Background: an optimization exercise with open tools, aiming at small area. Do not read the settings as production practice. Where RTL was checked, it was by simulation tests only, not by an equivalence proof against the original. Some runs may be left out. An edit can pass the tests and still lose a function that they never use. No functional check of the RTL was part of run 3.

==> flow/design.v <==
module sat_add #(parameter W=24) (
  input  signed [W-1:0] a,
  input  signed [W-1:0] b,
  output signed [W-1:0] y
);
  wire signed [W:0] s = a + b;
  assign y = (s[W] ^ s[W-1]) ? (s[W] ? {1'b1,{(W-1){1'b0}}} : {1'b0,{(W-1){1'b1}}}) : s[W-1:0];
endmodule
module sat_clip #(parameter WIN=48, parameter WOUT=24) (
  input  signed [WIN-1:0] din,
  output signed [WOUT-1:0] dout
);
  localparam signed [WIN-1:0] MAXP = {{(WIN-WOUT){1'b0}}, 1'b0, {(WOUT-1){1'b1}}};
  localparam signed [WIN-1:0] MAXN = {{(WIN-WOUT){1'b1}}, 1'b1, {(WOUT-1){1'b0}}};
  assign dout = (din > MAXP) ? MAXP[WOUT-1:0] :
                (din < MAXN) ? MAXN[WOUT-1:0] :
                din[WOUT-1:0];
endmodule
module crc8_poly07 (
  input        clk,
  input        rst_n,
  input        clr,        
  input        en,         
  input        din,        
  output [7:0] crc
);
  reg [7:0] r;
  wire fb = din ^ r[7];
  assign crc = r;
  always @(posedge clk or negedge rst_n) begin
    if(!rst_n) r <= 8'h00;
    else if (clr) r <= 8'h00;
    else if (en) begin
      r[7] <= r[6];
      r[6] <= r[5];
      r[5] <= r[4];
      r[4] <= r[3];
      r[3] <= r[2];
      r[2] <= r[1] ^ fb;  
      r[1] <= r[0] ^ fb;  
      r[0] <= fb;         
    end
  end
endmodule
module adc_axis_router #(
  parameter ADC_BITS = 10,
  parameter W = 24,
  parameter FRAC = 12
)(
  input                       clk,
  input                       rst_n,
  input      [ADC_BITS-1:0]   adc_code,    
  input                       adc_valid,
  input      [1:0]            mux_sel,     
  output reg signed [W-1:0]   x_sample, y_sample, z_sample,
  output reg                  x_valid,  y_valid,  z_valid
);
  wire [ADC_BITS:0] u = {1'b0, adc_code};
  wire signed [ADC_BITS:0] s = $signed(u) - (1 << (ADC_BITS-1));
  wire signed [W-1:0] q = {{(W-(ADC_BITS+1+FRAC)){s[ADC_BITS]}}, s, {FRAC{1'b0}}};
  always @(posedge clk or negedge rst_n) begin
    if(!rst_n) begin
      x_sample <= 0; y_sample <= 0; z_sample <= 0;
      x_valid <= 1'b0; y_valid <= 1'b0; z_valid <= 1'b0;
    end else begin
      x_valid <= 1'b0; y_valid <= 1'b0; z_valid <= 1'b0;
      if (adc_valid) begin
        case (mux_sel)
          2'd0: begin x_sample <= q; x_valid <= 1'b1; end
          2'd1: begin y_sample <= q; y_valid <= 1'b1; end
          2'd2: begin z_sample <= q; z_valid <= 1'b1; end
          default: ;
        endcase
      end
    end
  end
endmodule
module osr_mavg_dyn #(
  parameter W = 24,
  parameter LOG2_OSR_MAX = 8   
)(
  input                        clk,
  input                        rst_n,
  input  signed [W-1:0]        din,
  input                        din_valid,
  input        [7:0]           log2_osr,    
  output reg signed [W-1:0]    dout,
  output reg                   dout_valid
);
  reg [LOG2_OSR_MAX-1:0] cnt;
  reg signed [W+LOG2_OSR_MAX:0] acc;
  wire [LOG2_OSR_MAX-1:0] osr_mask = (1'b1 << log2_osr[LOG2_OSR_MAX-1:0]) - 1'b1;
  wire [LOG2_OSR_MAX-1:0] osr_val  = (1'b1 << log2_osr[LOG2_OSR_MAX-1:0]);
  always @(posedge clk or negedge rst_n) begin
    if(!rst_n) begin
      cnt <= 0; acc <= 0; dout <= 0; dout_valid <= 1'b0;
    end else begin
      dout_valid <= 1'b0;
      if (din_valid) begin
        acc <= acc + din;
        cnt <= cnt + 1'b1;
        if (cnt == osr_val - 1) begin
          dout <= acc >>> log2_osr[LOG2_OSR_MAX-1:0];
          dout_valid <= 1'b1;
          cnt <= 0;
          acc <= 0;
        end
      end
    end
  end
endmodule
module gain_offset_apply #(
  parameter W=24,
  parameter FRAC=12
)(
  input  signed [W-1:0] din,
  input  signed [W-1:0] offset,
  input  signed [W-1:0] gain,
  output signed [W-1:0] dout
);
  wire signed [W-1:0] din_z = din - offset;
  wire signed [2*W-1:0] p = din_z * gain;
  wire signed [2*W-1:0] pr = p + (1<<(FRAC-1));
  wire signed [W-1:0] s = pr >>> FRAC;
  wire signed [W:0] ext = {s[W-1], s};
  assign dout = (ext[W]^ext[W-1]) ? (ext[W] ? {1'b1,{(W-1){1'b0}}} : {1'b0,{(W-1){1'b1}}}) : s;
endmodule
module ema_drift #(
  parameter W=24
)(
  input                      clk,
  input                      rst_n,
  input  signed [W-1:0]      din,
  input                      din_valid,
  input  [7:0]               alpha_shift,
  input  signed [W-1:0]      freeze_th,
  output reg signed [W-1:0]  drift_out
);
  wire signed [W-1:0] err = din - drift_out;
  wire [W-1:0] abs_err = err[W-1] ? (~err + 1'b1) : err;
  always @(posedge clk or negedge rst_n) begin
    if(!rst_n) begin
      drift_out <= 0;
    end else if(din_valid) begin
      if(abs_err <= freeze_th) begin
        drift_out <= drift_out + (err >>> alpha_shift);
      end
    end
  end
endmodule
module iir_notch2 #(
  parameter W=24,
  parameter FRAC=12
)(
  input                       clk,
  input                       rst_n,
  input  signed [W-1:0]       din,
  input                       din_valid,
  input  signed [W-1:0]       b1,    
  input  signed [W-1:0]       a1,    
  input  signed [W-1:0]       a2,    
  output reg signed [W-1:0]   dout,
  output reg                  dout_valid
);
  reg signed [W-1:0] x1, x2, y1, y2;
  function [W-1:0] mult_q;
    input signed [W-1:0] a, b;
    reg signed [2*W-1:0] p;
    begin p = a*b + (1<<(FRAC-1)); mult_q = p >>> FRAC; end
  endfunction
  wire signed [W-1:0] t1 = mult_q(b1, x1);
  wire signed [W-1:0] t2 = mult_q(a1, y1);
  wire signed [W-1:0] t3 = mult_q(a2, y2);
  wire signed [W:0] ypre = $signed(din) + $signed(t1) + $signed(x2) - $signed(t2) - $signed(t3);
  wire signed [W-1:0] ys = (ypre[W]^ypre[W-1]) ? (ypre[W] ? {1'b1,{(W-1){1'b0}}} : {1'b0,{(W-1){1'b1}}}) : ypre[W-1:0];
  always @(posedge clk or negedge rst_n) begin
    if(!rst_n) begin x1<=0; x2<=0; y1<=0; y2<=0; dout<=0; dout_valid<=1'b0; end
    else begin
      dout_valid <= 1'b0;
      if(din_valid) begin
        dout <= ys; dout_valid <= 1'b1;
        x2 <= x1; x1 <= din;
        y2 <= y1; y1 <= ys;
      end
    end
  end
endmodule
module mat3x3_q12 #(
  parameter W=24,
  parameter FRAC=12
)(
  input  signed [W-1:0] x_in, y_in, z_in,
  input  signed [W-1:0] m00,m01,m02,m10,m11,m12,m20,m21,m22,
  output signed [W-1:0] x_out, y_out, z_out
);
  function [W-1:0] mult_q;
    input signed [W-1:0] a,b;
    reg signed [2*W-1:0] p;
    begin p = a*b + (1<<(FRAC-1)); mult_q = p >>> FRAC; end
  endfunction
  wire signed [W-1:0] x0 = mult_q(m00, x_in);
  wire signed [W-1:0] x1 = mult_q(m01, y_in);
  wire signed [W-1:0] x2 = mult_q(m02, z_in);
  wire signed [W-1:0] y0 = mult_q(m10, x_in);
  wire signed [W-1:0] y1 = mult_q(m11, y_in);
  wire signed [W-1:0] y2 = mult_q(m12, z_in);
  wire signed [W-1:0] z0 = mult_q(m20, x_in);
  wire signed [W-1:0] z1 = mult_q(m21, y_in);
  wire signed [W-1:0] z2 = mult_q(m22, z_in);
  wire signed [W-1:0] t01, sx, t23, sy, t45, sz;
  sat_add #(W) ax0 (.a(x0), .b(x1), .y(t01));
  sat_add #(W) ax1 (.a(t01), .b(x2), .y(sx));
  sat_add #(W) ay0 (.a(y0), .b(y1), .y(t23));
  sat_add #(W) ay1 (.a(t23), .b(y2), .y(sy));
  sat_add #(W) az0 (.a(z0), .b(z1), .y(t45));
  sat_add #(W) az1 (.a(t45), .b(z2), .y(sz));
  assign x_out = sx; assign y_out = sy; assign z_out = sz;
endmodule
module spi_regfile_crc #(
  parameter W=24,
  parameter FRAC=12
)(
  input  clk,
  input  rst_n,
  input  sclk,
  input  cs_n,
  input  mosi,
  output miso,
  output reg        notch50_en,
  output reg        notch60_en,
  output reg        selftest_en,
  output reg [7:0]  osr_log2,
  output reg [7:0]  drift_alpha_shift,
  output reg signed [W-1:0] drift_freeze_th,
  output reg signed [W-1:0] offset_x, offset_y, offset_z,
  output reg signed [W-1:0] gain_x, gain_y, gain_z,
  output reg signed [W-1:0] b1_50, a1_50, a2_50,
  output reg signed [W-1:0] b1_60, a1_60, a2_60,
  output reg signed [W-1:0] m00, m01, m02, m10, m11, m12, m20, m21, m22,
  output reg        cal_start,
  input             cal_busy,
  input             cal_done,
  input  signed [W-1:0] out_x, out_y, out_z,
  input  [31:0]     out_mag2,
  input  [31:0]     version_id,
  input  [31:0]     drift_slope_x, drift_slope_y, drift_slope_z,
  output reg        crc_error   
);
  reg miso_r; assign miso = miso_r;
  reg sclk_d, sclk_dd, cs_d;
  always @(posedge clk or negedge rst_n) begin
    if(!rst_n) begin sclk_d<=0; sclk_dd<=0; cs_d<=1; end
    else begin sclk_d<=sclk; sclk_dd<=sclk_d; cs_d<=cs_n; end
  end
  wire sclk_rise = (sclk_d & ~sclk_dd) & ~cs_d;
  wire sclk_fall = (~sclk_d & sclk_dd) & ~cs_d;
  reg [39:0] sh_in;    
  reg [31:0] sh_out;
  reg [5:0]  bitcnt;
  reg        in_crc_phase;
  wire       rw   = sh_in[39];
  wire [6:0] addr = sh_in[38:32];
  wire [7:0] crc_rx, crc_tx;
  wire       crc_clr = cs_n;
  wire       crc_en  = sclk_rise & ~in_crc_phase;
  wire       crc_tx_bit = (bitcnt < 6'd8) ? mosi : miso_r;
  crc8_poly07 UCRCRX (.clk(clk), .rst_n(rst_n), .clr(crc_clr), .en(crc_en), .din(mosi), .crc(crc_rx));
  crc8_poly07 UCRCTX (.clk(clk), .rst_n(rst_n), .clr(crc_clr), .en(crc_en), .din(crc_tx_bit), .crc(crc_tx));
  reg [7:0] crc_recvd;
  always @(posedge clk or negedge rst_n) begin
    if(!rst_n) begin
      notch50_en<=1'b0; notch60_en<=1'b0; selftest_en<=1'b0;
      osr_log2<=8'd3; drift_alpha_shift<=8'd18; drift_freeze_th<=0;
      offset_x<=0; offset_y<=0; offset_z<=0;
      gain_x<=(1<<FRAC); gain_y<=(1<<FRAC); gain_z<=(1<<FRAC);
      {b1_50,a1_50,a2_50,b1_60,a1_60,a2_60} <= 0;
      {m00,m01,m02,m10,m11,m12,m20,m21,m22} <= 0;
      cal_start<=1'b0; crc_error<=1'b0;
      bitcnt<=0; sh_in<=0; sh_out<=32'h0; miso_r<=1'b0;
      in_crc_phase<=1'b0; crc_recvd<=8'h00;
    end else begin
      cal_start <= 1'b0;
      if(cs_n) begin
        bitcnt <= 0; in_crc_phase<=1'b0;
      end else begin
        if(sclk_rise) begin
          if(!in_crc_phase) begin
            sh_in <= {sh_in[38:0], mosi};
            bitcnt <= bitcnt + 1'b1;
            if(bitcnt==7) begin
              case ({sh_in[5:0], mosi})
                7'h00: sh_out <= 32'h4D41474D;   
                7'h01: sh_out <= version_id;
                7'h02: sh_out <= {28'h0, selftest_en, notch60_en, notch50_en, 1'b0};
                7'h03: sh_out <= {30'h0, cal_done, cal_busy};
                7'h04: sh_out <= {crc_error, 31'h0};
                7'h10: sh_out <= {{(32-W){offset_x[W-1]}}, offset_x};
                7'h11: sh_out <= {{(32-W){offset_y[W-1]}}, offset_y};
                7'h12: sh_out <= {{(32-W){offset_z[W-1]}}, offset_z};
                7'h14: sh_out <= {{(32-W){gain_x[W-1]}}, gain_x};
                7'h15: sh_out <= {{(32-W){gain_y[W-1]}}, gain_y};
                7'h16: sh_out <= {{(32-W){gain_z[W-1]}}, gain_z};
                7'h18: sh_out <= {{(32-W){drift_freeze_th[W-1]}}, drift_freeze_th};
                7'h19: sh_out <= {24'h0, drift_alpha_shift};
                7'h1A: sh_out <= {24'h0, osr_log2};
                7'h1B: sh_out <= {{(32-W){b1_50[W-1]}}, b1_50};
                7'h1C: sh_out <= {{(32-W){a1_50[W-1]}}, a1_50};
                7'h1D: sh_out <= {{(32-W){a2_50[W-1]}}, a2_50};
                7'h1E: sh_out <= {{(32-W){b1_60[W-1]}}, b1_60};
                7'h1F: sh_out <= {{(32-W){a1_60[W-1]}}, a1_60};
                7'h20: sh_out <= {{(32-W){a2_60[W-1]}}, a2_60};
                7'h30: sh_out <= {{(32-W){m00[W-1]}}, m00};
                7'h31: sh_out <= {{(32-W){m01[W-1]}}, m01};
                7'h32: sh_out <= {{(32-W){m02[W-1]}}, m02};
                7'h33: sh_out <= {{(32-W){m10[W-1]}}, m10};
                7'h34: sh_out <= {{(32-W){m11[W-1]}}, m11};
                7'h35: sh_out <= {{(32-W){m12[W-1]}}, m12};
                7'h36: sh_out <= {{(32-W){m20[W-1]}}, m20};
                7'h37: sh_out <= {{(32-W){m21[W-1]}}, m21};
                7'h38: sh_out <= {{(32-W){m22[W-1]}}, m22};
                7'h40: sh_out <= drift_slope_x;
                7'h41: sh_out <= drift_slope_y;
                7'h42: sh_out <= drift_slope_z;
                7'h50: sh_out <= {{(32-W){out_x[W-1]}}, out_x};
                7'h51: sh_out <= {{(32-W){out_y[W-1]}}, out_y};
                7'h52: sh_out <= {{(32-W){out_z[W-1]}}, out_z};
                7'h53: sh_out <= out_mag2;
                default: sh_out <= 32'h0;
              endcase
            end
            if(bitcnt==39) begin
              in_crc_phase <= 1'b1;
              bitcnt <= 0;
            end
          end else begin
            crc_recvd <= {crc_recvd[6:0], mosi};
            bitcnt <= bitcnt + 1'b1;
            if(bitcnt==7) begin
              if(!rw) begin
                crc_error <= ({crc_recvd[6:0], mosi} != crc_rx);
                if({crc_recvd[6:0], mosi} == crc_rx) begin
                  case (addr)
                    7'h02: begin notch50_en<=sh_in[2]; notch60_en<=sh_in[3]; selftest_en<=sh_in[4]; cal_start<=sh_in[0]; end
                    7'h10: offset_x <= sh_in[23:0];
                    7'h11: offset_y <= sh_in[23:0];
                    7'h12: offset_z <= sh_in[23:0];
                    7'h14: gain_x   <= sh_in[23:0];
                    7'h15: gain_y   <= sh_in[23:0];
                    7'h16: gain_z   <= sh_in[23:0];
                    7'h18: drift_freeze_th <= sh_in[23:0];
                    7'h19: drift_alpha_shift <= sh_in[7:0];
                    7'h1A: osr_log2 <= sh_in[7:0];
                    7'h1B: b1_50 <= sh_in[23:0];
                    7'h1C: a1_50 <= sh_in[23:0];
                    7'h1D: a2_50 <= sh_in[23:0];
                    7'h1E: b1_60 <= sh_in[23:0];
                    7'h1F: a1_60 <= sh_in[23:0];
                    7'h20: a2_60 <= sh_in[23:0];
                    7'h30: m00 <= sh_in[23:0];
                    7'h31: m01 <= sh_in[23:0];
                    7'h32: m02 <= sh_in[23:0];
                    7'h33: m10 <= sh_in[23:0];
                    7'h34: m11 <= sh_in[23:0];
                    7'h35: m12 <= sh_in[23:0];
                    7'h36: m20 <= sh_in[23:0];
                    7'h37: m21 <= sh_in[23:0];
                    7'h38: m22 <= sh_in[23:0];
                    default: ;
                  endcase
                end
              end
            end
          end
        end
        if(sclk_fall) begin
          if(!in_crc_phase) begin
            miso_r   <= sh_out[31];
            sh_out   <= {sh_out[30:0], 1'b0};
          end else begin
            miso_r <= crc_tx[7 - bitcnt];
          end
        end
      end
    end
  end
endmodule
module mag_dig_top #(
  parameter ADC_BITS=10,
  parameter W=24,
  parameter FRAC=12,
  parameter LOG2_OSR_MAX=8
)(
  input                 clk,
  input                 rst_n,
  input  [ADC_BITS-1:0] adc_code,
  input                 adc_valid,
  input  [1:0]          mux_sel,
  input  sclk,
  input  cs_n,
  input  mosi,
  output miso,
  input  [31:0]         version_id
);
  wire signed [W-1:0] xs, ys, zs; wire xv, yv, zv;
  adc_axis_router #(.ADC_BITS(ADC_BITS),.W(W),.FRAC(FRAC)) UROUT (
    .clk(clk), .rst_n(rst_n),
    .adc_code(adc_code), .adc_valid(adc_valid), .mux_sel(mux_sel),
    .x_sample(xs), .y_sample(ys), .z_sample(zs),
    .x_valid(xv), .y_valid(yv), .z_valid(zv)
  );
  wire notch50_en, notch60_en, selftest_en;
  wire [7:0] osr_log2, drift_alpha_shift;
  wire signed [W-1:0] drift_freeze_th;
  wire signed [W-1:0] offset_x,offset_y,offset_z;
  wire signed [W-1:0] gain_x,gain_y,gain_z;
  wire signed [W-1:0] b1_50,a1_50,a2_50,b1_60,a1_60,a2_60;
  wire signed [W-1:0] m00,m01,m02,m10,m11,m12,m20,m21,m22;
  wire cal_start;
  wire crc_error;
  wire signed [W-1:0] out_x, out_y, out_z;
  wire [31:0] out_mag2;
  wire [31:0] drift_slope_x, drift_slope_y, drift_slope_z;
  wire cal_busy, cal_done;
  assign cal_busy = 1'b0;  
  assign cal_done = 1'b0;
  spi_regfile_crc #(.W(W),.FRAC(FRAC)) USPI (
    .clk(clk), .rst_n(rst_n),
    .sclk(sclk), .cs_n(cs_n), .mosi(mosi), .miso(miso),
    .notch50_en(notch50_en), .notch60_en(notch60_en), .selftest_en(selftest_en),
    .osr_log2(osr_log2), .drift_alpha_shift(drift_alpha_shift), .drift_freeze_th(drift_freeze_th),
    .offset_x(offset_x), .offset_y(offset_y), .offset_z(offset_z),
    .gain_x(gain_x), .gain_y(gain_y), .gain_z(gain_z),
    .b1_50(b1_50), .a1_50(a1_50), .a2_50(a2_50),
    .b1_60(b1_60), .a1_60(a1_60), .a2_60(a2_60),
    .m00(m00), .m01(m01), .m02(m02), .m10(m10), .m11(m11), .m12(m12), .m20(m20), .m21(m21), .m22(m22),
    .cal_start(cal_start),
    .cal_busy(cal_busy), .cal_done(cal_done),
    .out_x(out_x), .out_y(out_y), .out_z(out_z), .out_mag2(out_mag2),
    .version_id(version_id),
    .drift_slope_x(drift_slope_x), .drift_slope_y(drift_slope_y), .drift_slope_z(drift_slope_z),
    .crc_error(crc_error)
  );
  wire signed [W-1:0] x_dec, y_dec, z_dec; wire xv_dec, yv_dec, zv_dec;
  osr_mavg_dyn #(.W(W), .LOG2_OSR_MAX(LOG2_OSR_MAX)) UDX (.clk(clk), .rst_n(rst_n), .din(xs), .din_valid(xv), .log2_osr(osr_log2), .dout(x_dec), .dout_valid(xv_dec));
  osr_mavg_dyn #(.W(W), .LOG2_OSR_MAX(LOG2_OSR_MAX)) UDY (.clk(clk), .rst_n(rst_n), .din(ys), .din_valid(yv), .log2_osr(osr_log2), .dout(y_dec), .dout_valid(yv_dec));
  osr_mavg_dyn #(.W(W), .LOG2_OSR_MAX(LOG2_OSR_MAX)) UDZ (.clk(clk), .rst_n(rst_n), .din(zs), .din_valid(zv), .log2_osr(osr_log2), .dout(z_dec), .dout_valid(zv_dec));
  wire signed [W-1:0] x_cg,y_cg,z_cg;
  gain_offset_apply #(.W(W),.FRAC(FRAC)) CGX (.din(x_dec), .offset(offset_x), .gain(gain_x), .dout(x_cg));
  gain_offset_apply #(.W(W),.FRAC(FRAC)) CGY (.din(y_dec), .offset(offset_y), .gain(gain_y), .dout(y_cg));
  gain_offset_apply #(.W(W),.FRAC(FRAC)) CGZ (.din(z_dec), .offset(offset_z), .gain(gain_z), .dout(z_cg));
  wire signed [W-1:0] x_drift, y_drift, z_drift;
  ema_drift #(.W(W)) DFX (.clk(clk), .rst_n(rst_n), .din(x_cg), .din_valid(xv_dec), .alpha_shift(drift_alpha_shift), .freeze_th(drift_freeze_th), .drift_out(x_drift));
  ema_drift #(.W(W)) DFY (.clk(clk), .rst_n(rst_n), .din(y_cg), .din_valid(yv_dec), .alpha_shift(drift_alpha_shift), .freeze_th(drift_freeze_th), .drift_out(y_drift));
  ema_drift #(.W(W)) DFZ (.clk(clk), .rst_n(rst_n), .din(z_cg), .din_valid(zv_dec), .alpha_shift(drift_alpha_shift), .freeze_th(drift_freeze_th), .drift_out(z_drift));
  wire signed [W-1:0] x_hp = x_cg - x_drift;
  wire signed [W-1:0] y_hp = y_cg - y_drift;
  wire signed [W-1:0] z_hp = z_cg - z_drift;
  wire signed [W-1:0] x_n50,y_n50,z_n50, x_n60,y_n60,z_n60;
  iir_notch2 #(.W(W),.FRAC(FRAC)) N50X (.clk(clk), .rst_n(rst_n), .din(x_hp), .din_valid(xv_dec), .b1(b1_50), .a1(a1_50), .a2(a2_50), .dout(x_n50), .dout_valid());
  iir_notch2 #(.W(W),.FRAC(FRAC)) N50Y (.clk(clk), .rst_n(rst_n), .din(y_hp), .din_valid(yv_dec), .b1(b1_50), .a1(a1_50), .a2(a2_50), .dout(y_n50), .dout_valid());
  iir_notch2 #(.W(W),.FRAC(FRAC)) N50Z (.clk(clk), .rst_n(rst_n), .din(z_hp), .din_valid(zv_dec), .b1(b1_50), .a1(a1_50), .a2(a2_50), .dout(z_n50), .dout_valid());
  wire signed [W-1:0] x_after50 = notch50_en ? x_n50 : x_hp;
  wire signed [W-1:0] y_after50 = notch50_en ? y_n50 : y_hp;
  wire signed [W-1:0] z_after50 = notch50_en ? z_n50 : z_hp;
  iir_notch2 #(.W(W),.FRAC(FRAC)) N60X (.clk(clk), .rst_n(rst_n), .din(x_after50), .din_valid(xv_dec), .b1(b1_60), .a1(a1_60), .a2(a2_60), .dout(x_n60), .dout_valid());
  iir_notch2 #(.W(W),.FRAC(FRAC)) N60Y (.clk(clk), .rst_n(rst_n), .din(y_after50), .din_valid(yv_dec), .b1(b1_60), .a1(a1_60), .a2(a2_60), .dout(y_n60), .dout_valid());
  iir_notch2 #(.W(W),.FRAC(FRAC)) N60Z (.clk(clk), .rst_n(rst_n), .din(z_after50), .din_valid(zv_dec), .b1(b1_60), .a1(a1_60), .a2(a2_60), .dout(z_n60), .dout_valid());
  wire signed [W-1:0] x_lin_in = notch60_en ? x_n60 : x_after50;
  wire signed [W-1:0] y_lin_in = notch60_en ? y_n60 : y_after50;
  wire signed [W-1:0] z_lin_in = notch60_en ? z_n60 : z_after50;
  wire signed [W-1:0] x_pre = selftest_en ? 0 : x_lin_in;
  wire signed [W-1:0] y_pre = selftest_en ? 0 : y_lin_in;
  wire signed [W-1:0] z_pre = selftest_en ? 0 : z_lin_in;
  mat3x3_q12 #(.W(W),.FRAC(FRAC)) MAT (
    .x_in(x_pre), .y_in(y_pre), .z_in(z_pre),
    .m00(m00), .m01(m01), .m02(m02),
    .m10(m10), .m11(m11), .m12(m12),
    .m20(m20), .m21(m21), .m22(m22),
    .x_out(out_x), .y_out(out_y), .z_out(out_z)
  );
  wire signed [2*W-1:0] xx = out_x * out_x;
  wire signed [2*W-1:0] yy = out_y * out_y;
  wire signed [2*W-1:0] zz = out_z * out_z;
  wire signed [2*W:0] sum = xx + yy + zz;
  assign out_mag2 = sum[31:0];
  reg [9:0] cntx, cnty, cntz;
  reg signed [W-1:0] x_drift_prev, y_drift_prev, z_drift_prev;
  reg [31:0] slope_x, slope_y, slope_z;
  always @(posedge clk or negedge rst_n) begin
    if(!rst_n) begin
      cntx<=0; x_drift_prev<=0; slope_x<=0;
      cnty<=0; y_drift_prev<=0; slope_y<=0;
      cntz<=0; z_drift_prev<=0; slope_z<=0;
    end else begin
      if(xv_dec) begin
        cntx <= cntx + 1'b1;
        if(cntx==10'd1023) begin slope_x <= x_drift - x_drift_prev; x_drift_prev <= x_drift; cntx<=0; end
      end
      if(yv_dec) begin
        cnty <= cnty + 1'b1;
        if(cnty==10'd1023) begin slope_y <= y_drift - y_drift_prev; y_drift_prev <= y_drift; cnty<=0; end
      end
      if(zv_dec) begin
        cntz <= cntz + 1'b1;
        if(cntz==10'd1023) begin slope_z <= z_drift - z_drift_prev; z_drift_prev <= z_drift; cntz<=0; end
      end
    end
  end
  assign drift_slope_x = slope_x;
  assign drift_slope_y = slope_y;
  assign drift_slope_z = slope_z;
endmodule
==> flow/run.sh <==
#!/bin/bash
# synth_recipe.tcl (not shown) runs the flow's synth.tcl, then flattens the netlist and writes it again
# the make line also repeats each setting of config.mk as NAME=value (left out here)
make -C /OpenROAD-flow-scripts/flow DESIGN_CONFIG=/design/flow/config.mk WORK_HOME=/design/flow/orfs CLKGATE_MAP_FILE= SYNTH_SCRIPT=/design/flow/synth_recipe.tcl finish
==> flow/config.mk <==
export PLATFORM = sky130hd
export DESIGN_NAME = mag_dig_top
export DESIGN_NICKNAME = mag_dig_top
export VERILOG_FILES = /design/flow/design.v
export SDC_FILE = /design/flow/constraint.sdc
export NUM_CORES = 8
export LEC_CHECK = 0
export CAP_MARGIN = 20
export CORE_MARGIN = 2
export CORE_UTILIZATION = 45
export PLACE_DENSITY = 0.6
export SLEW_MARGIN = 20
==> flow/constraint.sdc <==
create_clock -name core_clock -period 55.0 [get_ports {clk}]
set_input_delay 11.0000 -clock core_clock [delete_from_list [all_inputs] [get_ports {clk}]]
set_output_delay 11.0000 -clock core_clock [all_outputs]
set_load 0.01 [all_outputs]
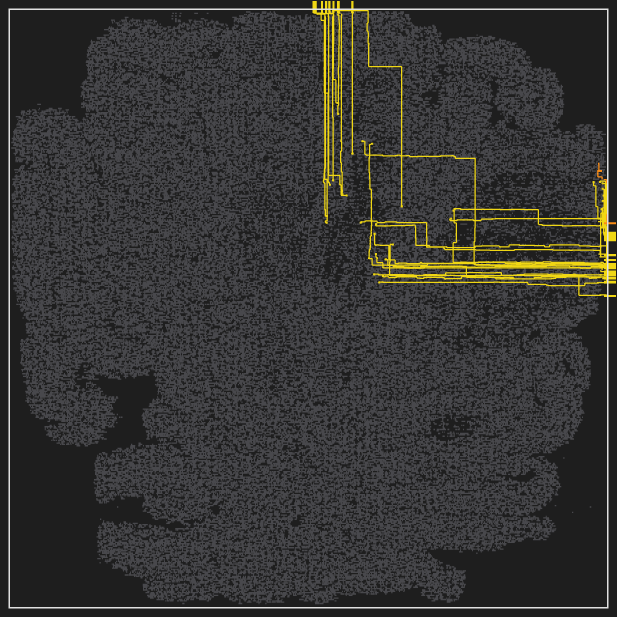
**Above:** run 1 (port wiring).
Drawn at 0.5 px/um.
[`version_id`] yellow | direction: input | end cells: 32 | buffers: 34 | wire: 12500 um
[`miso`] orange | direction: output | end cells: 1 | buffers: 1 | wire: 145 um
Port Buf Inserts: 50
I/O pin count: 51

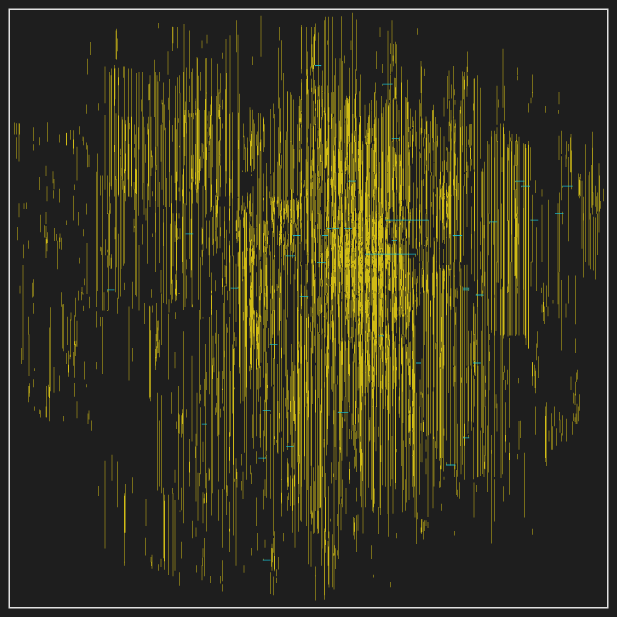
**Above:** run 1 (wiring by layer).
Drawn at 0.5 px/um. Two of the layers only.
[metal 5] cyan | wire length: 705 um
[metal 4] yellow | wire length: 209 mm
routed len/inst: 27.1 um
global-route usage over all layers: 33.8%
WL final: 2380000 um
via count: 480000

==> results.ini, run 1 <==
[run_status]
status = no timing/DRC/antenna violations

[worst_setup_path]
cp.arrival_ns = 39.91
max_stage_delay_ns = 0.87
critPathTopFamily = adder cells
r2r-start = USPI.offset_x[0]
cp_common_cell = fa_1
start_kind = register
critPathCaptureType = register
reg2reg_depth = 142
path_max_fanout = 25
crit_type = reg -> reg
cp.required_ns = 56.04
crit_slowest_cell = a2111oi_0
critical_path_buf_inv_count = 25
r2r_setup_slack_ns = 16.13
reg2reg_to = USPI.sh_out[31]

[route]
routed.top_layer = met5
first_iter_violations = 41000
drc = 0
met3_wirelength_um = 237000
drt_first_pass_iters = 9
wl_met1_um = 895000
viasPerCell = 5.46
wl_met2_um = 1040000
antenna_left = 0

[yosys]
synth-seq-cells = 1674
synth_common_cells = 16800 x inv_1, 15200 x fa_1, 11100 x nand2_1, 5129 x and2_1, 4504 x ha_1
synth_area_leaders = fa_1 48%, inv_1 9.9%, ha_1 8.8%
postSynthCellCount = 70300
synth_cell_types = 99
ys_warn_count = 8
synth-edff-count = 0
syn-num-nets = 90000
yosysMostFrequentCell = inv_1
synth_top_area_share_pct = 47.8
ys_seq_area_share_pct = 6.58
post-synth-top-area-cell = fa_1
synth_flop_cell = dfrtp_1
async_reset_ff_share_pct = 100
avgSynthCellArea_sq_um = 9.06
synth_area_sq_um = 637000

[sta]
finalSetupViolCount = 0
period_share_pct = 70.7
final_hold_viol_count = 0
final_max_slew_viol_count = 0
setup_tns_ns = 0
final.min_clock_period_ns = 38.87
fmax_ghz = 0.0257
slew_headroom_pct = 8.42
rsz0062_at_grt = false
worst_slew_pin_slew_ns = 1.37
holdWs_ns = 0.469

[grt]
overflow = 0
grt_pass1_wl_um = 3510000
antenna_found_initial = 288
grt_pass1_vias = 506000
grt_max_degree = 157

[clock_network]
clock_path_buffers = 5
cts_resized = 0
clk_pin_slew_ns = 0.06
cts.sinks = 1674
cts_tree = done
postCtsSetupBuffers = 0
clockRootBuffer = clkbuf_16
numCtsBuffers = 245
hold_buffers = 0
htreeDepth = 4

[job]
cap_viol_max_count = 0

[floorplanning]
num_rows = 437
die_h_um = 1190
die-area_sq_um = 1430000
start_util_pct = 45.1
core_area_sq_um = 1410000
die_x_um = 1190

[worst_hold_path]
hold_start = cntx[8]
hold_path_class = reg -> reg
hold_depth = 1
hold_end = cntx[8]

[final_layout]
drive_gt1_share_pct = 5.58
area_growth_pct = 5.41
nets = 88200
nFillCells = 137000
utilization_pct = 47.5

[place]
post-dp-hpwl_um = 1910000
place_congestion = 1.05

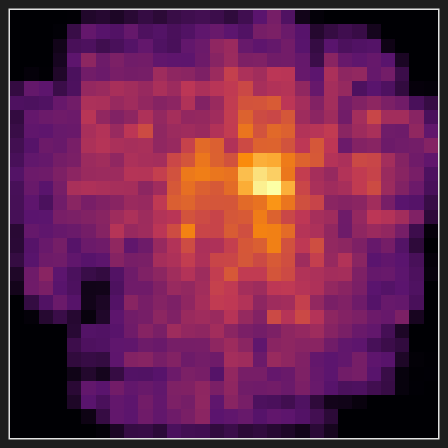
**Above:** run 1 (wire density map).
30 x 30 tiles, from black (low) to pale yellow (high), scaled to the fullest tile. Values are wire area over tile area, all layers added.
tiles over half the peak: 14%
mean over tiles: 0.29
fullest tile: 0.95
densest ninth of the die: center
emptiest ninth of the die: south-west
nearly empty tiles: 13%

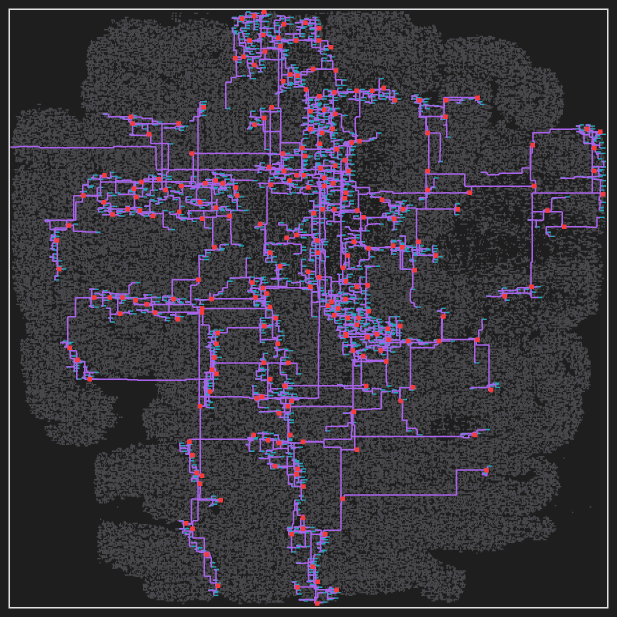
**Above:** run 1 (clock wires, drivers and flops).
Drawn at 0.5 px/um.
[flip-flops] cyan | count: 1674
[clock drivers] red | count: 245
[clock wires] purple | length: 38.4 mm
routed clock nets: 246
Clock Latency Late Sink: 1.25 ns
Clock Skews: 0.201 ns

## run 1: per-layer routing
layer / up-vias / GRT usage (%)
met3: 5407 / 8.86
met4: 80 / 23.8
met5: - / 0.152
met2: 22200 / 51.3
li1: 202000 / -
met1: 250000 / 42.1
## run 1: flip-flops by register name, summed over array words and instances, names as in the netlist, 25 cells and up
name,count
USPI.sh_in,40
slope_y,25
USPI.sh_out,32
slope_z,25
slope_x,25
## run 1: through the flow
step / setup slack (ns) / cells / area, sq um
global route: 14.15 / 87600 / 671000
finish: 16.13 / 87800 / 672000
detailed placement: 16.60 / 87000 / 662000
CTS: 16.39 / 87500 / 671000
floorplan: 23.05 / 70300 / 637000
global placement: 16.21 / 87000 / 662000
## run 1: worst max path at each step
| stage | startpoint | to | slack (ns) | cells past startpoint |
|---|---|---|---|---|
| global placement | USPI.offset_x[0] | USPI.sh_out[31] | 16.21 | 142 |
| finish | USPI.offset_x[0] | USPI.sh_out[31] | 16.13 | 142 |
| floorplan | USPI.offset_x[0] | USPI.sh_out[31] | 23.05 | 135 |
| global route | USPI.offset_x[0] | USPI.sh_out[31] | 14.15 | 142 |
| CTS | USPI.offset_x[0] | USPI.sh_out[31] | 16.39 | 142 |
| detailed placement | USPI.offset_x[0] | USPI.sh_out[31] | 16.60 | 142 |
## run 1: cell type report
class / instances / area [sq um] / area share, %
inverter: 16800 / 63200 / 9.40
multi-input combinational: 48000 / 520000 / 77.5
antenna: 316 / 791 / 0.118
clock inverter: 139 / 1770 / 0.263
tap: 18900 / 23600 / 3.52
clock buffer: 312 / 6780 / 1.01
sequential: 1674 / 42500 / 6.33
timing repair buffer: 1646 / 12800 / 1.90
## run 1: cells in the final DEF, fill, tap and decap left out, types with 198 or more instances in the layout
cell type  count
xor2_1       566
xnor2_1     1641
o21ai_0     1160
and3_1       280
nor2b_1      325
and2_1      5127
ha_1        4503
clkbuf_16    249
o21a_1       198
a21oi_1     1143
dfrtp_1     1423
buf_4       1570
nand2_1    11100
nor3_1       392
mux2_2       986
fa_1       15200
inv_1      16800
nand2b_1     467
diode_2      316
nor2_1      1666
a21o_1       339
nand3_1      276
## run 1: logic make-up (layout without fill, tap and decap cells)
family                     after synthesis  in the layout  synth area share (%)
AOI/OAI and AO/OA                     4378           4378                  4.35
and+or+nand+nor                      20300          20300                  14.8
DFF                                   1674           1674                  6.58
buffers and inverters                20600          18900                  12.1
other                                    0            316                     0
adders and majority gates            19800          19800                  56.8
xor gates and xnor gates              2327           2327                  3.26
muxes                                 1195           1195                  2.11
## Run 2: files that changed since run 1, shown whole
==> flow/design.v <==
module mag_dig_top #(
  parameter ADC_BITS=10,
  parameter W=24,
  parameter FRAC=12,
  parameter LOG2_OSR_MAX=8
)(
  input                 clk,
  input                 rst_n,
  input  [ADC_BITS-1:0] adc_code,
  input                 adc_valid,
  input  [1:0]          mux_sel,
  input  sclk,
  input  cs_n,
  input  mosi,
  output miso,
  input  [31:0]         version_id
);
  reg  [3:0] ph;
  reg        sweep;
  wire [15:0] P = 16'd1 << ph;
  reg        rtC, rtR;         
  reg  [1:0] wax;              
  wire       rtCR = rtC | rtR;
  wire       adc_ok = adc_valid & (mux_sel != 2'd3);
  reg        bv;
  reg  [1:0] bax;
  reg  [9:0] bs;                
  reg        rp;
  reg  [1:0] rpax;
  always @(posedge clk or negedge rst_n) begin
    if (!rst_n) begin
      ph <= 4'd0; sweep <= 1'b1;
      rtC <= 1'b0; rtR <= 1'b0; wax <= 2'd0;
      bv <= 1'b0;
    end else begin
      ph <= ph + 4'd1;
      if (P[15]) begin
        sweep <= 1'b0;
        if (bv | adc_ok) begin
          rtC <= 1'b1; rtR <= 1'b0; wax <= adc_ok ? mux_sel : bax;
        end else if (rp) begin
          rtC <= 1'b0; rtR <= 1'b1; wax <= rpax;
        end else begin
          rtC <= 1'b0; rtR <= 1'b0;
        end
      end
      if (adc_ok) bv <= 1'b1;
      else if (P[0] & rtC) bv <= 1'b0;
    end
  end
  always @(posedge clk) begin
    if (adc_ok) begin bax <= mux_sel; bs <= {~adc_code[9], adc_code[8:0]}; end
  end
  reg        n50, n60, st;
  reg  [7:0] alpha, osr;
  reg        crc_error;
  reg  [2:0] slope24;           
  reg  [2:0] offs, gains;       
  reg  [383:0] LX, LY, LZ, G;
  reg  [1:0] cap_ax;
  wire [1:0] lsel = rtCR ? wax : cap_ax;
  wire [23:0] HEAD  = (lsel == 2'd0) ? LX[360 +: 24] : (lsel == 2'd1) ? LY[360 +: 24] : LZ[360 +: 24];
  wire [23:0] NEXT  = (lsel == 2'd0) ? LX[336 +: 24] : (lsel == 2'd1) ? LY[336 +: 24] : LZ[336 +: 24];
  wire [23:0] NEXT2 = (lsel == 2'd0) ? LX[312 +: 24] : (lsel == 2'd1) ? LY[312 +: 24] : LZ[312 +: 24];
  wire [23:0] GH  = G[360 +: 24];
  wire [23:0] GN2 = G[312 +: 24];
  reg  [23:0] T;
  reg  [31:0] S;
  reg  [24:0] S2;
  reg         ev_r, sl_r, cond_r, flo;
  reg  [23:0] PX, PY, PZ;       
  reg  [23:0] OUT0, OUT1, OUT2;
  reg  [31:0] MAG;
  reg  [23:0] MA, MB;
  reg         rnd;
  wire signed [35:0] PR = $signed(MA) * $signed(MB) + $signed({24'd0, rnd, 11'd0});
  wire [23:0] rq = PR[35:12];
  wire [31:0] sq = PR[31:0];
  wire        alo = (alpha <= 8'd12);
  wire [4:0]  ash = alo ? (5'd12 - alpha[4:0]) : ((alpha >= 8'd23) ? 5'd1 : (5'd24 - alpha[4:0]));
  wire [23:0] Tsh = alo ? T : {{12{T[23]}}, T[23:12]};
  wire [4:0]  dsh = 5'd21 - {2'b0, osr[2:0]};
  wire [23:0] X1Bo = flo ? NEXT2 : NEXT;
  wire [23:0] PSEL = st ? 24'd0 : (P[1] | P[4] | P[7]) ? PX : (P[2] | P[5] | P[8]) ? PY : PZ;
  wire [23:0] OSEL = P[9] ? OUT0 : P[11] ? OUT1 : OUT2;
  always @* begin
    MA = GN2; MB = HEAD; rnd = 1'b1;
    if (rtCR) begin
      if (P[0])              begin MA = HEAD; MB = 24'd1 << dsh; end
      else if (P[4])         begin MA = T;    MB = HEAD; end
      else if (P[7] | P[15]) begin MA = Tsh;  MB = 24'd1 << ash; rnd = 1'b0; end
      else if (P[9])         begin MA = GN2;  MB = X1Bo; end
      else                   begin MA = GN2;  MB = HEAD; end
    end else begin
      if (P[9] | P[11] | P[12]) begin MA = OSEL; MB = OSEL; rnd = 1'b0; end
      else                      begin MA = GH;   MB = PSEL; end
    end
  end
  reg  [31:0] A1, B1; reg sub1;
  wire [31:0] R1 = A1 + (sub1 ? ~B1 : B1) + {31'd0, sub1};
  reg  [24:0] A2, B2; reg sub2;
  wire [24:0] R2 = A2 + (sub2 ? ~B2 : B2) + {24'd0, sub2};
  wire [31:0] rq32 = {{8{rq[23]}}, rq};
  wire [24:0] rq25 = {rq[23], rq};
  function [24:0] sx25; input [23:0] v; sx25 = {v[23], v}; endfunction
  function [31:0] sx32; input [23:0] v; sx32 = {{8{v[23]}}, v}; endfunction
  function [23:0] sat25; input [24:0] v;
    sat25 = (v[24] ^ v[23]) ? (v[24] ? 24'h800000 : 24'h7FFFFF) : v[23:0];
  endfunction
  wire [24:0] cmpv = {1'b0, GN2} + {1'b0, T[23] ? T : ~T} + {24'd0, ~T[23]};
  wire        cond = cmpv[24];
  wire [23:0] dm = (P[7] ? cond : cond_r) ? rq : 24'd0;    
  wire [20:0] s21 = {{11{bs[9]}}, bs};
  always @* begin
    A1 = S; B1 = rq32; sub1 = 1'b0;
    A2 = S2; B2 = rq25; sub2 = 1'b0;
    if (rtCR) begin
      if (P[8])  begin A1 = sx32(T); B1 = sx32(HEAD); end
      if (P[11] | P[12]) sub1 = 1'b1;
      if (P[15]) begin A1 = sx32(T); B1 = sx32(dm); sub1 = 1'b1; end
      if (P[0])  begin A2 = sx25(HEAD); B2 = sx25({s21, 3'b0}); end
      if (P[3])  begin A2 = sx25(T); B2 = sx25(HEAD); sub2 = 1'b1; end
      if (P[5])  begin A2 = sx25(NEXT2); B2 = sx25(NEXT); sub2 = 1'b1; end
      if (P[6])  begin A2 = sx25(T); B2 = sx25(NEXT); sub2 = 1'b1; end
      if (P[7])  begin A2 = sx25(HEAD); B2 = sx25(dm); end
      if (P[9])  begin A2 = sx25(HEAD); end
      if (P[12]) begin B2 = sx25(n50 ? HEAD : T); end
      if (P[13] | P[14]) sub2 = 1'b1;
    end else begin
      B1 = sq;
      if (P[9])  A1 = 32'd0;
      if (P[1] | P[4] | P[7]) A2 = 25'd0;
    end
  end
  wire [7:0]  omask = (8'd1 << osr[2:0]) - 8'd1;
  wire        ev = rtC & (osr[7:3] == 5'd0) & (NEXT[7:0] == omask);
  wire        sl = ev & (NEXT[17:8] == 10'h3FF);
  reg  [23:0] cwd;    
  reg         cwe;    
  always @* begin
    cwd = 24'd0; cwe = 1'b0;
    case (ph)
      4'd0:  begin cwe = rtC;  cwd = ev ? 24'd0 : R2[23:0]; end
      4'd1:  begin cwe = rtC;  cwd = {5'd0, ev_r ? n50 : HEAD[18],
                                           ev_r ? HEAD[17:8] + 10'd1 : HEAD[17:8],
                                           ev_r ? 8'd0 : HEAD[7:0] + 8'd1}; end
      4'd2:  begin cwe = ev_r; cwd = {5'd0, T[23:5]}; end
      4'd5:  begin cwe = sl_r; cwd = R2[23:0]; end
      4'd6:  begin cwe = sl_r; cwd = NEXT; end
      4'd7:  begin cwe = ev_r; cwd = R2[23:0]; end
      4'd8:  begin cwe = ev_r; cwd = NEXT2; end
      4'd9:  begin cwe = ev_r; cwd = X1Bo; end
      4'd10: begin cwe = ev_r; cwd = T; end
      4'd11: begin cwe = ev_r; cwd = NEXT; end
      4'd12: begin cwe = ev_r; cwd = sat25(R1[24:0]); end
      4'd13: begin cwe = ev_r; cwd = NEXT; end
      4'd14: begin cwe = ev_r; cwd = sat25(R2); end
      4'd15: begin cwe = 1'b1; cwd = R1[23:0]; end
      default: ;
    endcase
    cwe = cwe & rtCR;
  end
  always @(posedge clk) begin
    if (rtCR) begin
      if (P[0]) begin T <= rq; ev_r <= ev; sl_r <= sl; end
      if (P[1]) flo <= HEAD[18];
      if (P[2] & ~ev_r) T <= {HEAD[18:0], 5'd0};
      if (P[3] | P[6]) T <= R2[23:0];
      if (P[4]) T <= rq;
      if (P[7]) cond_r <= cond & ev_r;
      if (P[8] | P[10] | P[11]) S <= R1;
      if (P[9] | P[12] | P[13]) S2 <= R2;
    end else begin
      ev_r <= 1'b0; sl_r <= 1'b0;
      if (P[1] | P[2] | P[4] | P[5] | P[7] | P[8]) S2 <= sx25(sat25(R2));
      if (P[3])  OUT0 <= sat25(R2);
      if (P[6])  OUT1 <= sat25(R2);
      if (P[10]) OUT2 <= sat25(R2);
      if (P[9] | P[11]) S <= R1;
      if (P[12]) MAG <= R1;
    end
    if (n60 ? P[15] : n50 ? P[13] : P[0]) begin
      PX <= LX[23:0]; PY <= LY[23:0]; PZ <= LZ[23:0];
    end
  end
  reg sclk_d, sclk_dd, cs_d;
  wire srise = sclk_d & ~sclk_dd & ~cs_d;
  wire sfall = ~sclk_d & sclk_dd & ~cs_d;
  reg  [5:0]  fc;
  reg  [7:0]  cmd;
  reg  [7:0]  lf;
  reg  [7:0]  HI;
  reg  [23:0] SH;
  reg         miso_r;
  assign miso = miso_r;
  wire        rw = cmd[7];
  reg         wp, wp_g;
  reg  [1:0]  wp_ax;
  reg  [3:0]  wp_slot;
  reg         cap, cap_g;
  reg  [3:0]  cap_slot;
  wire        land  = wp & (ph == wp_slot);
  wire        lland = land & ~wp_g;
  wire        gland = land & wp_g;
  function [7:0] crc_step; input [7:0] r; input b;
    reg fb; begin fb = b ^ r[7]; crc_step = {r[6:2], r[1] ^ fb, r[0] ^ fb, fb}; end
  endfunction
  wire        crc_in = (fc < 6'd8 || !rw) ? mosi : miso_r;
  wire [7:0]  lf_next = crc_step(lf, crc_in);
  wire [6:0]  ra = {cmd[5:0], mosi};
  reg  [31:0] rv;          
  reg         rring;       
  reg         rg;          
  reg  [1:0]  rax;
  reg  [3:0]  rslot;
  reg         rsgn_l;      
  always @* begin
    rv = 32'd0; rring = 1'b0; rg = 1'b0; rax = ra[1:0]; rslot = 4'd0; rsgn_l = 1'b0;
    case (ra)
      7'h00: rv = 32'h4D41474D;
      7'h01: rv = version_id;
      7'h02: rv = {28'd0, st, n60, n50, 1'b0};
      7'h04: rv = {crc_error, 31'd0};
      7'h10, 7'h11, 7'h12: begin rring = 1'b1; rslot = 4'd3; rsgn_l = offs[ra[1:0]]; end
      7'h14, 7'h15, 7'h16: begin rring = 1'b1; rslot = 4'd4; rsgn_l = gains[ra[1:0]]; end
      7'h40, 7'h41, 7'h42: begin rring = 1'b1; rslot = 4'd5; rsgn_l = slope24[ra[1:0]]; end
      7'h18: begin rring = 1'b1; rg = 1'b1; rslot = 4'd9;  end
      7'h19: rv = {24'd0, alpha};
      7'h1A: rv = {24'd0, osr};
      7'h1B: begin rring = 1'b1; rg = 1'b1; rslot = 4'd12; end
      7'h1C: begin rring = 1'b1; rg = 1'b1; rslot = 4'd14; end
      7'h1D: begin rring = 1'b1; rg = 1'b1; rslot = 4'd13; end
      7'h1E: begin rring = 1'b1; rg = 1'b1; rslot = 4'd11; end
      7'h1F: begin rring = 1'b1; rg = 1'b1; rslot = 4'd0;  end
      7'h20: begin rring = 1'b1; rg = 1'b1; rslot = 4'd15; end
      7'h30: begin rring = 1'b1; rg = 1'b1; rslot = 4'd1;  end
      7'h31: begin rring = 1'b1; rg = 1'b1; rslot = 4'd2;  end
      7'h32: begin rring = 1'b1; rg = 1'b1; rslot = 4'd3;  end
      7'h33: begin rring = 1'b1; rg = 1'b1; rslot = 4'd4;  end
      7'h34: begin rring = 1'b1; rg = 1'b1; rslot = 4'd5;  end
      7'h35: begin rring = 1'b1; rg = 1'b1; rslot = 4'd6;  end
      7'h36: begin rring = 1'b1; rg = 1'b1; rslot = 4'd7;  end
      7'h37: begin rring = 1'b1; rg = 1'b1; rslot = 4'd8;  end
      7'h38: begin rring = 1'b1; rg = 1'b1; rslot = 4'd10; end
      7'h50: rv = sx32(OUT0);
      7'h51: rv = sx32(OUT1);
      7'h52: rv = sx32(OUT2);
      7'h53: rv = MAG;
      default: ;
    endcase
  end
  wire [3:0]  gpos = ph + 4'd15 - rslot;
  wire        gsgn = G[{gpos, 4'd0} + {gpos, 3'd0} + 9'd23];
  wire        rsgn = rg ? gsgn : rsgn_l;
  wire [6:0]  wa = cmd[6:0];
  reg         wring, wg;
  reg  [3:0]  wslot;
  always @* begin
    wring = 1'b1; wg = 1'b1; wslot = 4'd0;
    case (wa)
      7'h10, 7'h11, 7'h12: begin wg = 1'b0; wslot = 4'd3; end
      7'h14, 7'h15, 7'h16: begin wg = 1'b0; wslot = 4'd4; end
      7'h18: wslot = 4'd9;
      7'h1B: wslot = 4'd12;
      7'h1C: wslot = 4'd14;
      7'h1D: wslot = 4'd13;
      7'h1E: wslot = 4'd11;
      7'h1F: wslot = 4'd0;
      7'h20: wslot = 4'd15;
      7'h30: wslot = 4'd1;
      7'h31: wslot = 4'd2;
      7'h32: wslot = 4'd3;
      7'h33: wslot = 4'd4;
      7'h34: wslot = 4'd5;
      7'h35: wslot = 4'd6;
      7'h36: wslot = 4'd7;
      7'h37: wslot = 4'd8;
      7'h38: wslot = 4'd10;
      default: wring = 1'b0;
    endcase
  end
  wire commit_cyc = srise & (fc == 6'd47) & ~rw;
  wire crc_ok = (lf_next == 8'd0);
  always @(posedge clk or negedge rst_n) begin
    if (!rst_n) begin
      sclk_d <= 1'b0; sclk_dd <= 1'b0; cs_d <= 1'b1;
      n50 <= 1'b0; n60 <= 1'b0; st <= 1'b0;
      alpha <= 8'd18; osr <= 8'd3; crc_error <= 1'b0;
      wp <= 1'b0; cap <= 1'b0; rp <= 1'b0;
      offs <= 3'd0; gains <= 3'd0; slope24 <= 3'd0;
    end else begin
      sclk_d <= sclk; sclk_dd <= sclk_d; cs_d <= cs_n;
      if (commit_cyc) begin
        crc_error <= ~crc_ok;
        if (crc_ok) begin
          if (wa == 7'h02) begin n50 <= SH[2]; n60 <= SH[3]; st <= SH[4]; end
          if (wa == 7'h19) alpha <= SH[7:0];
          if (wa == 7'h1A) osr <= SH[7:0];
          if (wring) begin wp <= 1'b1; wp_g <= wg; wp_ax <= wa[1:0]; wp_slot <= wslot; end
        end
      end
      if (land) wp <= 1'b0;
      if (lland) begin
        rp <= 1'b1; rpax <= wp_ax;
        if (wp_slot == 4'd3) offs[wp_ax] <= SH[23];
        else gains[wp_ax] <= SH[23];
      end else if (P[15] & ~(bv | adc_ok)) rp <= 1'b0;
      if (srise & (fc == 6'd7) & cmd[6] & rring) begin
        cap <= 1'b1; cap_g <= rg; cap_ax <= ra[1:0]; cap_slot <= rslot;
      end else if (cap & (ph == cap_slot)) cap <= 1'b0;
      if (rtCR & P[5] & sl_r) slope24[wax] <= R2[24];
    end
  end
  always @(posedge clk) begin
    if (cs_n) begin
      fc <= 6'd0; lf <= 8'd0;
    end else begin
      if (srise) begin
        fc <= fc + 6'd1;
        if (fc < 6'd8) cmd <= {cmd[6:0], mosi};
        if (fc < 6'd40 || !rw) lf <= lf_next;
        if (fc >= 6'd8 && fc < 6'd40 && !rw) SH <= {SH[22:0], mosi};
        if (fc == 6'd7 && cmd[6]) begin
          if (rring) HI <= {8{rsgn}};
          else begin HI <= rv[31:24]; SH <= rv[23:0]; end
        end
      end
      if (sfall && rw) begin
        if (fc >= 6'd8 && fc < 6'd16) begin miso_r <= HI[7]; HI <= {HI[6:0], 1'b0}; end
        else if (fc >= 6'd16 && fc < 6'd40) begin miso_r <= SH[23]; SH <= {SH[22:0], 1'b0}; end
        else if (fc >= 6'd40 && fc < 6'd48) begin miso_r <= lf[7]; lf <= {lf[6:0], 1'b0}; end
      end
    end
    if (cap & (ph == cap_slot)) SH <= cap_g ? GH : HEAD;
  end
  wire [23:0] BUS = sweep ? (P[4] ? 24'h001000 : 24'd0) : lland ? SH : cwd;
  wire weX = sweep | (cwe & (wax == 2'd0)) | (lland & (wp_ax == 2'd0));
  wire weY = sweep | (cwe & (wax == 2'd1)) | (lland & (wp_ax == 2'd1));
  wire weZ = sweep | (cwe & (wax == 2'd2)) | (lland & (wp_ax == 2'd2));
  wire [23:0] Gin = sweep ? 24'd0 : gland ? SH : GH;
  always @(posedge clk) begin
    LX <= {LX[359:0], weX ? BUS : LX[360 +: 24]};
    LY <= {LY[359:0], weY ? BUS : LY[360 +: 24]};
    LZ <= {LZ[359:0], weZ ? BUS : LZ[360 +: 24]};
    G  <= {G[359:0], Gin};
  end
endmodule
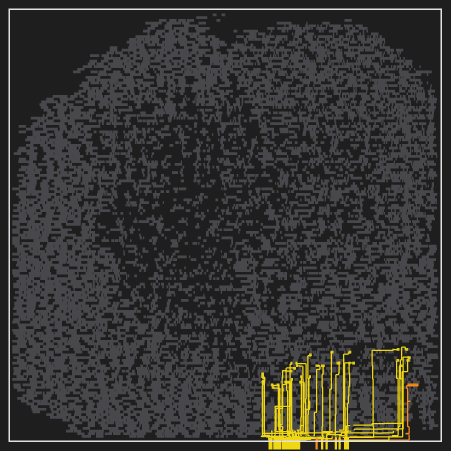
**Above:** run 2 (port wiring).
Drawn at 1 px/um.
[`miso`] orange | direction: output | end cells: 1 | buffers: 1 | wire: 165 um
[`version_id`] yellow | direction: input | end cells: 32 | buffers: 32 | wire: 3230 um

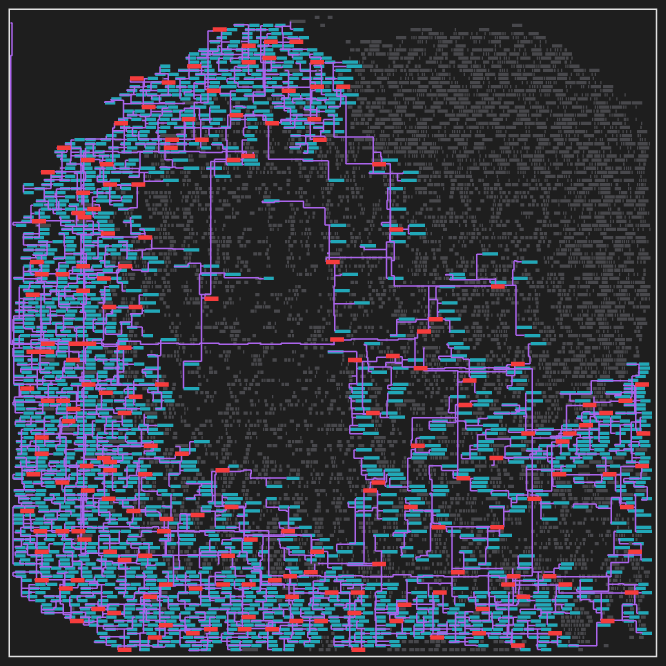
**Above:** run 2 (clock wires, drivers and flops).
Drawn at 1.5 px/um.
[flip-flops] cyan | count: 1931
[clock drivers] red | count: 182
[clock wires] purple | length: 20.6 mm
flops lie: all over the die
routed clock nets: 183
Clock Latency Late Sink: 0.89 ns
Clock Skews: 0.138 ns

==> run 2 against run 1 <==
  * Critical endpoint is now LZ[23]
  * Largest cell class is now flip-flops and latches
  * Via count down 87%
  * Critical path depth down 93
  * Final area down 86%
  * Die area down 87%
  * Synthesized cell count down 89%
  * Sequential share of layout area up 39 points
  * Hold slack worse by 0.22 ns
  * Register-to-register slack better by 22 ns
  * Global-route usage up 2.1 points
==> results.ini, run 2 <==
[worst_setup_path]
max_stage_delay_ns = 1.01
critPathCaptureType = register
cp_common_cell = inv_1
crit_slowest_cell = xor2_1
reg2reg_to = LZ[23]
start_kind = register
cp.required_ns = 55.69
cp.arrival_ns = 18.04
reg2reg_depth = 49
r2r-start = ph[1]
path_max_fanout = 36
critical_path_buf_inv_count = 10
crit_type = reg -> reg
r2r_setup_slack_ns = 37.65
critPathTopFamily = compound AO/OA/AOI/OAI gates

[grt]
grt.total_usage_pct = 35.8
grt_pass1_vias = 60100
grt_max_degree = 124
grt_pass1_wl_um = 465000
overflow = 0
antenna_found_initial = 50

[yosys]
async_reset_ff_share_pct = 2.33
ys_seq_area_share_pct = 51.5
synth_common_cells = 1560 x dfxtp_1, 822 x nand2_1, 650 x inv_1, 486 x nor2_1, 459 x fa_1
ys_warn_count = 1
synth_flop_cell = dfxtp_1
synth-edff-count = 326
yosysMostFrequentCell = dfxtp_1
postSynthCellCount = 7567
synth_cell_types = 111
synth_area_sq_um = 81900
synth_top_area_share_pct = 38.1
syn-num-nets = 8311
synth_area_leaders = dfxtp_1 38%, edfxtp_1 12%, fa_1 11%
post-synth-top-area-cell = dfxtp_1
avgSynthCellArea_sq_um = 10.8
synth-seq-cells = 1931

[floorplanning]
num_rows = 156
core_area_sq_um = 181000
die_h_um = 431
die-area_sq_um = 185000
io_pins = 51
die_x_um = 431
start_util_pct = 45.3

[sta]
fmax_ghz = 0.0576
final_hold_viol_count = 0
finalSetupViolCount = 0
setup_tns_ns = 0
final_max_slew_viol_count = 0
slew_headroom_pct = 10.0
worst_slew_pin_slew_ns = 1.35
final.min_clock_period_ns = 17.35
rsz0062_at_grt = false
period_share_pct = 31.5

[route]
met3_wirelength_um = 43300
wl_met2_um = 136000
first_iter_violations = 9308
drt_first_pass_iters = 10
drc = 0
wl_um = 334000
routed.top_layer = met5
vias = 62800
viasPerCell = 6.13
wl_met1_um = 127000
wire_per_inst_um = 32.6
antenna_left = 0

[final_layout]
stdcell_count = 10200
final_cell_mix = 1560 x dfxtp_1, 821 x nand2_1, 650 x inv_1
area_growth_pct = 13.8
nets = 8433
register_area_sq_um = 42200
multi_input_area_sq_um = 36000
final_common_cell = dfxtp_1
nFillCells = 16000
drive_gt1_share_pct = 10.8

[worst_hold_path]
hold_end = G[154]
hold_depth = 0
hold_path_class = reg -> reg
hold_start = G[130]

[clock_network]
hold_buffers = 0
postCtsSetupBuffers = 0
clk_pin_slew_ns = 0.06
clock_path_buffers = 3
cts.sinks = 1931
cts_tree = done
htreeDepth = 4
numCtsBuffers = 182
cts_resized = 0
clockRootBuffer = clkbuf_16

[place]
place_congestion = 1.13
post-dp-hpwl_um = 245000
io_buffers = 50
dp.cells = 9874

[run_status]
status = no timing/DRC/antenna violations

[job]
cap_viol_max_count = 0

run 2: changes by cell type after synthesis, sizes merged, moves of 3285 or more:
cell and change:
and2 -5061, clkbuf -3285, fa -14700, ha -4269
inv -16200, nand2 -10300
run 2: cell families (layout without fill, tap and decap cells):
logic type	after synthesis	count (layout)	share of synthesized area, %
flops	1931	1931	51.5
simple gates	1777	1777	9.56
mux	143	143	2.37
compound gates	1710	1710	14.1
xor+xnor	216	216	2.38
other cells	0	32	0
buf+inv	1077	1351	5.05
fa+ha+maj	713	713	15.1
run 2: worst max path at each step:
stage / start / cells after the start / slack [ns] / to
finish: ph[1] / 49 / 37.65 / LZ[23]
global route: rtC / 52 / 37.38 / LY[6]
CTS: ph[1] / 49 / 38.13 / LZ[23]
detailed placement: ph[1] / 49 / 38.16 / LZ[23]
global placement: rtC / 47 / 38.06 / LZ[6]
floorplan: mosi / 23 / 38.76 / HI[3]
run 2: metrics by stage:
step	worst slack [ns]	utilization [%]	hold slack (ns)	area, sq um
after global placement	38.06	47.7	0.310	86300
after floorplan	38.76	-	0.310	81900
after detailed placement	38.16	47.8	0.312	86400
after CTS	38.13	51.5	0.240	93000
final	37.65	51.6	0.251	93200
after global routing	37.38	51.5	0.248	93100
run 2: layout make-up:
type | instances | share of cell area [%]
antenna | 32 | 0.0859
clock buffer | 259 | 5.91
clock inverter | 77 | 1.24
inverter | 653 | 2.63
multi-input combinational | 4559 | 38.7
sequential | 1931 | 45.2
tap | 2370 | 3.18
timing repair buffer | 362 | 3.06
run 2: routing by layer:
| layer | vias to the layer above | track usage [%] |
|---|---|---|
| li1 | 26300 | - |
| met1 | 31100 | 45.7 |
| met2 | 4207 | 50.9 |
| met3 | 1171 | 13.1 |
| met4 | 30 | 23.9 |
| met5 | - | 0 |
run 2: worst register-to-register path, delay by kind of cell, from the launching register on:
| kind | cells | cell delay, ns |
|---|---|---|
| xor gates and xnor gates | 1 | 1.01 |
| muxes | 2 | 0.59 |
| and+or+nand+nor | 9 | 2.16 |
| AOI/OAI and AO/OA | 17 | 6.06 |
| buffers and inverters | 10 | 2.00 |
| adders and majority gates | 10 | 4.99 |
| DFF | 1 | 0.48 |
--- run 3: outline of the changes from run 2 ---
flow/design.v: 347 -> 1143 lines; modules unchanged: 0
  mag_dig_top: edited, 347 -> 370 lines
  mul24b: new, 773 lines
--- a/flow/config.mk
+++ b/flow/config.mk
@@ -6,7 +6,11 @@
 export NUM_CORES = 8
 export LEC_CHECK = 0
+export ABC_AREA = 1
 export CAP_MARGIN = 20
 export CORE_MARGIN = 2
 export CORE_UTILIZATION = 45
+export CTS_CLUSTER_DIAMETER = 70
+export CTS_CLUSTER_SIZE = 22
+export GPL_TIMING_DRIVEN = 0
 export PLACE_DENSITY = 0.6
 export SLEW_MARGIN = 20
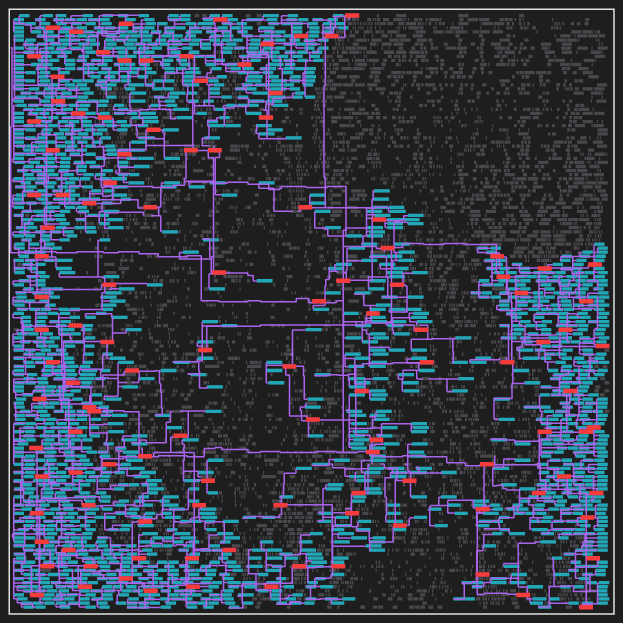
**Above:** run 3 (clock wires, drivers and flops).
Drawn at 1.5 px/um.
[flip-flops] cyan | count: 1917
[clock drivers] red | count: 117
[clock wires] purple | length: 18900 um
routed clock nets: 118
flops lie: all over the die
Clock Latency Late Sink: 0.84 ns
Clock Skews: 0.104 ns

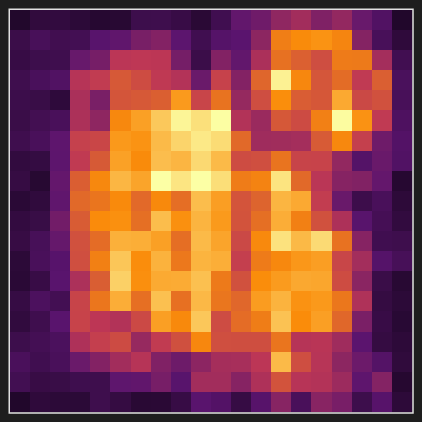
**Above:** run 3 (wire density map).
Drawn at 1 px/um. 20 x 20 tiles, from black (low) to pale yellow (high), scaled to the fullest tile. Values are wire area over tile area, all layers added.
densest ninth of the die: center
mean over tiles: 0.31
fullest tile: 0.65
tiles over half the peak: 47%
via count: 53200
global-route usage over all layers: 35.9%
routed len/inst: 32.4 um

==> run 3 against run 2 <==
  * Routed wire length down 12%
  * Synthesized cell count down 11%
  * Clock skew down 0.033 ns
  * Via count down 15%
  * Area after synthesis down 13%
  * Hold slack better by 0.029 ns
  * Sequential share of layout area up 7.5 points
  * Maximum frequency down 32%
  * Critical path type unchanged
  * Still clean
  * Non-clock buffer count up 34
  * Count of clock-buffer cells in the layout down 116
==> results.ini, run 3 <==
[run_status]
status = no timing/DRC/antenna violations

[clock_network]
cts_tree = done
cts.sinks = 1917
cts_resized = 0
clock_path_buffers = 3
clk_pin_slew_ns = 0.09
htreeDepth = 3
hold_buffers = 0
clockRootBuffer = clkbuf_16
numCtsBuffers = 117
postCtsSetupBuffers = 0

[yosys]
synthAdderAreaFrac_pct = 9.00
synthXorXnorAreaFrac_pct = 4.70
post-synth-top-area-cell = dfxtp_1
yosysMostFrequentCell = dfxtp_1
synth-seq-cells = 1917
synth_top_family_by_area = compound AO/OA/AOI/OAI gates
ys_seq_area_share_pct = 58.5
postSynthCellCount = 6737
syn-num-nets = 7154
avgSynthCellArea_sq_um = 10.6
async_reset_ff_share_pct = 2.35
synth_compound_area_share_pct = 12.6
synth-edff-count = 312
synth-simple-area-share_pct = 9.76
synth_top_area_share_pct = 43.8
synth_common_cells = 1560 x dfxtp_1, 989 x nand2_1, 648 x inv_1, 391 x o21ai_0, 340 x xor2_1
synth_area_leaders = dfxtp_1 44%, edfxtp_1 13%, fa_1 6.8%
synth_area_sq_um = 71300
synth_flop_cell = dfxtp_1
synthMuxAreaShare_pct = 0.0281
ys_warn_count = 1
synth_cell_types = 85

[route]
drc = 0
drt_first_pass_iters = 8
first_iter_violations = 6681
antenna_left = 0
viasPerCell = 5.85
wl_um = 295000

[sta]
setup_tns_ns = 0
final.min_clock_period_ns = 25.49
worst_slew_pin_slew_ns = 1.27
fmax_ghz = 0.0392
finalSetupViolCount = 0
slew_headroom_pct = 14.7
period_share_pct = 46.3
final_max_slew_viol_count = 0
rsz0062_at_grt = false
final_hold_viol_count = 0

[worst_hold_path]
hold_end = G[131]
hold_path_class = reg -> reg
hold_depth = 0
hold_start = G[107]

[final_layout]
utilization_pct = 50.2
final_common_cell = dfxtp_1
final_cell_mix = 1560 x dfxtp_1, 987 x nand2_1, 648 x inv_1
nFillCells = 14500
nets = 7363
area_growth_pct = 11.0
drive_gt1_share_pct = 6.00
multi_input_area_sq_um = 26100
stdcell_count = 9095
register_area_sq_um = 41700

[grt]
top_usage_layer = met2
use_met3_pct = 8.39
grtUsageMet2_pct = 53.3
grt_pass1_vias = 50800
antenna_found_initial = 44
grt_pass1_wl_um = 404000
grt_util_met1_pct = 49.2
overflow = 0
grt_max_degree = 47

[worst_setup_path]
start_kind = register
r2r-start = ph[1]
path_max_fanout = 10
crit_type = reg -> reg
critPathCaptureType = register
reg2reg_depth = 70
cp.required_ns = 55.71
reg2reg_to = LX[5]
cp_common_cell = fa_1
max_stage_delay_ns = 0.95
r2r_setup_slack_ns = 29.51
crit_slowest_cell = nor3_2
cp.arrival_ns = 26.19

[floorplanning]
num_rows = 146
start_util_pct = 45.2
die_x_um = 402
die-area_sq_um = 162000
io_pins = 51
die_h_um = 402
core_area_sq_um = 158000

[place]
io_buffers = 50
place_congestion = 1.07
post-dp-hpwl_um = 233000
dp.cells = 8897

[job]
cap_viol_max_count = 0

-- run 3: logic make-up (layout without fill, tap and decap cells) --
group,count (synthesis),count (layout)
buf+inv,1000,1274
compound gates,1408,1408
fa+ha+maj,367,367
mux,2,2
simple gates,1660,1660
flops,1917,1917
xor+xnor,383,383
other cells,0,12
-- run 3: routing by layer --
metal  vias to the layer above  share of wire (%)
li1                      23000                  -
met1                     26500                 42
met2                      2891                 42
met3                       706                9.6
met4                         6                6.0
met5                         -              0.016
-- run 3: worst max-delay path by stage --
stage                     start      end  slack, ns  cells past startpoint
after CTS                 ph[1]    LX[5]      29.94                     70
after detailed placement  ph[1]    LX[5]      30.04                     70
final                     ph[1]    LX[5]      29.51                     70
after global routing      ph[1]    LX[5]      28.96                     70
after floorplan             rtR  MAG[31]      35.52                     66
after global placement      rtR    LX[5]      28.44                     73
-- run 3: area by class of cell --
cell class | count | area share (%)
sequential | 1917 | 52.7
multi-input combinational | 3820 | 33.0
clock buffer | 143 | 3.90
inverter | 694 | 3.29
tap | 2072 | 3.27
buffer | 306 | 1.57
timing repair buffer | 90 | 1.36
clock inverter | 41 | 0.864
antenna | 12 | 0.0379
-- run 3: worst max-delay path: cells and delay by family, from the launching register on --
family / cells / cell delay, ns
fa+ha+maj: 30 / 13.94
simple gates: 18 / 3.81
buf+inv: 13 / 3.65
compound gates: 6 / 2.26
xor+xnor: 3 / 0.97
flops: 1 / 0.65
-- run 3: through the flow --
step	setup slack [ns]	hold WS (ns)	cell area [sq um]
after floorplan	35.52	0.310	71300
after global placement	28.44	0.310	74400
after detailed placement	30.04	0.312	75300
after CTS	29.94	0.285	79100
after global routing	28.96	0.290	79200
final	29.51	0.280	79200
==> inputs of run 4 (changes only) <==
--- a/flow/design.v
+++ b/flow/design.v
@@ -178,11 +178,10 @@
                      (sl_r & (P[5] | P[6])) | P[15]);
   always @(posedge clk) begin
     if (rtCR) begin
-      if (P[0]) begin T <= rq; ev_r <= ev; sl_r <= sl; end
+      if (P[0]) begin ev_r <= ev; sl_r <= sl; end
       if (P[1]) flo <= HEAD[18];
-      if (P[2] & ~ev_r) T <= {HEAD[18:0], 5'd0};
-      if (P[3] | P[6]) T <= R2[23:0];
-      if (P[4]) T <= rq;
+      if (P[0] | (P[2] & ~ev_r) | P[3] | P[4] | P[6])
+        T <= ({24{P[0] | P[4]}} & rq) | ({24{P[2]}} & {HEAD[18:0], 5'd0}) | ({24{P[3] | P[6]}} & R2[23:0]);
       if (P[7]) cond_r <= cond & ev_r;
       if (P[8] | P[10] | P[11]) S <= R1;
       if (P[9] | P[12] | P[13]) S2 <= R2;
@@ -238,12 +237,16 @@
       7'h01: rv = version_id;
       7'h02: rv = {28'd0, st, n60, n50, 1'b0};
       7'h04: rv = {crc_error, 31'd0};
+      7'h19: rv = {24'd0, alpha};
+      7'h1A: rv = {24'd0, osr};
+      7'h50: rv = sx32(OUT0);
+      7'h51: rv = sx32(OUT1);
+      7'h52: rv = sx32(OUT2);
+      7'h53: rv = MAG;
       7'h10, 7'h11, 7'h12: begin rring = 1'b1; rslot = 4'd3; rsgn_l = offs[ra[1:0]]; end
       7'h14, 7'h15, 7'h16: begin rring = 1'b1; rslot = 4'd4; rsgn_l = gains[ra[1:0]]; end
       7'h40, 7'h41, 7'h42: begin rring = 1'b1; rslot = 4'd5; rsgn_l = slope24[ra[1:0]]; end
       7'h18: begin rring = 1'b1; rg = 1'b1; rslot = 4'd9;  end
-      7'h19: rv = {24'd0, alpha};
-      7'h1A: rv = {24'd0, osr};
       7'h1B: begin rring = 1'b1; rg = 1'b1; rslot = 4'd12; end
       7'h1C: begin rring = 1'b1; rg = 1'b1; rslot = 4'd14; end
       7'h1D: begin rring = 1'b1; rg = 1'b1; rslot = 4'd13; end
@@ -259,10 +262,6 @@
       7'h36: begin rring = 1'b1; rg = 1'b1; rslot = 4'd7;  end
       7'h37: begin rring = 1'b1; rg = 1'b1; rslot = 4'd8;  end
       7'h38: begin rring = 1'b1; rg = 1'b1; rslot = 4'd10; end
-      7'h50: rv = sx32(OUT0);
-      7'h51: rv = sx32(OUT1);
-      7'h52: rv = sx32(OUT2);
-      7'h53: rv = MAG;
       default: ;
     endcase
   end
@@ -299,6 +298,12 @@
     endcase
   end
   wire commit_cyc = srise & (fc == 6'd47) & ~rw;
+  wire rd_dec = ~cs_n & srise & (fc == 6'd7) & cmd[6];
+  wire cmd_ld = rd_dec;
+  wire cmd_sh = ~cs_n & ~rd_dec & ((srise & (fc < 6'd8)) | (sfall & rw & (fc >= 6'd8) & (fc < 6'd16)));
+  wire sh_ld  = rd_dec & ~rring;
+  wire sh_cap = cap & (ph == cap_slot);
+  wire sh_sh  = ~cs_n & ~sh_cap & ((srise & ~rw & (fc >= 6'd8) & (fc < 6'd40)) | (sfall & rw & (fc >= 6'd16) & (fc < 6'd40)));
   assign wp_g = wg;
   assign wp_ax = wa[1:0];
   assign wp_slot = wslot;
@@ -339,28 +344,26 @@
     end else begin
       if (srise) begin
         fc <= fc + 6'd1;
-        if (fc < 6'd8) cmd <= {cmd[6:0], mosi};
         if (fc == 6'd7) rwr <= cmd[6];
         if (fc < 6'd40 || !rw) lf <= lf_next;
-        if (fc >= 6'd8 && fc < 6'd40 && !rw) SH <= {SH[22:0], mosi};
-        if (fc == 6'd7 && cmd[6]) begin
-          if (rring) cmd <= {8{rsgn}};
-          else begin cmd <= rv[31:24]; SH <= rv[23:0]; end
-        end
       end
       if (sfall && rw) begin
-        if (fc >= 6'd8 && fc < 6'd16) begin miso_r <= cmd[7]; cmd <= {cmd[6:0], 1'b0}; end
-        else if (fc >= 6'd16 && fc < 6'd40) begin miso_r <= SH[23]; SH <= {SH[22:0], 1'b0}; end
+        if (fc >= 6'd8 && fc < 6'd16) miso_r <= cmd[7];
+        else if (fc >= 6'd16 && fc < 6'd40) miso_r <= SH[23];
         else if (fc >= 6'd40 && fc < 6'd48) begin miso_r <= lf[7]; lf <= {lf[6:0], 1'b0}; end
       end
     end
-    if (cap & (ph == cap_slot)) SH <= cap_g ? GH : HEAD;
+    if (cmd_ld | cmd_sh)
+      cmd <= ({8{cmd_ld & rring}} & {8{rsgn}}) | ({8{cmd_ld & ~rring}} & rv[31:24]) | ({8{cmd_sh}} & {cmd[6:0], mosi});
+    if (sh_ld | sh_cap | sh_sh)
+      SH <= ({24{sh_ld}} & rv[23:0]) | ({24{sh_cap & cap_g}} & GH) | ({24{sh_cap & ~cap_g}} & HEAD) |
+            ({24{sh_sh}} & {SH[22:0], mosi});
   end
-  wire [23:0] BUS = sweep ? (P[4] ? 24'h001000 : 24'd0) : lland ? SH : cwd;
+  wire [23:0] BUS = ({24{~sweep}} & (cwd | ({24{lland}} & SH))) | {11'd0, sweep & P[4], 12'd0};
   wire weX = sweep | (cwe & (wax == 2'd0)) | (lland & (wp_ax == 2'd0));
   wire weY = sweep | (cwe & (wax == 2'd1)) | (lland & (wp_ax == 2'd1));
   wire weZ = sweep | (cwe & (wax == 2'd2)) | (lland & (wp_ax == 2'd2));
-  wire [23:0] Gin = sweep ? 24'd0 : gland ? SH : GH;
+  wire [23:0] Gin = ({24{~sweep & gland}} & SH) | ({24{~sweep & ~gland}} & GH);
   always @(posedge clk) begin
     LX <= {LX[359:0], weX ? BUS : LX[360 +: 24]};
     LY <= {LY[359:0], weY ? BUS : LY[360 +: 24]};
--- a/flow/config.mk
+++ b/flow/config.mk
@@ -9,8 +9,9 @@
 export CAP_MARGIN = 20
 export CORE_MARGIN = 2
 export CORE_UTILIZATION = 45
-export CTS_CLUSTER_DIAMETER = 70
-export CTS_CLUSTER_SIZE = 22
+export CTS_BUF_LIST = sky130_fd_sc_hd__clkbuf_8
+export CTS_CLUSTER_DIAMETER = 50
+export CTS_CLUSTER_SIZE = 14
 export GPL_TIMING_DRIVEN = 0
 export PLACE_DENSITY = 0.6
 export SLEW_MARGIN = 20
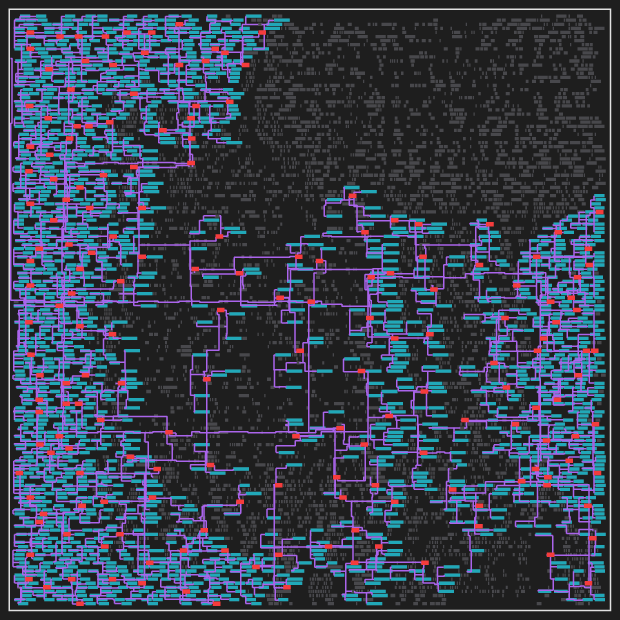
**Above:** run 4 (clock wires, drivers and flops).
Drawn at 1.5 px/um.
[clock wires] purple | length: 19600 um
[clock drivers] red | count: 183
[flip-flops] cyan | count: 1917
routed clock nets: 184
Clock Skews: 0.0862 ns
Clock Latency Late Sink: 0.97 ns

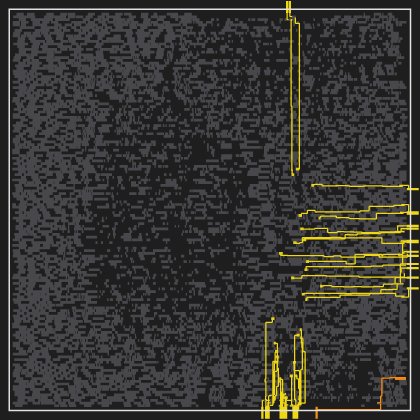
**Above:** run 4 (port wiring).
Drawn at 1 px/um.
[`miso`] orange | direction: output | end cells: 1 | buffers: 1 | wire: 124 um
[`version_id`] yellow | direction: input | end cells: 32 | buffers: 32 | wire: 2840 um

==> run 4 against run 3 <==
  * Still clean on timing, DRC and antenna
  * Synthesized cell count fell by 3.2%
  * First-iteration DRC count fell by 13%
  * Register-to-register slack got worse by 0.96 ns
  * Cell count fell by 1.6%
  * Critical endpoint is now LY[1]
  * Highest routed layer unchanged
==> results.ini, run 4 <==
[clock_network]
postCtsSetupBuffers = 0
numCtsBuffers = 183
cts.sinks = 1917
hold_buffers = 0
clock_path_buffers = 3
htreeDepth = 4
cts_tree = done
clockRootBuffer = clkbuf_8
cts_resized = 0
clk_pin_slew_ns = 0.09

[place]
place_ws_ns = 29.09
io_buffers = 50
post-dp-hpwl_um = 217000
placed_cell_area_sq_um = 74400
place_congestion = 1.03

[worst_setup_path]
crit_slowest_cell = xnor2_1
cp.required_ns = 55.86
max_stage_delay_ns = 0.95
start_kind = register
critPathCaptureType = register
critPathTopFamily = adder cells
path_max_fanout = 10
critical_path_buf_inv_count = 12
cp_common_cell = fa_1
cp.arrival_ns = 27.31
crit_type = reg -> reg

[route]
vias = 51100
first_iter_violations = 5782
wire_per_inst_um = 30.8
drc = 0
antenna_left = 0
viasPerCell = 5.71
wl_um = 275000
drt_first_pass_iters = 6

[final_layout]
final_cell_mix = 1560 x dfxtp_1, 1037 x nand2_1, 615 x inv_1
drive_gt1_share_pct = 7.91
utilization_pct = 50.0
fin_area_sq_um = 77900
area_growth_pct = 10.5
final_common_cell = dfxtp_1
nets = 7207

[sta]
period_share_pct = 48.1
worst_slew_pin_slew_ns = 1.45
holdWs_ns = 0.291
final_hold_viol_count = 0
slew_headroom_pct = 3.23
setup_tns_ns = 0
final.min_clock_period_ns = 26.45
finalSetupViolCount = 0
rsz0062_at_grt = false
setup_slack_ns = 28.55
final_max_slew_viol_count = 0
fmax_ghz = 0.0378

[yosys]
synth_top_area_share_pct = 44.3
syn-num-nets = 6937
ys_seq_area_share_pct = 59.2
ys_warn_count = 1
post-synth-top-area-cell = dfxtp_1
synth_area_sq_um = 70500
synth_common_cells = 1560 x dfxtp_1, 1039 x nand2_1, 594 x inv_1, 350 x o22ai_1, 342 x xor2_1
synth-seq-cells = 1917
yosysMostFrequentCell = dfxtp_1
async_reset_ff_share_pct = 2.35
synth_cell_types = 84
avgSynthCellArea_sq_um = 10.8
postSynthCellCount = 6520
synth_flop_cell = dfxtp_1
synth_area_leaders = dfxtp_1 44%, edfxtp_1 13%, fa_1 6.9%
synth-edff-count = 312

[worst_hold_path]
hold_path_class = reg -> reg

[grt]
grt_pass1_wl_um = 377000
grt_pass1_vias = 48100
overflow = 0
grt.total_usage_pct = 34.1
antenna_found_initial = 30
grt_max_degree = 53

[job]
cap_viol_max_count = 0

[floorplanning]
core_area_sq_um = 156000
die_h_um = 400
die_x_um = 400
start_util_pct = 45.2
num_rows = 145
die-area_sq_um = 160000
io_pins = 51

[run_status]
status = no timing/DRC/antenna violations

## run 4: cell type report
class,instances,area [sq um]
antenna,14,35.0
buffer,283,1240
clock buffer,186,2560
clock inverter,83,912
fill,14300,77900
inverter,642,2430
multi-input combinational,3678,25400
sequential,1917,41700
tap,2058,2570
timing repair buffer,85,982
## run 4: path summary, 6_finish.rpt
kind	from	endpoint	slack (ns)	cells after the start
min	LZ[209]	LZ[233]	0.29	0
max reg2reg	rtC	LY[1]	28.55	68
min in group asynchronous	rst_n	bv	10.08	1
max in group asynchronous	rst_n	gains[2]	44.43	1
min reg2reg	LZ[209]	LZ[233]	0.29	0
max	rtC	LY[1]	28.55	68
## run 4: metal layers
layer  routed length (um)  vias to the layer above  part of all wire (%)  GRT usage (%)
li1                     -                    22400                     -              -
met1               117000                    25200                    42           47.2
met2               114000                     2791                    42           48.9
met3                26400                      645                   9.6           7.79
met4                17600                        6                   6.4           19.7
met5                   50                        -                 0.018              0
## run 4: kinds of logic after synthesis
kind of cell,after synthesis,synth area share [%]
flip-flops,1917,59.2
buffers and inverters,925,5.21
adder cells (fa/ha/maj),367,9.11
AO/OA/AOI/OAI,1234,11.4
multiplexers,1,0.0142
AND/OR/NAND/NOR,1689,10.2
XOR/XNOR,387,4.82
## run 4: stage by stage
stage          cells
3_5_place_dp    8662
3_3_place_gp    8628
6_report        8946
2_1_floorplan   6520
4_1_cts         8931
5_1_grt         8936
==> inputs of run 5 (changes only) <==
--- a/flow/config.mk
+++ b/flow/config.mk
@@ -9,9 +9,8 @@
 export CAP_MARGIN = 20
 export CORE_MARGIN = 2
 export CORE_UTILIZATION = 45
-export CTS_BUF_LIST = sky130_fd_sc_hd__clkbuf_8
-export CTS_CLUSTER_DIAMETER = 50
-export CTS_CLUSTER_SIZE = 14
+export CTS_CLUSTER_DIAMETER = 80
+export CTS_CLUSTER_SIZE = 26
 export GPL_TIMING_DRIVEN = 0
 export PLACE_DENSITY = 0.6
 export SLEW_MARGIN = 20
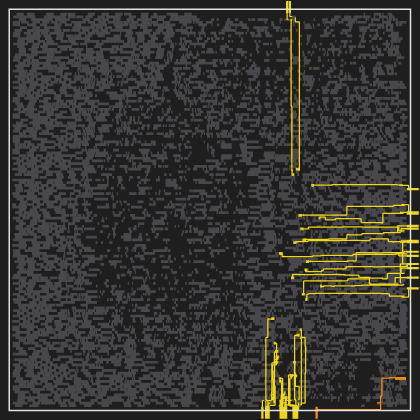
**Above:** run 5 (port wiring).
Drawn at 1 px/um.
[`version_id`] yellow | direction: input | end cells: 32 | buffers: 32 | wire: 2860 um
[`miso`] orange | direction: output | end cells: 1 | buffers: 1 | wire: 124 um

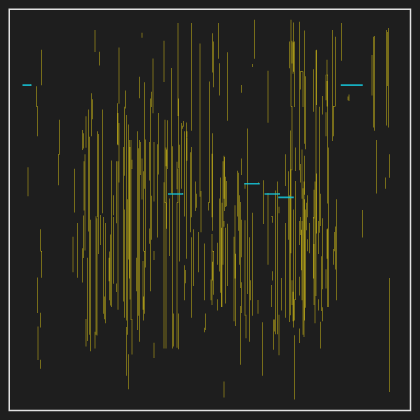
**Above:** run 5 (wiring by layer).
Drawn at 1 px/um. Two of the layers only.
[metal 4] yellow | wire length: 17500 um
[metal 5] cyan | wire length: 82.8 um
routed len/inst: 31.0 um
via count: 50700

==> run 5 against run 4 <==
  * Register-to-register slack worse by 0.25 ns
  * Cell count down 1.4%
  * Routed wire length shrank 0.55%
  * Clock skew grew 0.019 ns
  * Setup slack got worse by 0.25 ns
  * Flip-flop and latch count did not move
  * Via count decreased by 0.65%
==> results.ini, run 5 <==
[final_layout]
final_common_cell = dfxtp_1
drive_gt1_share_pct = 6.30
nets = 7119
area_growth_pct = 10.0
final_cell_mix = 1560 x dfxtp_1, 1037 x nand2_1, 594 x inv_1
fin_area_sq_um = 77600

[worst_setup_path]
reg2reg_depth = 68
cp.required_ns = 55.67
cp_common_cell = fa_1
crit_slowest_cell = xnor2_1
start_kind = register
crit_type = reg -> reg
path_max_fanout = 10
max_stage_delay_ns = 0.89
critPathCaptureType = register

[floorplanning]
io_pins = 51
die_x_um = 400
core_area_sq_um = 156000
die_h_um = 400

[yosys]
async_reset_ff_share_pct = 2.35
synth-seq-cells = 1917
postSynthCellCount = 6520
synth_common_cells = 1560 x dfxtp_1, 1039 x nand2_1, 594 x inv_1, 350 x o22ai_1, 342 x xor2_1
ys_warn_count = 1
synth_area_leaders = dfxtp_1 44%, edfxtp_1 13%, fa_1 6.9%
syn-num-nets = 6937
synth-simple-area-share_pct = 10.2
synth_top_family_by_area = compound AO/OA/AOI/OAI gates
ys_seq_area_share_pct = 59.2
synth_cell_types = 84
synth_area_sq_um = 70500
post-synth-top-area-cell = dfxtp_1
yosysMostFrequentCell = dfxtp_1

[route]
viasPerCell = 5.75
wl_um = 274000
drt_first_pass_iters = 8
first_iter_violations = 6046

[clock_network]
hold_buffers = 0
clock_path_buffers = 3
clock_latency_ns = 0.81
postCtsSetupBuffers = 0
clk_pin_slew_ns = 0.10
clockRootBuffer = clkbuf_16
htreeDepth = 3

[sta]
final_hold_viol_count = 0
setup_tns_ns = 0
worst_slew_pin_slew_ns = 1.35
slew_headroom_pct = 9.87
fin_skew_ns = 0.105
final_max_slew_viol_count = 0
finalSetupViolCount = 0
final.min_clock_period_ns = 26.70

[run_status]
status = no timing/DRC/antenna violations

[grt]
grt_max_degree = 53
grt_pass1_vias = 47100
antenna_found_initial = 31

[place]
io_buffers = 50
placed_cell_area_sq_um = 74400

[worst_hold_path]
hold_path_class = reg -> reg

[job]
cap_viol_max_count = 0

==> run 5: kinds of logic (layout without fill, tap and decap cells) <==
group / after synthesis / count (layout)
xor gates and xnor gates: 387 / 387
muxes: 1 / 1
and+or+nand+nor: 1689 / 1689
adders and majority gates: 367 / 367
AOI/OAI and AO/OA: 1234 / 1234
DFF: 1917 / 1917
other: 0 / 11
buffers and inverters: 925 / 1154
==> run 5: stage by stage <==
step           util (%)  std cells  worst slack (ns)  hold slack (ns)
2_1_floorplan         -       6520             33.79            0.310
3_3_place_gp       47.2       8628             27.28            0.310
3_5_place_dp       47.7       8662             29.09            0.312
4_1_cts            49.7       8807             28.98            0.306
5_1_grt            49.8       8809             28.07            0.314
6_report           49.8       8818             28.30            0.291
==> run 5: worst paths after layout <==
kind,start,to
setup / recovery,rtC,LY[1]
hold / removal,LY[290],LY[314]
setup reg to reg,rtC,LY[1]
hold reg to reg,LY[290],LY[314]
max in group asynchronous,rst_n,crc_error
min in group asynchronous,rst_n,bv
==> run 5: cell type report <==
cell class	count	area [sq um]
Buffer	283	1240
Fill cell	14300	78300
Antenna cell	11	27.5
Clock buffer	115	2540
Sequential cell	1917	41700
Clock inverter	30	601
Inverter	642	2430
Timing Repair Buffer	84	975
Tap cell	2058	2570
Multi-Input combinational cell	3678	25400
==> run 5: layer usage <==
metal | track usage (%) | wire length (um) | share of wire (%) | vias up
met1 | 47.3 | 117000 | 43 | 25100
met2 | 48.7 | 113000 | 41 | 2727
met3 | 7.16 | 25300 | 9.3 | 623
li1 | - | - | - | 22200
met5 | 0 | 82 | 0.030 | -
met4 | 18.4 | 17500 | 6.4 | 12
==> run 5: worst max-delay path, delay by kind of cell (launching register included) <==
kind,cells,cell delay [ns]
AO/OA/AOI/OAI,13,4.38
flip-flops,1,0.45
AND/OR/NAND/NOR,12,2.66
XOR/XNOR,2,1.10
adder cells (fa/ha/maj),29,14.15
buffers and inverters,12,3.78
==> inputs of run 6 (changes only) <==
--- a/flow/config.mk
+++ b/flow/config.mk
@@ -9,8 +9,8 @@
 export CAP_MARGIN = 20
 export CORE_MARGIN = 2
 export CORE_UTILIZATION = 45
-export CTS_CLUSTER_DIAMETER = 80
-export CTS_CLUSTER_SIZE = 26
+export CTS_CLUSTER_DIAMETER = 85
+export CTS_CLUSTER_SIZE = 30
 export GPL_TIMING_DRIVEN = 0
 export PLACE_DENSITY = 0.6
 export SLEW_MARGIN = 20
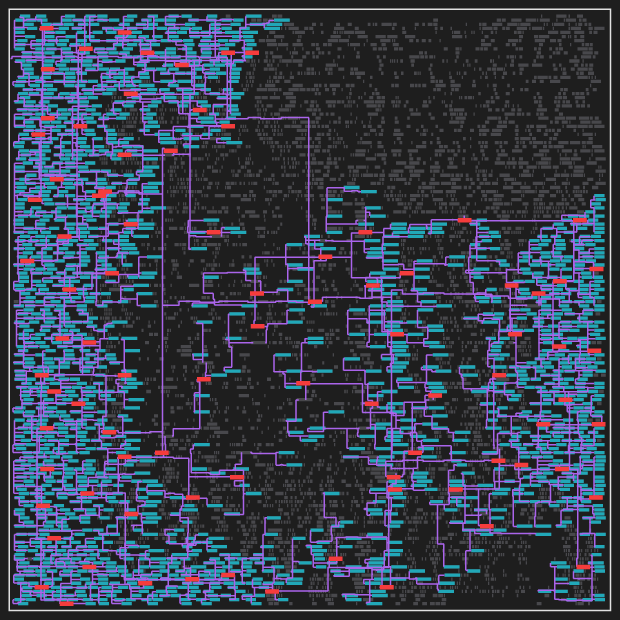
**Above:** run 6 (clock wires, drivers and flops).
Drawn at 1.5 px/um.
[flip-flops] cyan | count: 1917
[clock wires] purple | length: 18200 um
[clock drivers] red | count: 87
routed clock nets: 88
Clock Latency Late Sink: 0.78 ns
Clock Skews: 0.0766 ns

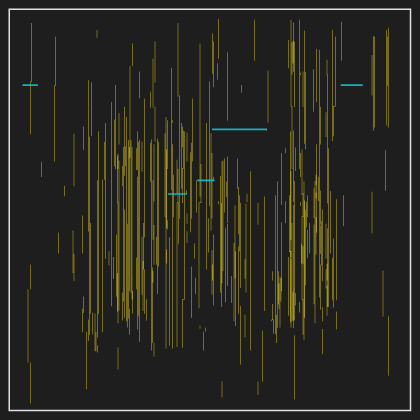
**Above:** run 6 (wiring by layer).
Drawn at 1 px/um. Two of the layers only.
[metal 5] cyan | wire length: 121 um
[metal 4] yellow | wire length: 17400 um
WL final: 274000 um
routed len/inst: 31.1 um

==> run 6 against run 5 <==
  * Global-route usage is essentially flat
  * Die area is the same
  * Critical endpoint unchanged
==> results.ini, run 6 <==
[run_status]
status = no timing/DRC/antenna violations

[yosys]
synth_flop_cell = dfxtp_1
async_reset_ff_share_pct = 2.35
avgSynthCellArea_sq_um = 10.8
synth-seq-cells = 1917
ys_seq_area_share_pct = 59.2
synth_cell_types = 84
synth-edff-count = 312
postSynthCellCount = 6520
synth_top_area_share_pct = 44.3
syn-num-nets = 6937
synth_area_sq_um = 70500
synth_common_cells = 1560 x dfxtp_1, 1039 x nand2_1, 594 x inv_1, 350 x o22ai_1, 342 x xor2_1

[route]
drt_first_pass_iters = 8
antenna_left = 0
vias = 50400
viasPerCell = 5.72
drc = 0
first_iter_violations = 5586

[sta]
setup_slack_ns = 28.32
fmax_ghz = 0.0375
final_max_slew_viol_count = 0
rsz0062_at_grt = false
finalSetupViolCount = 0
period_share_pct = 48.5
final.min_clock_period_ns = 26.68
worst_slew_pin_slew_ns = 1.33
final_hold_viol_count = 0
slew_headroom_pct = 11.5
holdWs_ns = 0.315
setup_tns_ns = 0

[worst_hold_path]
hold_start = G[61]
hold_path_class = reg -> reg

[place]
place_congestion = 1.03
dp.cells = 8662
place_ws_ns = 29.09
post-dp-hpwl_um = 217000

[grt]
grt_pass1_vias = 47100
antenna_found_initial = 28
grt_max_degree = 53
overflow = 0
grt.total_usage_pct = 33.8

[final_layout]
utilization_pct = 49.6
final_common_cell = dfxtp_1
final_cell_mix = 1560 x dfxtp_1, 1037 x nand2_1, 594 x inv_1
area_growth_pct = 9.70
nets = 7111
fin_area_sq_um = 77300
drive_gt1_share_pct = 6.16
stdcell_count = 8808

[worst_setup_path]
crit_slowest_cell = xnor2_1
r2r_setup_slack_ns = 28.32
start_kind = register
critPathCaptureType = register
reg2reg_to = LY[1]
reg2reg_depth = 68
cp_common_cell = fa_1
cp.arrival_ns = 27.36

[clock_network]
postCtsSetupBuffers = 0
cts_resized = 0
numCtsBuffers = 87
clockRootBuffer = clkbuf_16
htreeDepth = 3
clock_path_buffers = 3

[floorplanning]
die-area_sq_um = 160000
die_h_um = 400
io_pins = 51
core_area_sq_um = 156000
die_x_um = 400

[job]
cap_viol_max_count = 0

run 6: cell count changes in the layout (fill, tap and decap cells not counted), moves of 2 or more:
cell,delta
clkinv_8,-3
clkbuf_8,-2
clkbuf_16,-8
inv_16,+2
inv_12,+2
run 6: per-layer routing:
layer,part of all wire (%),vias up,GRT usage [%]
li1,-,22200,-
met1,43,25000,47.3
met2,42,2595,49.0
met3,9.1,604,7.14
met4,6.4,10,18.2
met5,0.044,-,0
run 6: layout make-up:
| cell class | instances | area (sq um) |
|---|---|---|
| Buffer | 283 | 1240 |
| Antenna cell | 10 | 25.0 |
| Multi-Input combinational cell | 3678 | 25400 |
| Clock inverter | 31 | 623 |
| Sequential cell | 1917 | 41700 |
| Timing Repair Buffer | 85 | 982 |
| Tap cell | 2058 | 2570 |
| Inverter | 642 | 2430 |
| Clock buffer | 104 | 2300 |
| Fill cell | 14300 | 78500 |
run 6: how the worst max path moves through the flow:
stage | start | end | cells past startpoint
floorplan | rtR | MAG[31] | 64
global placement | rtC | LY[1] | 64
detailed placement | rtC | LY[1] | 68
CTS | rtC | LY[1] | 68
global route | rtC | LY[1] | 68
finish | rtC | LY[1] | 68
run 6: worst max-delay path: cells and delay by family (launching register included):
kind,cells,cell delay (ns)
buf+inv,12,3.77
fa+ha+maj,29,14.16
compound gates,13,4.31
simple gates,12,2.64
flops,1,0.45
xor+xnor,2,1.18
run 6: cells by family after synthesis:
group	count (synthesis)	share of synthesized area [%]
muxes	1	0.0142
and+or+nand+nor	1689	10.2
xor gates and xnor gates	387	4.82
DFF	1917	59.2
adders and majority gates	367	9.11
buffers and inverters	925	5.21
AOI/OAI and AO/OA	1234	11.4
==> inputs of run 7 (changes only) <==
--- a/flow/config.mk
+++ b/flow/config.mk
@@ -9,8 +9,8 @@
 export CAP_MARGIN = 20
 export CORE_MARGIN = 2
 export CORE_UTILIZATION = 45
-export CTS_CLUSTER_DIAMETER = 85
-export CTS_CLUSTER_SIZE = 30
+export CTS_CLUSTER_DIAMETER = 70
+export CTS_CLUSTER_SIZE = 22
 export GPL_TIMING_DRIVEN = 0
 export PLACE_DENSITY = 0.6
 export SLEW_MARGIN = 20
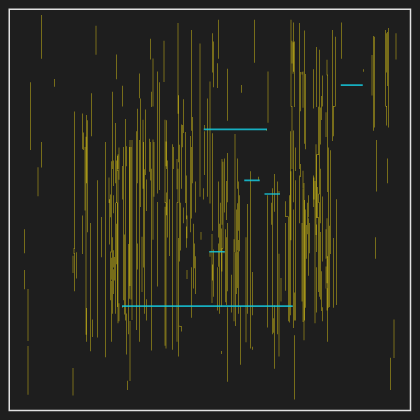
**Above:** run 7 (wiring by layer).
Drawn at 1 px/um. Two of the layers only.
[metal 5] cyan | wire length: 293 um
[metal 4] yellow | wire length: 18100 um
global-route usage over all layers: 33.9%
via count: 50600

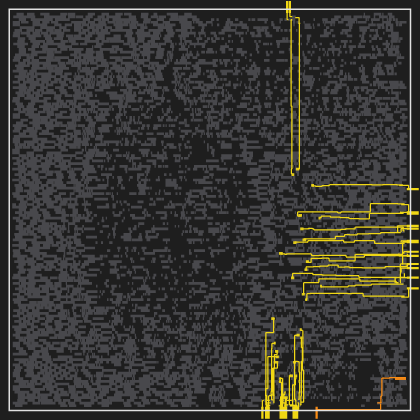
**Above:** run 7 (port wiring).
Drawn at 1 px/um.
[`miso`] orange | direction: output | end cells: 1 | buffers: 1 | wire: 124 um
[`version_id`] yellow | direction: input | end cells: 32 | buffers: 32 | wire: 2870 um

==> run 7 against run 6 <==
  * Still clean on timing, DRC and antenna
  * Non-clock buffer count unchanged
  * Hold slack lost 0.038 ns
  * Critical endpoint unchanged
==> results.ini, run 7 <==
[route]
wl_um = 274000
drt_first_pass_iters = 6
viasPerCell = 5.72
wire_per_inst_um = 30.9
first_iter_violations = 5768
drc = 0
antenna_left = 0

[yosys]
ys_seq_area_share_pct = 59.2
synth-seq-cells = 1917
synth_area_leaders = dfxtp_1 44%, edfxtp_1 13%, fa_1 6.9%
avgSynthCellArea_sq_um = 10.8
ys_warn_count = 1
postSynthCellCount = 6520
syn-num-nets = 6937
async_reset_ff_share_pct = 2.35
post-synth-top-area-cell = dfxtp_1
synth_area_sq_um = 70500
synth-edff-count = 312
synth_cell_types = 84
synth_common_cells = 1560 x dfxtp_1, 1039 x nand2_1, 594 x inv_1, 350 x o22ai_1, 342 x xor2_1
synth_flop_cell = dfxtp_1
synth_top_area_share_pct = 44.3
yosysMostFrequentCell = dfxtp_1

[clock_network]
cts_resized = 0
hold_buffers = 0
numCtsBuffers = 117
clock_latency_ns = 0.84
clockRootBuffer = clkbuf_16
htreeDepth = 3
clk_pin_slew_ns = 0.09
cts.sinks = 1917
postCtsSetupBuffers = 0
cts_tree = done
clock_path_buffers = 3

[sta]
worst_slew_pin_slew_ns = 1.29
final_max_slew_viol_count = 0
setup_slack_ns = 28.30
final_hold_viol_count = 0
fin_skew_ns = 0.110
holdWs_ns = 0.277
setup_tns_ns = 0
finalSetupViolCount = 0
final.min_clock_period_ns = 26.70
rsz0062_at_grt = false
fmax_ghz = 0.0375
slew_headroom_pct = 14.3
period_share_pct = 48.5

[worst_hold_path]
hold_path_class = reg -> reg
hold_start = LX[166]

[floorplanning]
io_pins = 51
die_h_um = 400
die-area_sq_um = 160000
start_util_pct = 45.2
core_area_sq_um = 156000
die_x_um = 400
num_rows = 145

[worst_setup_path]
r2r_setup_slack_ns = 28.30
reg2reg_to = LY[1]
start_kind = register
crit_slowest_cell = xnor2_1
r2r-start = rtC
crit_type = reg -> reg
cp.required_ns = 55.69
cp_common_cell = fa_1
cp-startpoint = rtC
crit_end = LY[1]
critPathCaptureType = register
reg2reg_depth = 68
cp.arrival_ns = 27.38
max_stage_delay_ns = 0.90
path_max_fanout = 10

[place]
place_congestion = 1.03
place_ws_ns = 29.09
io_buffers = 50
post-dp-hpwl_um = 217000

[run_status]
status = no timing/DRC/antenna violations

[grt]
grt_pass1_wl_um = 375000
overflow = 0
antenna_found_initial = 29
grt_pass1_vias = 47400
grt_max_degree = 53

[final_layout]
final_cell_mix = 1560 x dfxtp_1, 1037 x nand2_1, 594 x inv_1
drive_gt1_share_pct = 6.78
utilization_pct = 50.2
nFillCells = 14200
nets = 7141
area_growth_pct = 10.9
multi_input_area_sq_um = 25400
final_common_cell = dfxtp_1
register_area_sq_um = 41700

[job]
cap_viol_max_count = 0

==> run 7: changes by cell type in the layout (fill, tap and decap cells not counted), moves of 2 or more <==
cell	previous run	this run
a31oi_1	44	42
a31oi_2	2	4
clkbuf_1	205	207
clkbuf_16	90	119
clkinv_16	10	6
clkinv_4	1	3
clkinv_8	1	8
inv_16	7	10
inv_6	4	6
==> run 7: layout make-up <==
class / instances / area share (%)
diodes: 10 / 0.0320
repair buffers: 85 / 1.26
clock buffers: 136 / 3.90
inverters: 642 / 3.11
well taps: 2058 / 3.29
flip-flops and latches: 1917 / 53.4
clock inverters: 43 / 0.920
multi-input cells: 3678 / 32.5
plain buffers: 283 / 1.59
==> run 7: worst min-delay path by stage <==
stage	endpoint	slack [ns]	cells after the start
floorplan	G[100]	0.31	0
CTS	LX[190]	0.26	0
global route	LX[238]	0.28	0
finish	LX[190]	0.28	0
detailed placement	G[318]	0.31	0
global placement	LX[205]	0.31	0
==> run 7: through the flow <==
| step | area [sq um] | cells |
|---|---|---|
| after global routing | 78200 | 8842 |
| after CTS | 78200 | 8841 |
| final | 78200 | 8852 |
| after detailed placement | 74400 | 8662 |
| after floorplan | 70500 | 6520 |
| after global placement | 73600 | 8628 |
==> run 7: cell families after synthesis <==
family                   after synthesis  synth area share, %
AND/OR/NAND/NOR                     1689                 10.2
multiplexers                           1               0.0142
adder cells (fa/ha/maj)              367                 9.11
XOR/XNOR                             387                 4.82
buffers and inverters                925                 5.21
AO/OA/AOI/OAI                       1234                 11.4
flip-flops                          1917                 59.2
==> run 7: worst max-delay path, delay by kind of cell, from the launching register on <==
kind | cells | cell delay [ns]
compound gates | 13 | 4.32
xor+xnor | 2 | 1.11
simple gates | 12 | 2.67
flops | 1 | 0.44
fa+ha+maj | 29 | 14.15
buf+inv | 12 | 3.76
==> run 7: metal layers <==
metal  track usage, %  vias to the layer above  part of all wire (%)
li1                 -                    22300                     -
met1             47.1                    25000                    42
met2             48.5                     2690                    41
met3             7.56                      613                   9.5
met4             19.1                       12                   6.6
met5            0.817                        -                  0.11
==> inputs of run 8 (changes only) <==
--- a/flow/design.v
+++ b/flow/design.v
@@ -58,6 +58,7 @@
   reg  [2:0] offs, gains;       
   reg  [383:0] LX, LY, LZ, G;
   reg  [1:0] cap_ax;
+  reg        cap, cap_g, cap_o;    
   wire [1:0] lsel = rtCR ? wax : cap_ax;
   wire [23:0] HEAD  = (lsel == 2'd0) ? LX[360 +: 24] : (lsel == 2'd1) ? LY[360 +: 24] : LZ[360 +: 24];
   wire [23:0] NEXT  = (lsel == 2'd0) ? LX[336 +: 24] : (lsel == 2'd1) ? LY[336 +: 24] : LZ[336 +: 24];
@@ -68,7 +69,7 @@
   reg  [31:0] S;
   reg  [24:0] S2;
   reg         ev_r, sl_r, cond_r, flo;
-  reg  [23:0] PX, PY, PZ;       
+  reg  [23:0] PY, PZ;           
   reg  [23:0] OUT0, OUT1, OUT2;
   reg  [31:0] MAG;
   reg  [23:0] MA, MB;
@@ -81,9 +82,11 @@
   wire [4:0]  ash = alo ? (5'd12 - alpha[4:0]) : ((alpha >= 8'd23) ? 5'd1 : (5'd24 - alpha[4:0]));
   wire [23:0] Tsh = alo ? T : {{12{T[23]}}, T[23:12]};
   wire [4:0]  dsh = 5'd21 - {2'b0, osr[2:0]};
-  wire [23:0] X1Bo = flo ? NEXT2 : NEXT;
-  wire [23:0] PSEL = st ? 24'd0 : (P[1] | P[4] | P[7]) ? PX : (P[2] | P[5] | P[8]) ? PY : PZ;
-  wire [23:0] OSEL = ({24{P[9]}} & OUT0) | ({24{P[11]}} & OUT1) | ({24{P[12]}} & OUT2);
+  wire [23:0] cwd_cp;
+  wire        ocap = cap & cap_o & P[13];
+  wire [23:0] OSEL = ({24{P[9]  | (ocap & (cap_ax == 2'd0))}} & OUT0) |
+                     ({24{P[11] | (ocap & (cap_ax == 2'd1))}} & OUT1) |
+                     ({24{P[12] | (ocap & (cap_ax == 2'd2))}} & OUT2);
   wire [4:0]  osh = P[0] ? dsh : ash;
   wire [23:0] OH  = 24'd1 << osh;
   wire mHEAD = rtCR & (P[0] | P[4]);
@@ -93,8 +96,7 @@
   wire mGH   = ~rtCR & ~(P[9] | P[11] | P[12]);
   wire nOH   = rtCR & (P[0] | P[7] | P[15]);
   wire nT    = rtCR & P[4];
-  wire nN1   = rtCR & P[9] & ~flo;
-  wire nN2   = rtCR & P[9] & flo;
+  wire nX1B  = rtCR & P[9];
   wire nHEAD = rtCR & (P[10] | P[11] | P[12] | P[13] | P[14]);
   wire nPX   = ~rtCR & ~st & (P[1] | P[4] | P[7]);
   wire nPY   = ~rtCR & ~st & (P[2] | P[5] | P[8]);
@@ -103,8 +105,8 @@
     rnd = ~(mTSH | mOSL);
     MA = ({24{mHEAD}} & HEAD) | ({24{mTSH}} & Tsh) | ({24{mGN2}} & GN2) |
          ({24{mOSL}} & OSEL) | ({24{mGH}} & GH);
-    MB = ({24{nOH}} & OH) | ({24{nT}} & T) | ({24{nN1}} & NEXT) | ({24{nN2}} & NEXT2) |
-         ({24{nHEAD}} & HEAD) | ({24{nPX}} & PX) | ({24{nPY}} & PY) | ({24{nPZ}} & PZ) |
+    MB = ({24{nOH}} & OH) | ({24{nT | nPX}} & T) | ({24{nX1B}} & cwd_cp) |
+         ({24{nHEAD}} & HEAD) | ({24{nPY}} & PY) | ({24{nPZ}} & PZ) |
          ({24{mOSL}} & OSEL);
   end
   reg  [31:0] A1, B1; reg sub1;
@@ -138,7 +140,10 @@
   wire b1rq = rtCR & (P[10] | P[11] | P[12] | (P[15] & cond_r));
   wire b1H  = rtCR & P[8];
   wire b1sq = ~rtCR & (P[9] | P[11] | P[12]);
-  wire a2H  = rtCR & (P[0] | P[7] | P[9]);
+  wire a2H  = rtCR & (P[0] | P[1] | P[7] | P[9]);
+  wire b2c1 = rtCR & P[1] & ~ev_r;
+  wire b2c9 = rtCR & P[1] & ev_r;
+  wire [24:0] a2Hm = ~(rtCR & P[1]) ? 25'h1FFFFFF : ev_r ? 25'h007FE00 : 25'h007FEFF;
   wire a2T  = rtCR & (P[3] | P[6]);
   wire a2N2 = rtCR & P[5];
   wire a2S2 = (rtCR & (P[12] | P[13] | P[14])) | (~rtCR & (P[2] | P[3] | P[5] | P[6] | P[8] | P[10]));
@@ -152,41 +157,37 @@
     sub2 = rtCR & (P[3] | P[5] | P[6] | P[13] | P[14]);
     A1 = ({32{a1S}} & S) | ({32{a1T}} & sx32(T));
     B1 = ({32{b1rq}} & rq32) | ({32{b1H}} & sx32(HEAD)) | ({32{b1sq}} & sq);
-    A2 = ({25{a2H}} & sx25(HEAD)) | ({25{a2T}} & sx25(T)) | ({25{a2N2}} & sx25(NEXT2)) | ({25{a2S2}} & S2);
+    A2 = ({25{a2H}} & a2Hm & sx25(HEAD)) | ({25{a2T}} & sx25(T)) | ({25{a2N2}} & sx25(NEXT2)) | ({25{a2S2}} & S2);
     B2 = ({25{b2s}} & sx25({s21, 3'b0})) | ({25{b2H}} & sx25(HEAD)) | ({25{b2N}} & sx25(NEXT)) |
-         ({25{b2T}} & sx25(T)) | ({25{b2rq}} & rq25);
+         ({25{b2T}} & sx25(T)) | ({25{b2rq}} & rq25) | {15'd0, b2c9, 8'd0, b2c1};
   end
   wire [7:0]  omask = (8'd1 << osr[2:0]) - 8'd1;
   wire        ev = rtC & (osr[7:3] == 5'd0) & (NEXT[7:0] == omask);
-  wire        sl = ev & (NEXT[17:8] == 10'h3FF);
-  wire [23:0] cnt_new = {5'd0, ev_r ? n50 : HEAD[18],
-                         ev_r ? HEAD[17:8] + 10'd1 : HEAD[17:8],
-                         ev_r ? 8'd0 : HEAD[7:0] + 8'd1};
-  wire w_R2  = (P[0] & ~ev) | P[5] | P[7];
-  wire w_CNT = P[1];
-  wire w_DEC = P[2];
+  wire        sl = ev & (NEXT[18:9] == 10'h3FF);
+  wire w_R2  = (P[0] & ~ev) | P[1] | P[5] | P[7];
   wire w_N   = P[6] | P[11] | P[13] | (P[9] & ~flo);
   wire w_N2  = P[8] | (P[9] & flo);
-  wire w_T   = P[10];
-  wire w_S1  = P[12];
+  assign cwd_cp = ({24{w_N}} & NEXT) | ({24{w_N2}} & NEXT2);
+  wire w_T   = P[2] | P[10];
+  wire w_S1  = P[12] | P[15];
   wire w_S2  = P[14];
-  wire w_R1  = P[15];
-  wire [23:0] cwd = ({24{w_R2}} & R2[23:0]) | ({24{w_CNT}} & cnt_new) | ({24{w_DEC}} & {5'd0, T[23:5]}) |
-                    ({24{w_N}} & NEXT) | ({24{w_N2}} & NEXT2) | ({24{w_T}} & T) |
-                    ({24{w_S1}} & sat25(R1[24:0])) | ({24{w_S2}} & sat25(R2)) | ({24{w_R1}} & R1[23:0]);
+  wire [23:0] cwd = ({24{w_R2}} & R2[23:0]) | cwd_cp |
+                    ({24{w_T}} & T) | {23'd0, P[2] & n50} |
+                    ({24{w_S1}} & sat25(R1[24:0])) | ({24{w_S2}} & sat25(R2));
   wire cwe = rtCR & ((rtC & (P[0] | P[1])) | (ev_r & (P[2] | P[7] | P[8] | P[9] | P[10] | P[11] | P[12] | P[13] | P[14])) |
                      (sl_r & (P[5] | P[6])) | P[15]);
   always @(posedge clk) begin
     if (rtCR) begin
       if (P[0]) begin ev_r <= ev; sl_r <= sl; end
-      if (P[1]) flo <= HEAD[18];
+      if (P[2]) flo <= HEAD[0];
       if (P[0] | (P[2] & ~ev_r) | P[3] | P[4] | P[6])
-        T <= ({24{P[0] | P[4]}} & rq) | ({24{P[2]}} & {HEAD[18:0], 5'd0}) | ({24{P[3] | P[6]}} & R2[23:0]);
+        T <= ({24{P[0] | P[4]}} & rq) | ({24{P[2]}} & {HEAD[23:5], 5'd0}) | ({24{P[3] | P[6]}} & R2[23:0]);
       if (P[7]) cond_r <= cond & ev_r;
       if (P[8] | P[10] | P[11]) S <= R1;
       if (P[9] | P[12] | P[13]) S2 <= R2;
     end else begin
       ev_r <= 1'b0; sl_r <= 1'b0;
+      if (P[0]) T <= n60 ? LX[47:24] : n50 ? LX[95:72] : LX[23:0];
       if (P[1] | P[2] | P[4] | P[5] | P[7] | P[8]) S2 <= sx25(sat25(R2));
       if (P[3])  OUT0 <= sat25(R2);
       if (P[6])  OUT1 <= sat25(R2);
@@ -195,7 +196,7 @@
       if (P[12]) MAG <= R1;
     end
     if (n60 ? P[15] : n50 ? P[13] : P[0]) begin
-      PX <= LX[23:0]; PY <= LY[23:0]; PZ <= LZ[23:0];
+      PY <= LY[23:0]; PZ <= LZ[23:0];
     end
   end
   reg sclk_d, sclk_dd, cs_d;
@@ -213,7 +214,6 @@
   wire        wp_g;
   wire [1:0]  wp_ax;
   wire [3:0]  wp_slot;
-  reg         cap, cap_g;
   reg  [3:0]  cap_slot;
   wire        land  = wp & (ph == wp_slot);
   wire        lland = land & ~wp_g;
@@ -230,8 +230,9 @@
   reg  [1:0]  rax;
   reg  [3:0]  rslot;
   reg         rsgn_l;      
+  reg         ro;          
   always @* begin
-    rv = 32'd0; rring = 1'b0; rg = 1'b0; rax = ra[1:0]; rslot = 4'd0; rsgn_l = 1'b0;
+    rv = 32'd0; rring = 1'b0; rg = 1'b0; ro = 1'b0; rax = ra[1:0]; rslot = 4'd0; rsgn_l = 1'b0;
     case (ra)
       7'h00: rv = 32'h4D41474D;
       7'h01: rv = version_id;
@@ -239,9 +240,9 @@
       7'h04: rv = {crc_error, 31'd0};
       7'h19: rv = {24'd0, alpha};
       7'h1A: rv = {24'd0, osr};
-      7'h50: rv = sx32(OUT0);
-      7'h51: rv = sx32(OUT1);
-      7'h52: rv = sx32(OUT2);
+      7'h50: begin rring = 1'b1; ro = 1'b1; rslot = 4'd13; rsgn_l = OUT0[23]; end
+      7'h51: begin rring = 1'b1; ro = 1'b1; rslot = 4'd13; rsgn_l = OUT1[23]; end
+      7'h52: begin rring = 1'b1; ro = 1'b1; rslot = 4'd13; rsgn_l = OUT2[23]; end
       7'h53: rv = MAG;
       7'h10, 7'h11, 7'h12: begin rring = 1'b1; rslot = 4'd3; rsgn_l = offs[ra[1:0]]; end
       7'h14, 7'h15, 7'h16: begin rring = 1'b1; rslot = 4'd4; rsgn_l = gains[ra[1:0]]; end
@@ -333,7 +334,7 @@
         else gains[wp_ax] <= SH[23];
       end else if (P[15] & ~(bv | adc_ok)) rp <= 1'b0;
       if (srise & (fc == 6'd7) & cmd[6] & rring) begin
-        cap <= 1'b1; cap_g <= rg; cap_ax <= ra[1:0]; cap_slot <= rslot;
+        cap <= 1'b1; cap_g <= rg; cap_o <= ro; cap_ax <= ra[1:0]; cap_slot <= rslot;
       end else if (cap & (ph == cap_slot)) cap <= 1'b0;
       if (rtCR & P[5] & sl_r) slope24[wax] <= R2[24];
     end
@@ -356,7 +357,7 @@
     if (cmd_ld | cmd_sh)
       cmd <= ({8{cmd_ld & rring}} & {8{rsgn}}) | ({8{cmd_ld & ~rring}} & rv[31:24]) | ({8{cmd_sh}} & {cmd[6:0], mosi});
     if (sh_ld | sh_cap | sh_sh)
-      SH <= ({24{sh_ld}} & rv[23:0]) | ({24{sh_cap & cap_g}} & GH) | ({24{sh_cap & ~cap_g}} & HEAD) |
+      SH <= ({24{sh_ld}} & rv[23:0]) | ({24{sh_cap & cap_g}} & GH) | ({24{sh_cap & cap_o}} & OSEL) | ({24{sh_cap & ~cap_g & ~cap_o}} & HEAD) |
             ({24{sh_sh}} & {SH[22:0], mosi});
   end
   wire [23:0] BUS = ({24{~sweep}} & (cwd | ({24{lland}} & SH))) | {11'd0, sweep & P[4], 12'd0};
@@ -1142,5 +1143,9 @@
   wire c468 = (c398 & s399) | (c398 & s335) | (s399 & s335);
   wire [35:0] xs = {c466, c464, c462, c460, c458, c456, c454, c452, c450, c448, c446, c444, c442, c440, c438, c436, c434, c432, c430, c428, c426, c424, c422, c420, c418, c416, c414, c412, c410, c408, c406, c404, c402, s401, pp0_1, pp0_0};
   wire [35:0] ys = {s467, s465, s463, s461, s459, s457, s455, s453, s451, s449, s447, s445, s443, s441, s439, s437, s435, s433, s431, s429, s427, s425, s423, s421, s419, s417, s415, s413, s411, s409, s407, s405, s403, neg1, 1'b0, neg0};
-  assign p = xs + ys;
+  function [35:0] radd36; input [35:0] a; input [35:0] b;
+    integer i; reg c;
+    begin c = 1'b0; for (i = 0; i < 36; i = i + 1) begin radd36[i] = a[i] ^ b[i] ^ c; c = (a[i] & b[i]) | (c & (a[i] ^ b[i])); end end
+  endfunction
+  assign p = radd36(xs, ys);
 endmodule
--- a/flow/config.mk
+++ b/flow/config.mk
@@ -8,9 +8,9 @@
 export ABC_AREA = 1
 export CAP_MARGIN = 20
 export CORE_MARGIN = 2
-export CORE_UTILIZATION = 45
-export CTS_CLUSTER_DIAMETER = 70
-export CTS_CLUSTER_SIZE = 22
+export CORE_UTILIZATION = 50
+export CTS_CLUSTER_DIAMETER = 80
+export CTS_CLUSTER_SIZE = 26
 export GPL_TIMING_DRIVEN = 0
-export PLACE_DENSITY = 0.6
+export PLACE_DENSITY = 0.7
 export SLEW_MARGIN = 20
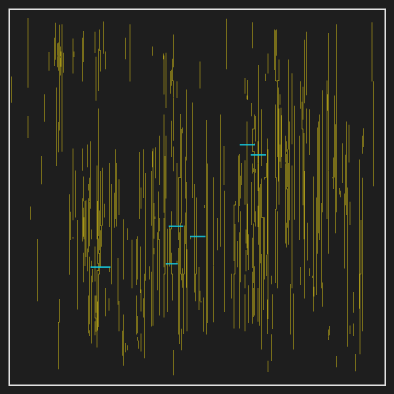
**Above:** run 8 (wiring by layer).
Drawn at 1 px/um. Two of the layers only.
[metal 4] yellow | wire length: 16400 um
[metal 5] cyan | wire length: 83.0 um
global-route usage over all layers: 39.9%
via count: 50700

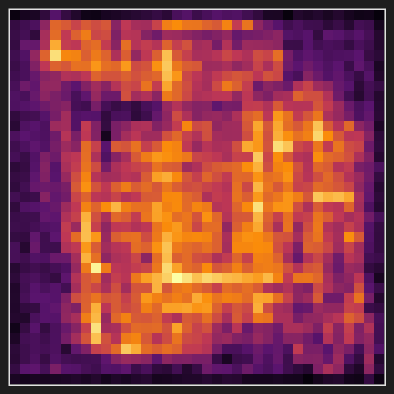
**Above:** run 8 (wire density map).
Drawn at 1 px/um. 37 x 37 tiles, from black (low) to pale yellow (high), scaled to the fullest tile. Values are wire area over tile area, all layers added.
nearly empty tiles: 0.10%
fullest tile: 0.79
tiles over half the peak: 42%
densest ninth of the die: center
mean over tiles: 0.35
routed len/inst: 34.2 um
WL final: 283000 um

==> run 8 against run 7 <==
  * Still clean on timing, DRC and antenna
  * Synthesized cell count decreased by 4.0%
  * Core utilization increased by 5.2 points
  * Area after synthesis decreased by 2.7%
  * Die area decreased by 12%
  * Final area decreased by 3.8%
  * Register-to-register slack got worse by 0.94 ns
  * Non-clock buffer count increased by 14
  * Setup slack got worse by 0.94 ns
  * Clock skew decreased by 0.040 ns
==> results.ini, run 8 <==
[place]
place_ws_ns = 27.93
io_buffers = 50
post-dp-hpwl_um = 221000
dp.cells = 8129
place_congestion = 1.06

[yosys]
synth_flop_cell = dfxtp_1
ys_warn_count = 2
synth_area_leaders = dfxtp_1 46%, edfxtp_1 13%, fa_1 8.1%
synth-seq-cells = 1894
synth_area_sq_um = 68600
synth-edff-count = 289
synth_top_area_share_pct = 45.5
synth_cell_types = 77
postSynthCellCount = 6262
yosysMostFrequentCell = dfxtp_1
ys_seq_area_share_pct = 59.8
syn-num-nets = 6674
post-synth-top-area-cell = dfxtp_1
async_reset_ff_share_pct = 2.38
avgSynthCellArea_sq_um = 11.0
synth_common_cells = 1560 x dfxtp_1, 887 x nand2_1, 644 x inv_1, 386 x o22ai_1, 309 x nor2_1

[floorplanning]
die_h_um = 374
start_util_pct = 50.5
io_pins = 51
die_x_um = 374
core_area_sq_um = 136000
die-area_sq_um = 140000
num_rows = 135

[sta]
fmax_ghz = 0.0362
finalSetupViolCount = 0
final.min_clock_period_ns = 27.63
final_max_slew_viol_count = 0
period_share_pct = 50.2
setup_tns_ns = 0
final_hold_viol_count = 0
worst_slew_pin_slew_ns = 1.28
slew_headroom_pct = 14.8
setup_slack_ns = 27.37
rsz0062_at_grt = false
fin_skew_ns = 0.0707

[worst_hold_path]
hold_path_class = reg -> reg
hold_start = G[152]
hold_end = G[176]
hold_depth = 0

[worst_setup_path]
critPathCaptureType = register
r2r-start = ph[1]
cp-startpoint = ph[1]
path_max_fanout = 10
start_kind = register
cp.required_ns = 55.58
reg2reg_depth = 72
reg2reg_to = S[31]
max_stage_delay_ns = 0.89
crit_slowest_cell = xor2_1
cp_common_cell = fa_1
cp.arrival_ns = 28.21
crit_type = reg -> reg
r2r_setup_slack_ns = 27.37

[clock_network]
numCtsBuffers = 97
clockRootBuffer = clkbuf_16
clock_latency_ns = 0.80
cts_resized = 0
clock_path_buffers = 3
cts_tree = done
cts.sinks = 1894
clk_pin_slew_ns = 0.10
hold_buffers = 0
htreeDepth = 3
postCtsSetupBuffers = 0

[grt]
grt_max_degree = 47
grt_pass1_wl_um = 387000
antenna_found_initial = 41
grt_pass1_vias = 48500
overflow = 0

[final_layout]
stdcell_count = 8293
final_cell_mix = 1560 x dfxtp_1, 887 x nand2_1, 643 x inv_1
nFillCells = 11500
final_common_cell = dfxtp_1
multi_input_area_sq_um = 24000
nets = 6860
register_area_sq_um = 41000
drive_gt1_share_pct = 5.47
area_growth_pct = 9.66

[route]
viasPerCell = 6.11
drt_first_pass_iters = 8
first_iter_violations = 7370
antenna_left = 0
drc = 0

[job]
cap_viol_max_count = 0

[run_status]
status = no timing/DRC/antenna violations

run 8: cell types whose count changed after synthesis, moves of 33 or more:
cell	delta
ha_1	-38
inv_1	+50
xor2_1	-56
nand2_1	-152
a21oi_1	-110
fa_1	+33
clkbuf_1	+38
nor2_1	+48
o22ai_1	+36
run 8: cells by family after synthesis:
group                      synth area share, %
muxes                                   0.0310
AOI/OAI and AO/OA                         11.1
DFF                                       59.8
adders and majority gates                 9.63
xor gates and xnor gates                  4.48
buffers and inverters                     5.50
and+or+nand+nor                           9.42
run 8: metal layers:
layer  up-vias  global-route usage [%]  part of all wire [%]
met5         -                       0                 0.029
met4        12                    19.1                   5.8
met3       712                    9.14                    10
met2      3375                    59.5                    43
met1     25400                    55.0                    41
li1      21200                       -                     -
run 8: worst max-delay path: cells and delay by family (launching register included):
| family | cells | cell delay, ns |
|---|---|---|
| flops | 1 | 0.51 |
| compound gates | 3 | 0.68 |
| xor+xnor | 8 | 2.68 |
| fa+ha+maj | 43 | 17.21 |
| buf+inv | 11 | 3.91 |
| simple gates | 7 | 2.38 |
run 8: final cells by class:
cell class / count / area share [%]
Buffer: 295 / 1.62
Sequential cell: 1894 / 54.6
Clock inverter: 33 / 0.888
Inverter: 678 / 3.39
Clock buffer: 121 / 3.39
Tap cell: 1781 / 2.96
Antenna cell: 9 / 0.0299
Timing Repair Buffer: 87 / 1.27
Multi-Input combinational cell: 3395 / 31.9
run 8: worst max-delay path by stage:
stage          endpoint  slack (ns)  cells after the start
3_3_place_gp    MAG[31]       27.17                     71
2_1_floorplan   MAG[31]       33.21                     74
3_5_place_dp    MAG[31]       27.93                     72
4_1_cts         MAG[31]       27.87                     72
6_report          S[31]       27.37                     72
5_1_grt         MAG[31]       26.99                     72
run 8: metrics by stage:
stage | hold slack (ns) | cell area, sq um | util, %
2_1_floorplan | 0.310 | 68600 | -
6_report | 0.307 | 75200 | 55.4
5_1_grt | 0.306 | 75200 | 55.4
4_1_cts | 0.282 | 75200 | 55.4
3_3_place_gp | 0.309 | 71300 | 52.5
3_5_place_dp | 0.312 | 72000 | 53.0

==> notes/layouts.md <==
Pictures saved along the way, in no particular order.

Wiring by layer.
Drawn at 1 px/um. Two of the layers only.
(a)
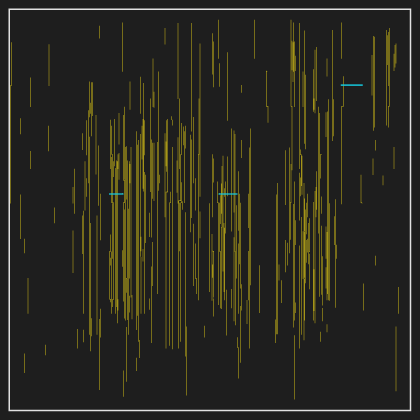
(b)
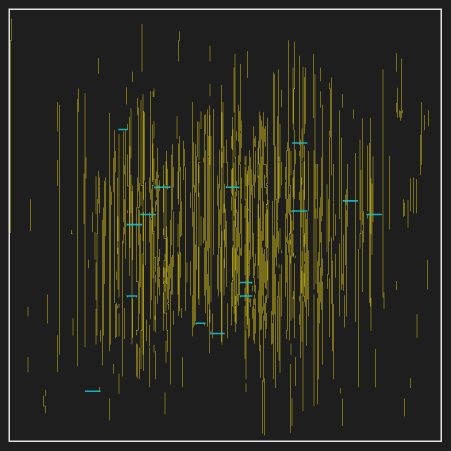
- (a) = run 4
- (b) = run 2
The one with the largest die is (b).
The one with the most wire is (b).


==> gallery <==
Port wiring.
Drawn at 1 px/um.
shot_01.png
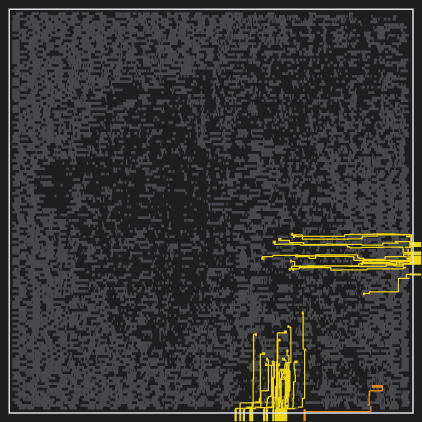
shot_02.png
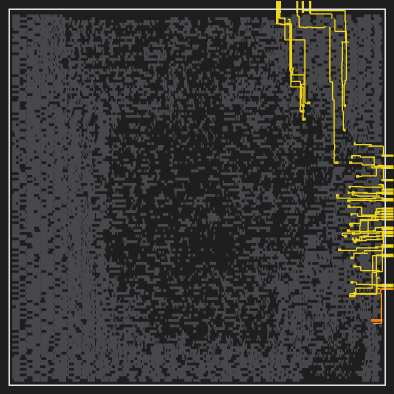
Of these, largest die: shot_01.png
shot_02.png comes from run 8.
shot_01.png comes from run 3.

Key to shot_02.png:
[`version_id`] yellow | direction: input | end cells: 32 | buffers: 32 | wire: 2250 um
[`miso`] orange | direction: output | end cells: 1 | buffers: 1 | wire: 49.8 um

[what the ideal ports hide]
Ports are ideal in the flow. The routed layouts listed here were re-timed in OpenROAD.
Step 1 assumes that a clkbuf_16 drives the clock port and a buf_2 every other input.
Step 2 times the ports against the registers' clock, not the clock port: input delays grow and output delays shrink by t, the midpoint of the rising clock arrivals with the driver on.
Three values: no drivers, after step 1, after step 2; two values: the first two.
| run | shift t [ns] | setup WS [ns] | hold slack, ns |
|---|---|---|---|
| run 1 | 1.339 | 16.126 / 16.126 / 16.126 | 0.469 / 0.469 / 0.469 |
| run 2 | 0.915 | 37.648 / 37.648 / 37.648 | 0.251 / 0.251 / 0.251 |
| run 3 | 0.865 | 29.511 / 29.511 / 29.511 | 0.280 / 0.280 / 0.280 |
| run 4 | 1.001 | 28.550 / 28.550 / 28.550 | 0.291 / 0.291 / 0.291 |
| run 5 | 0.846 | 28.296 / 28.296 / 28.296 | 0.291 / 0.291 / 0.291 |
| run 6 | 0.829 | 28.316 / 28.316 / 28.316 | 0.315 / 0.315 / 0.315 |
| run 7 | 0.870 | 28.305 / 28.305 / 28.305 | 0.277 / 0.277 / 0.277 |
| run 8 | 0.840 | 27.368 / 27.368 / 27.368 | 0.307 / 0.307 / 0.307 |
After both steps every run listed still meets setup and hold.
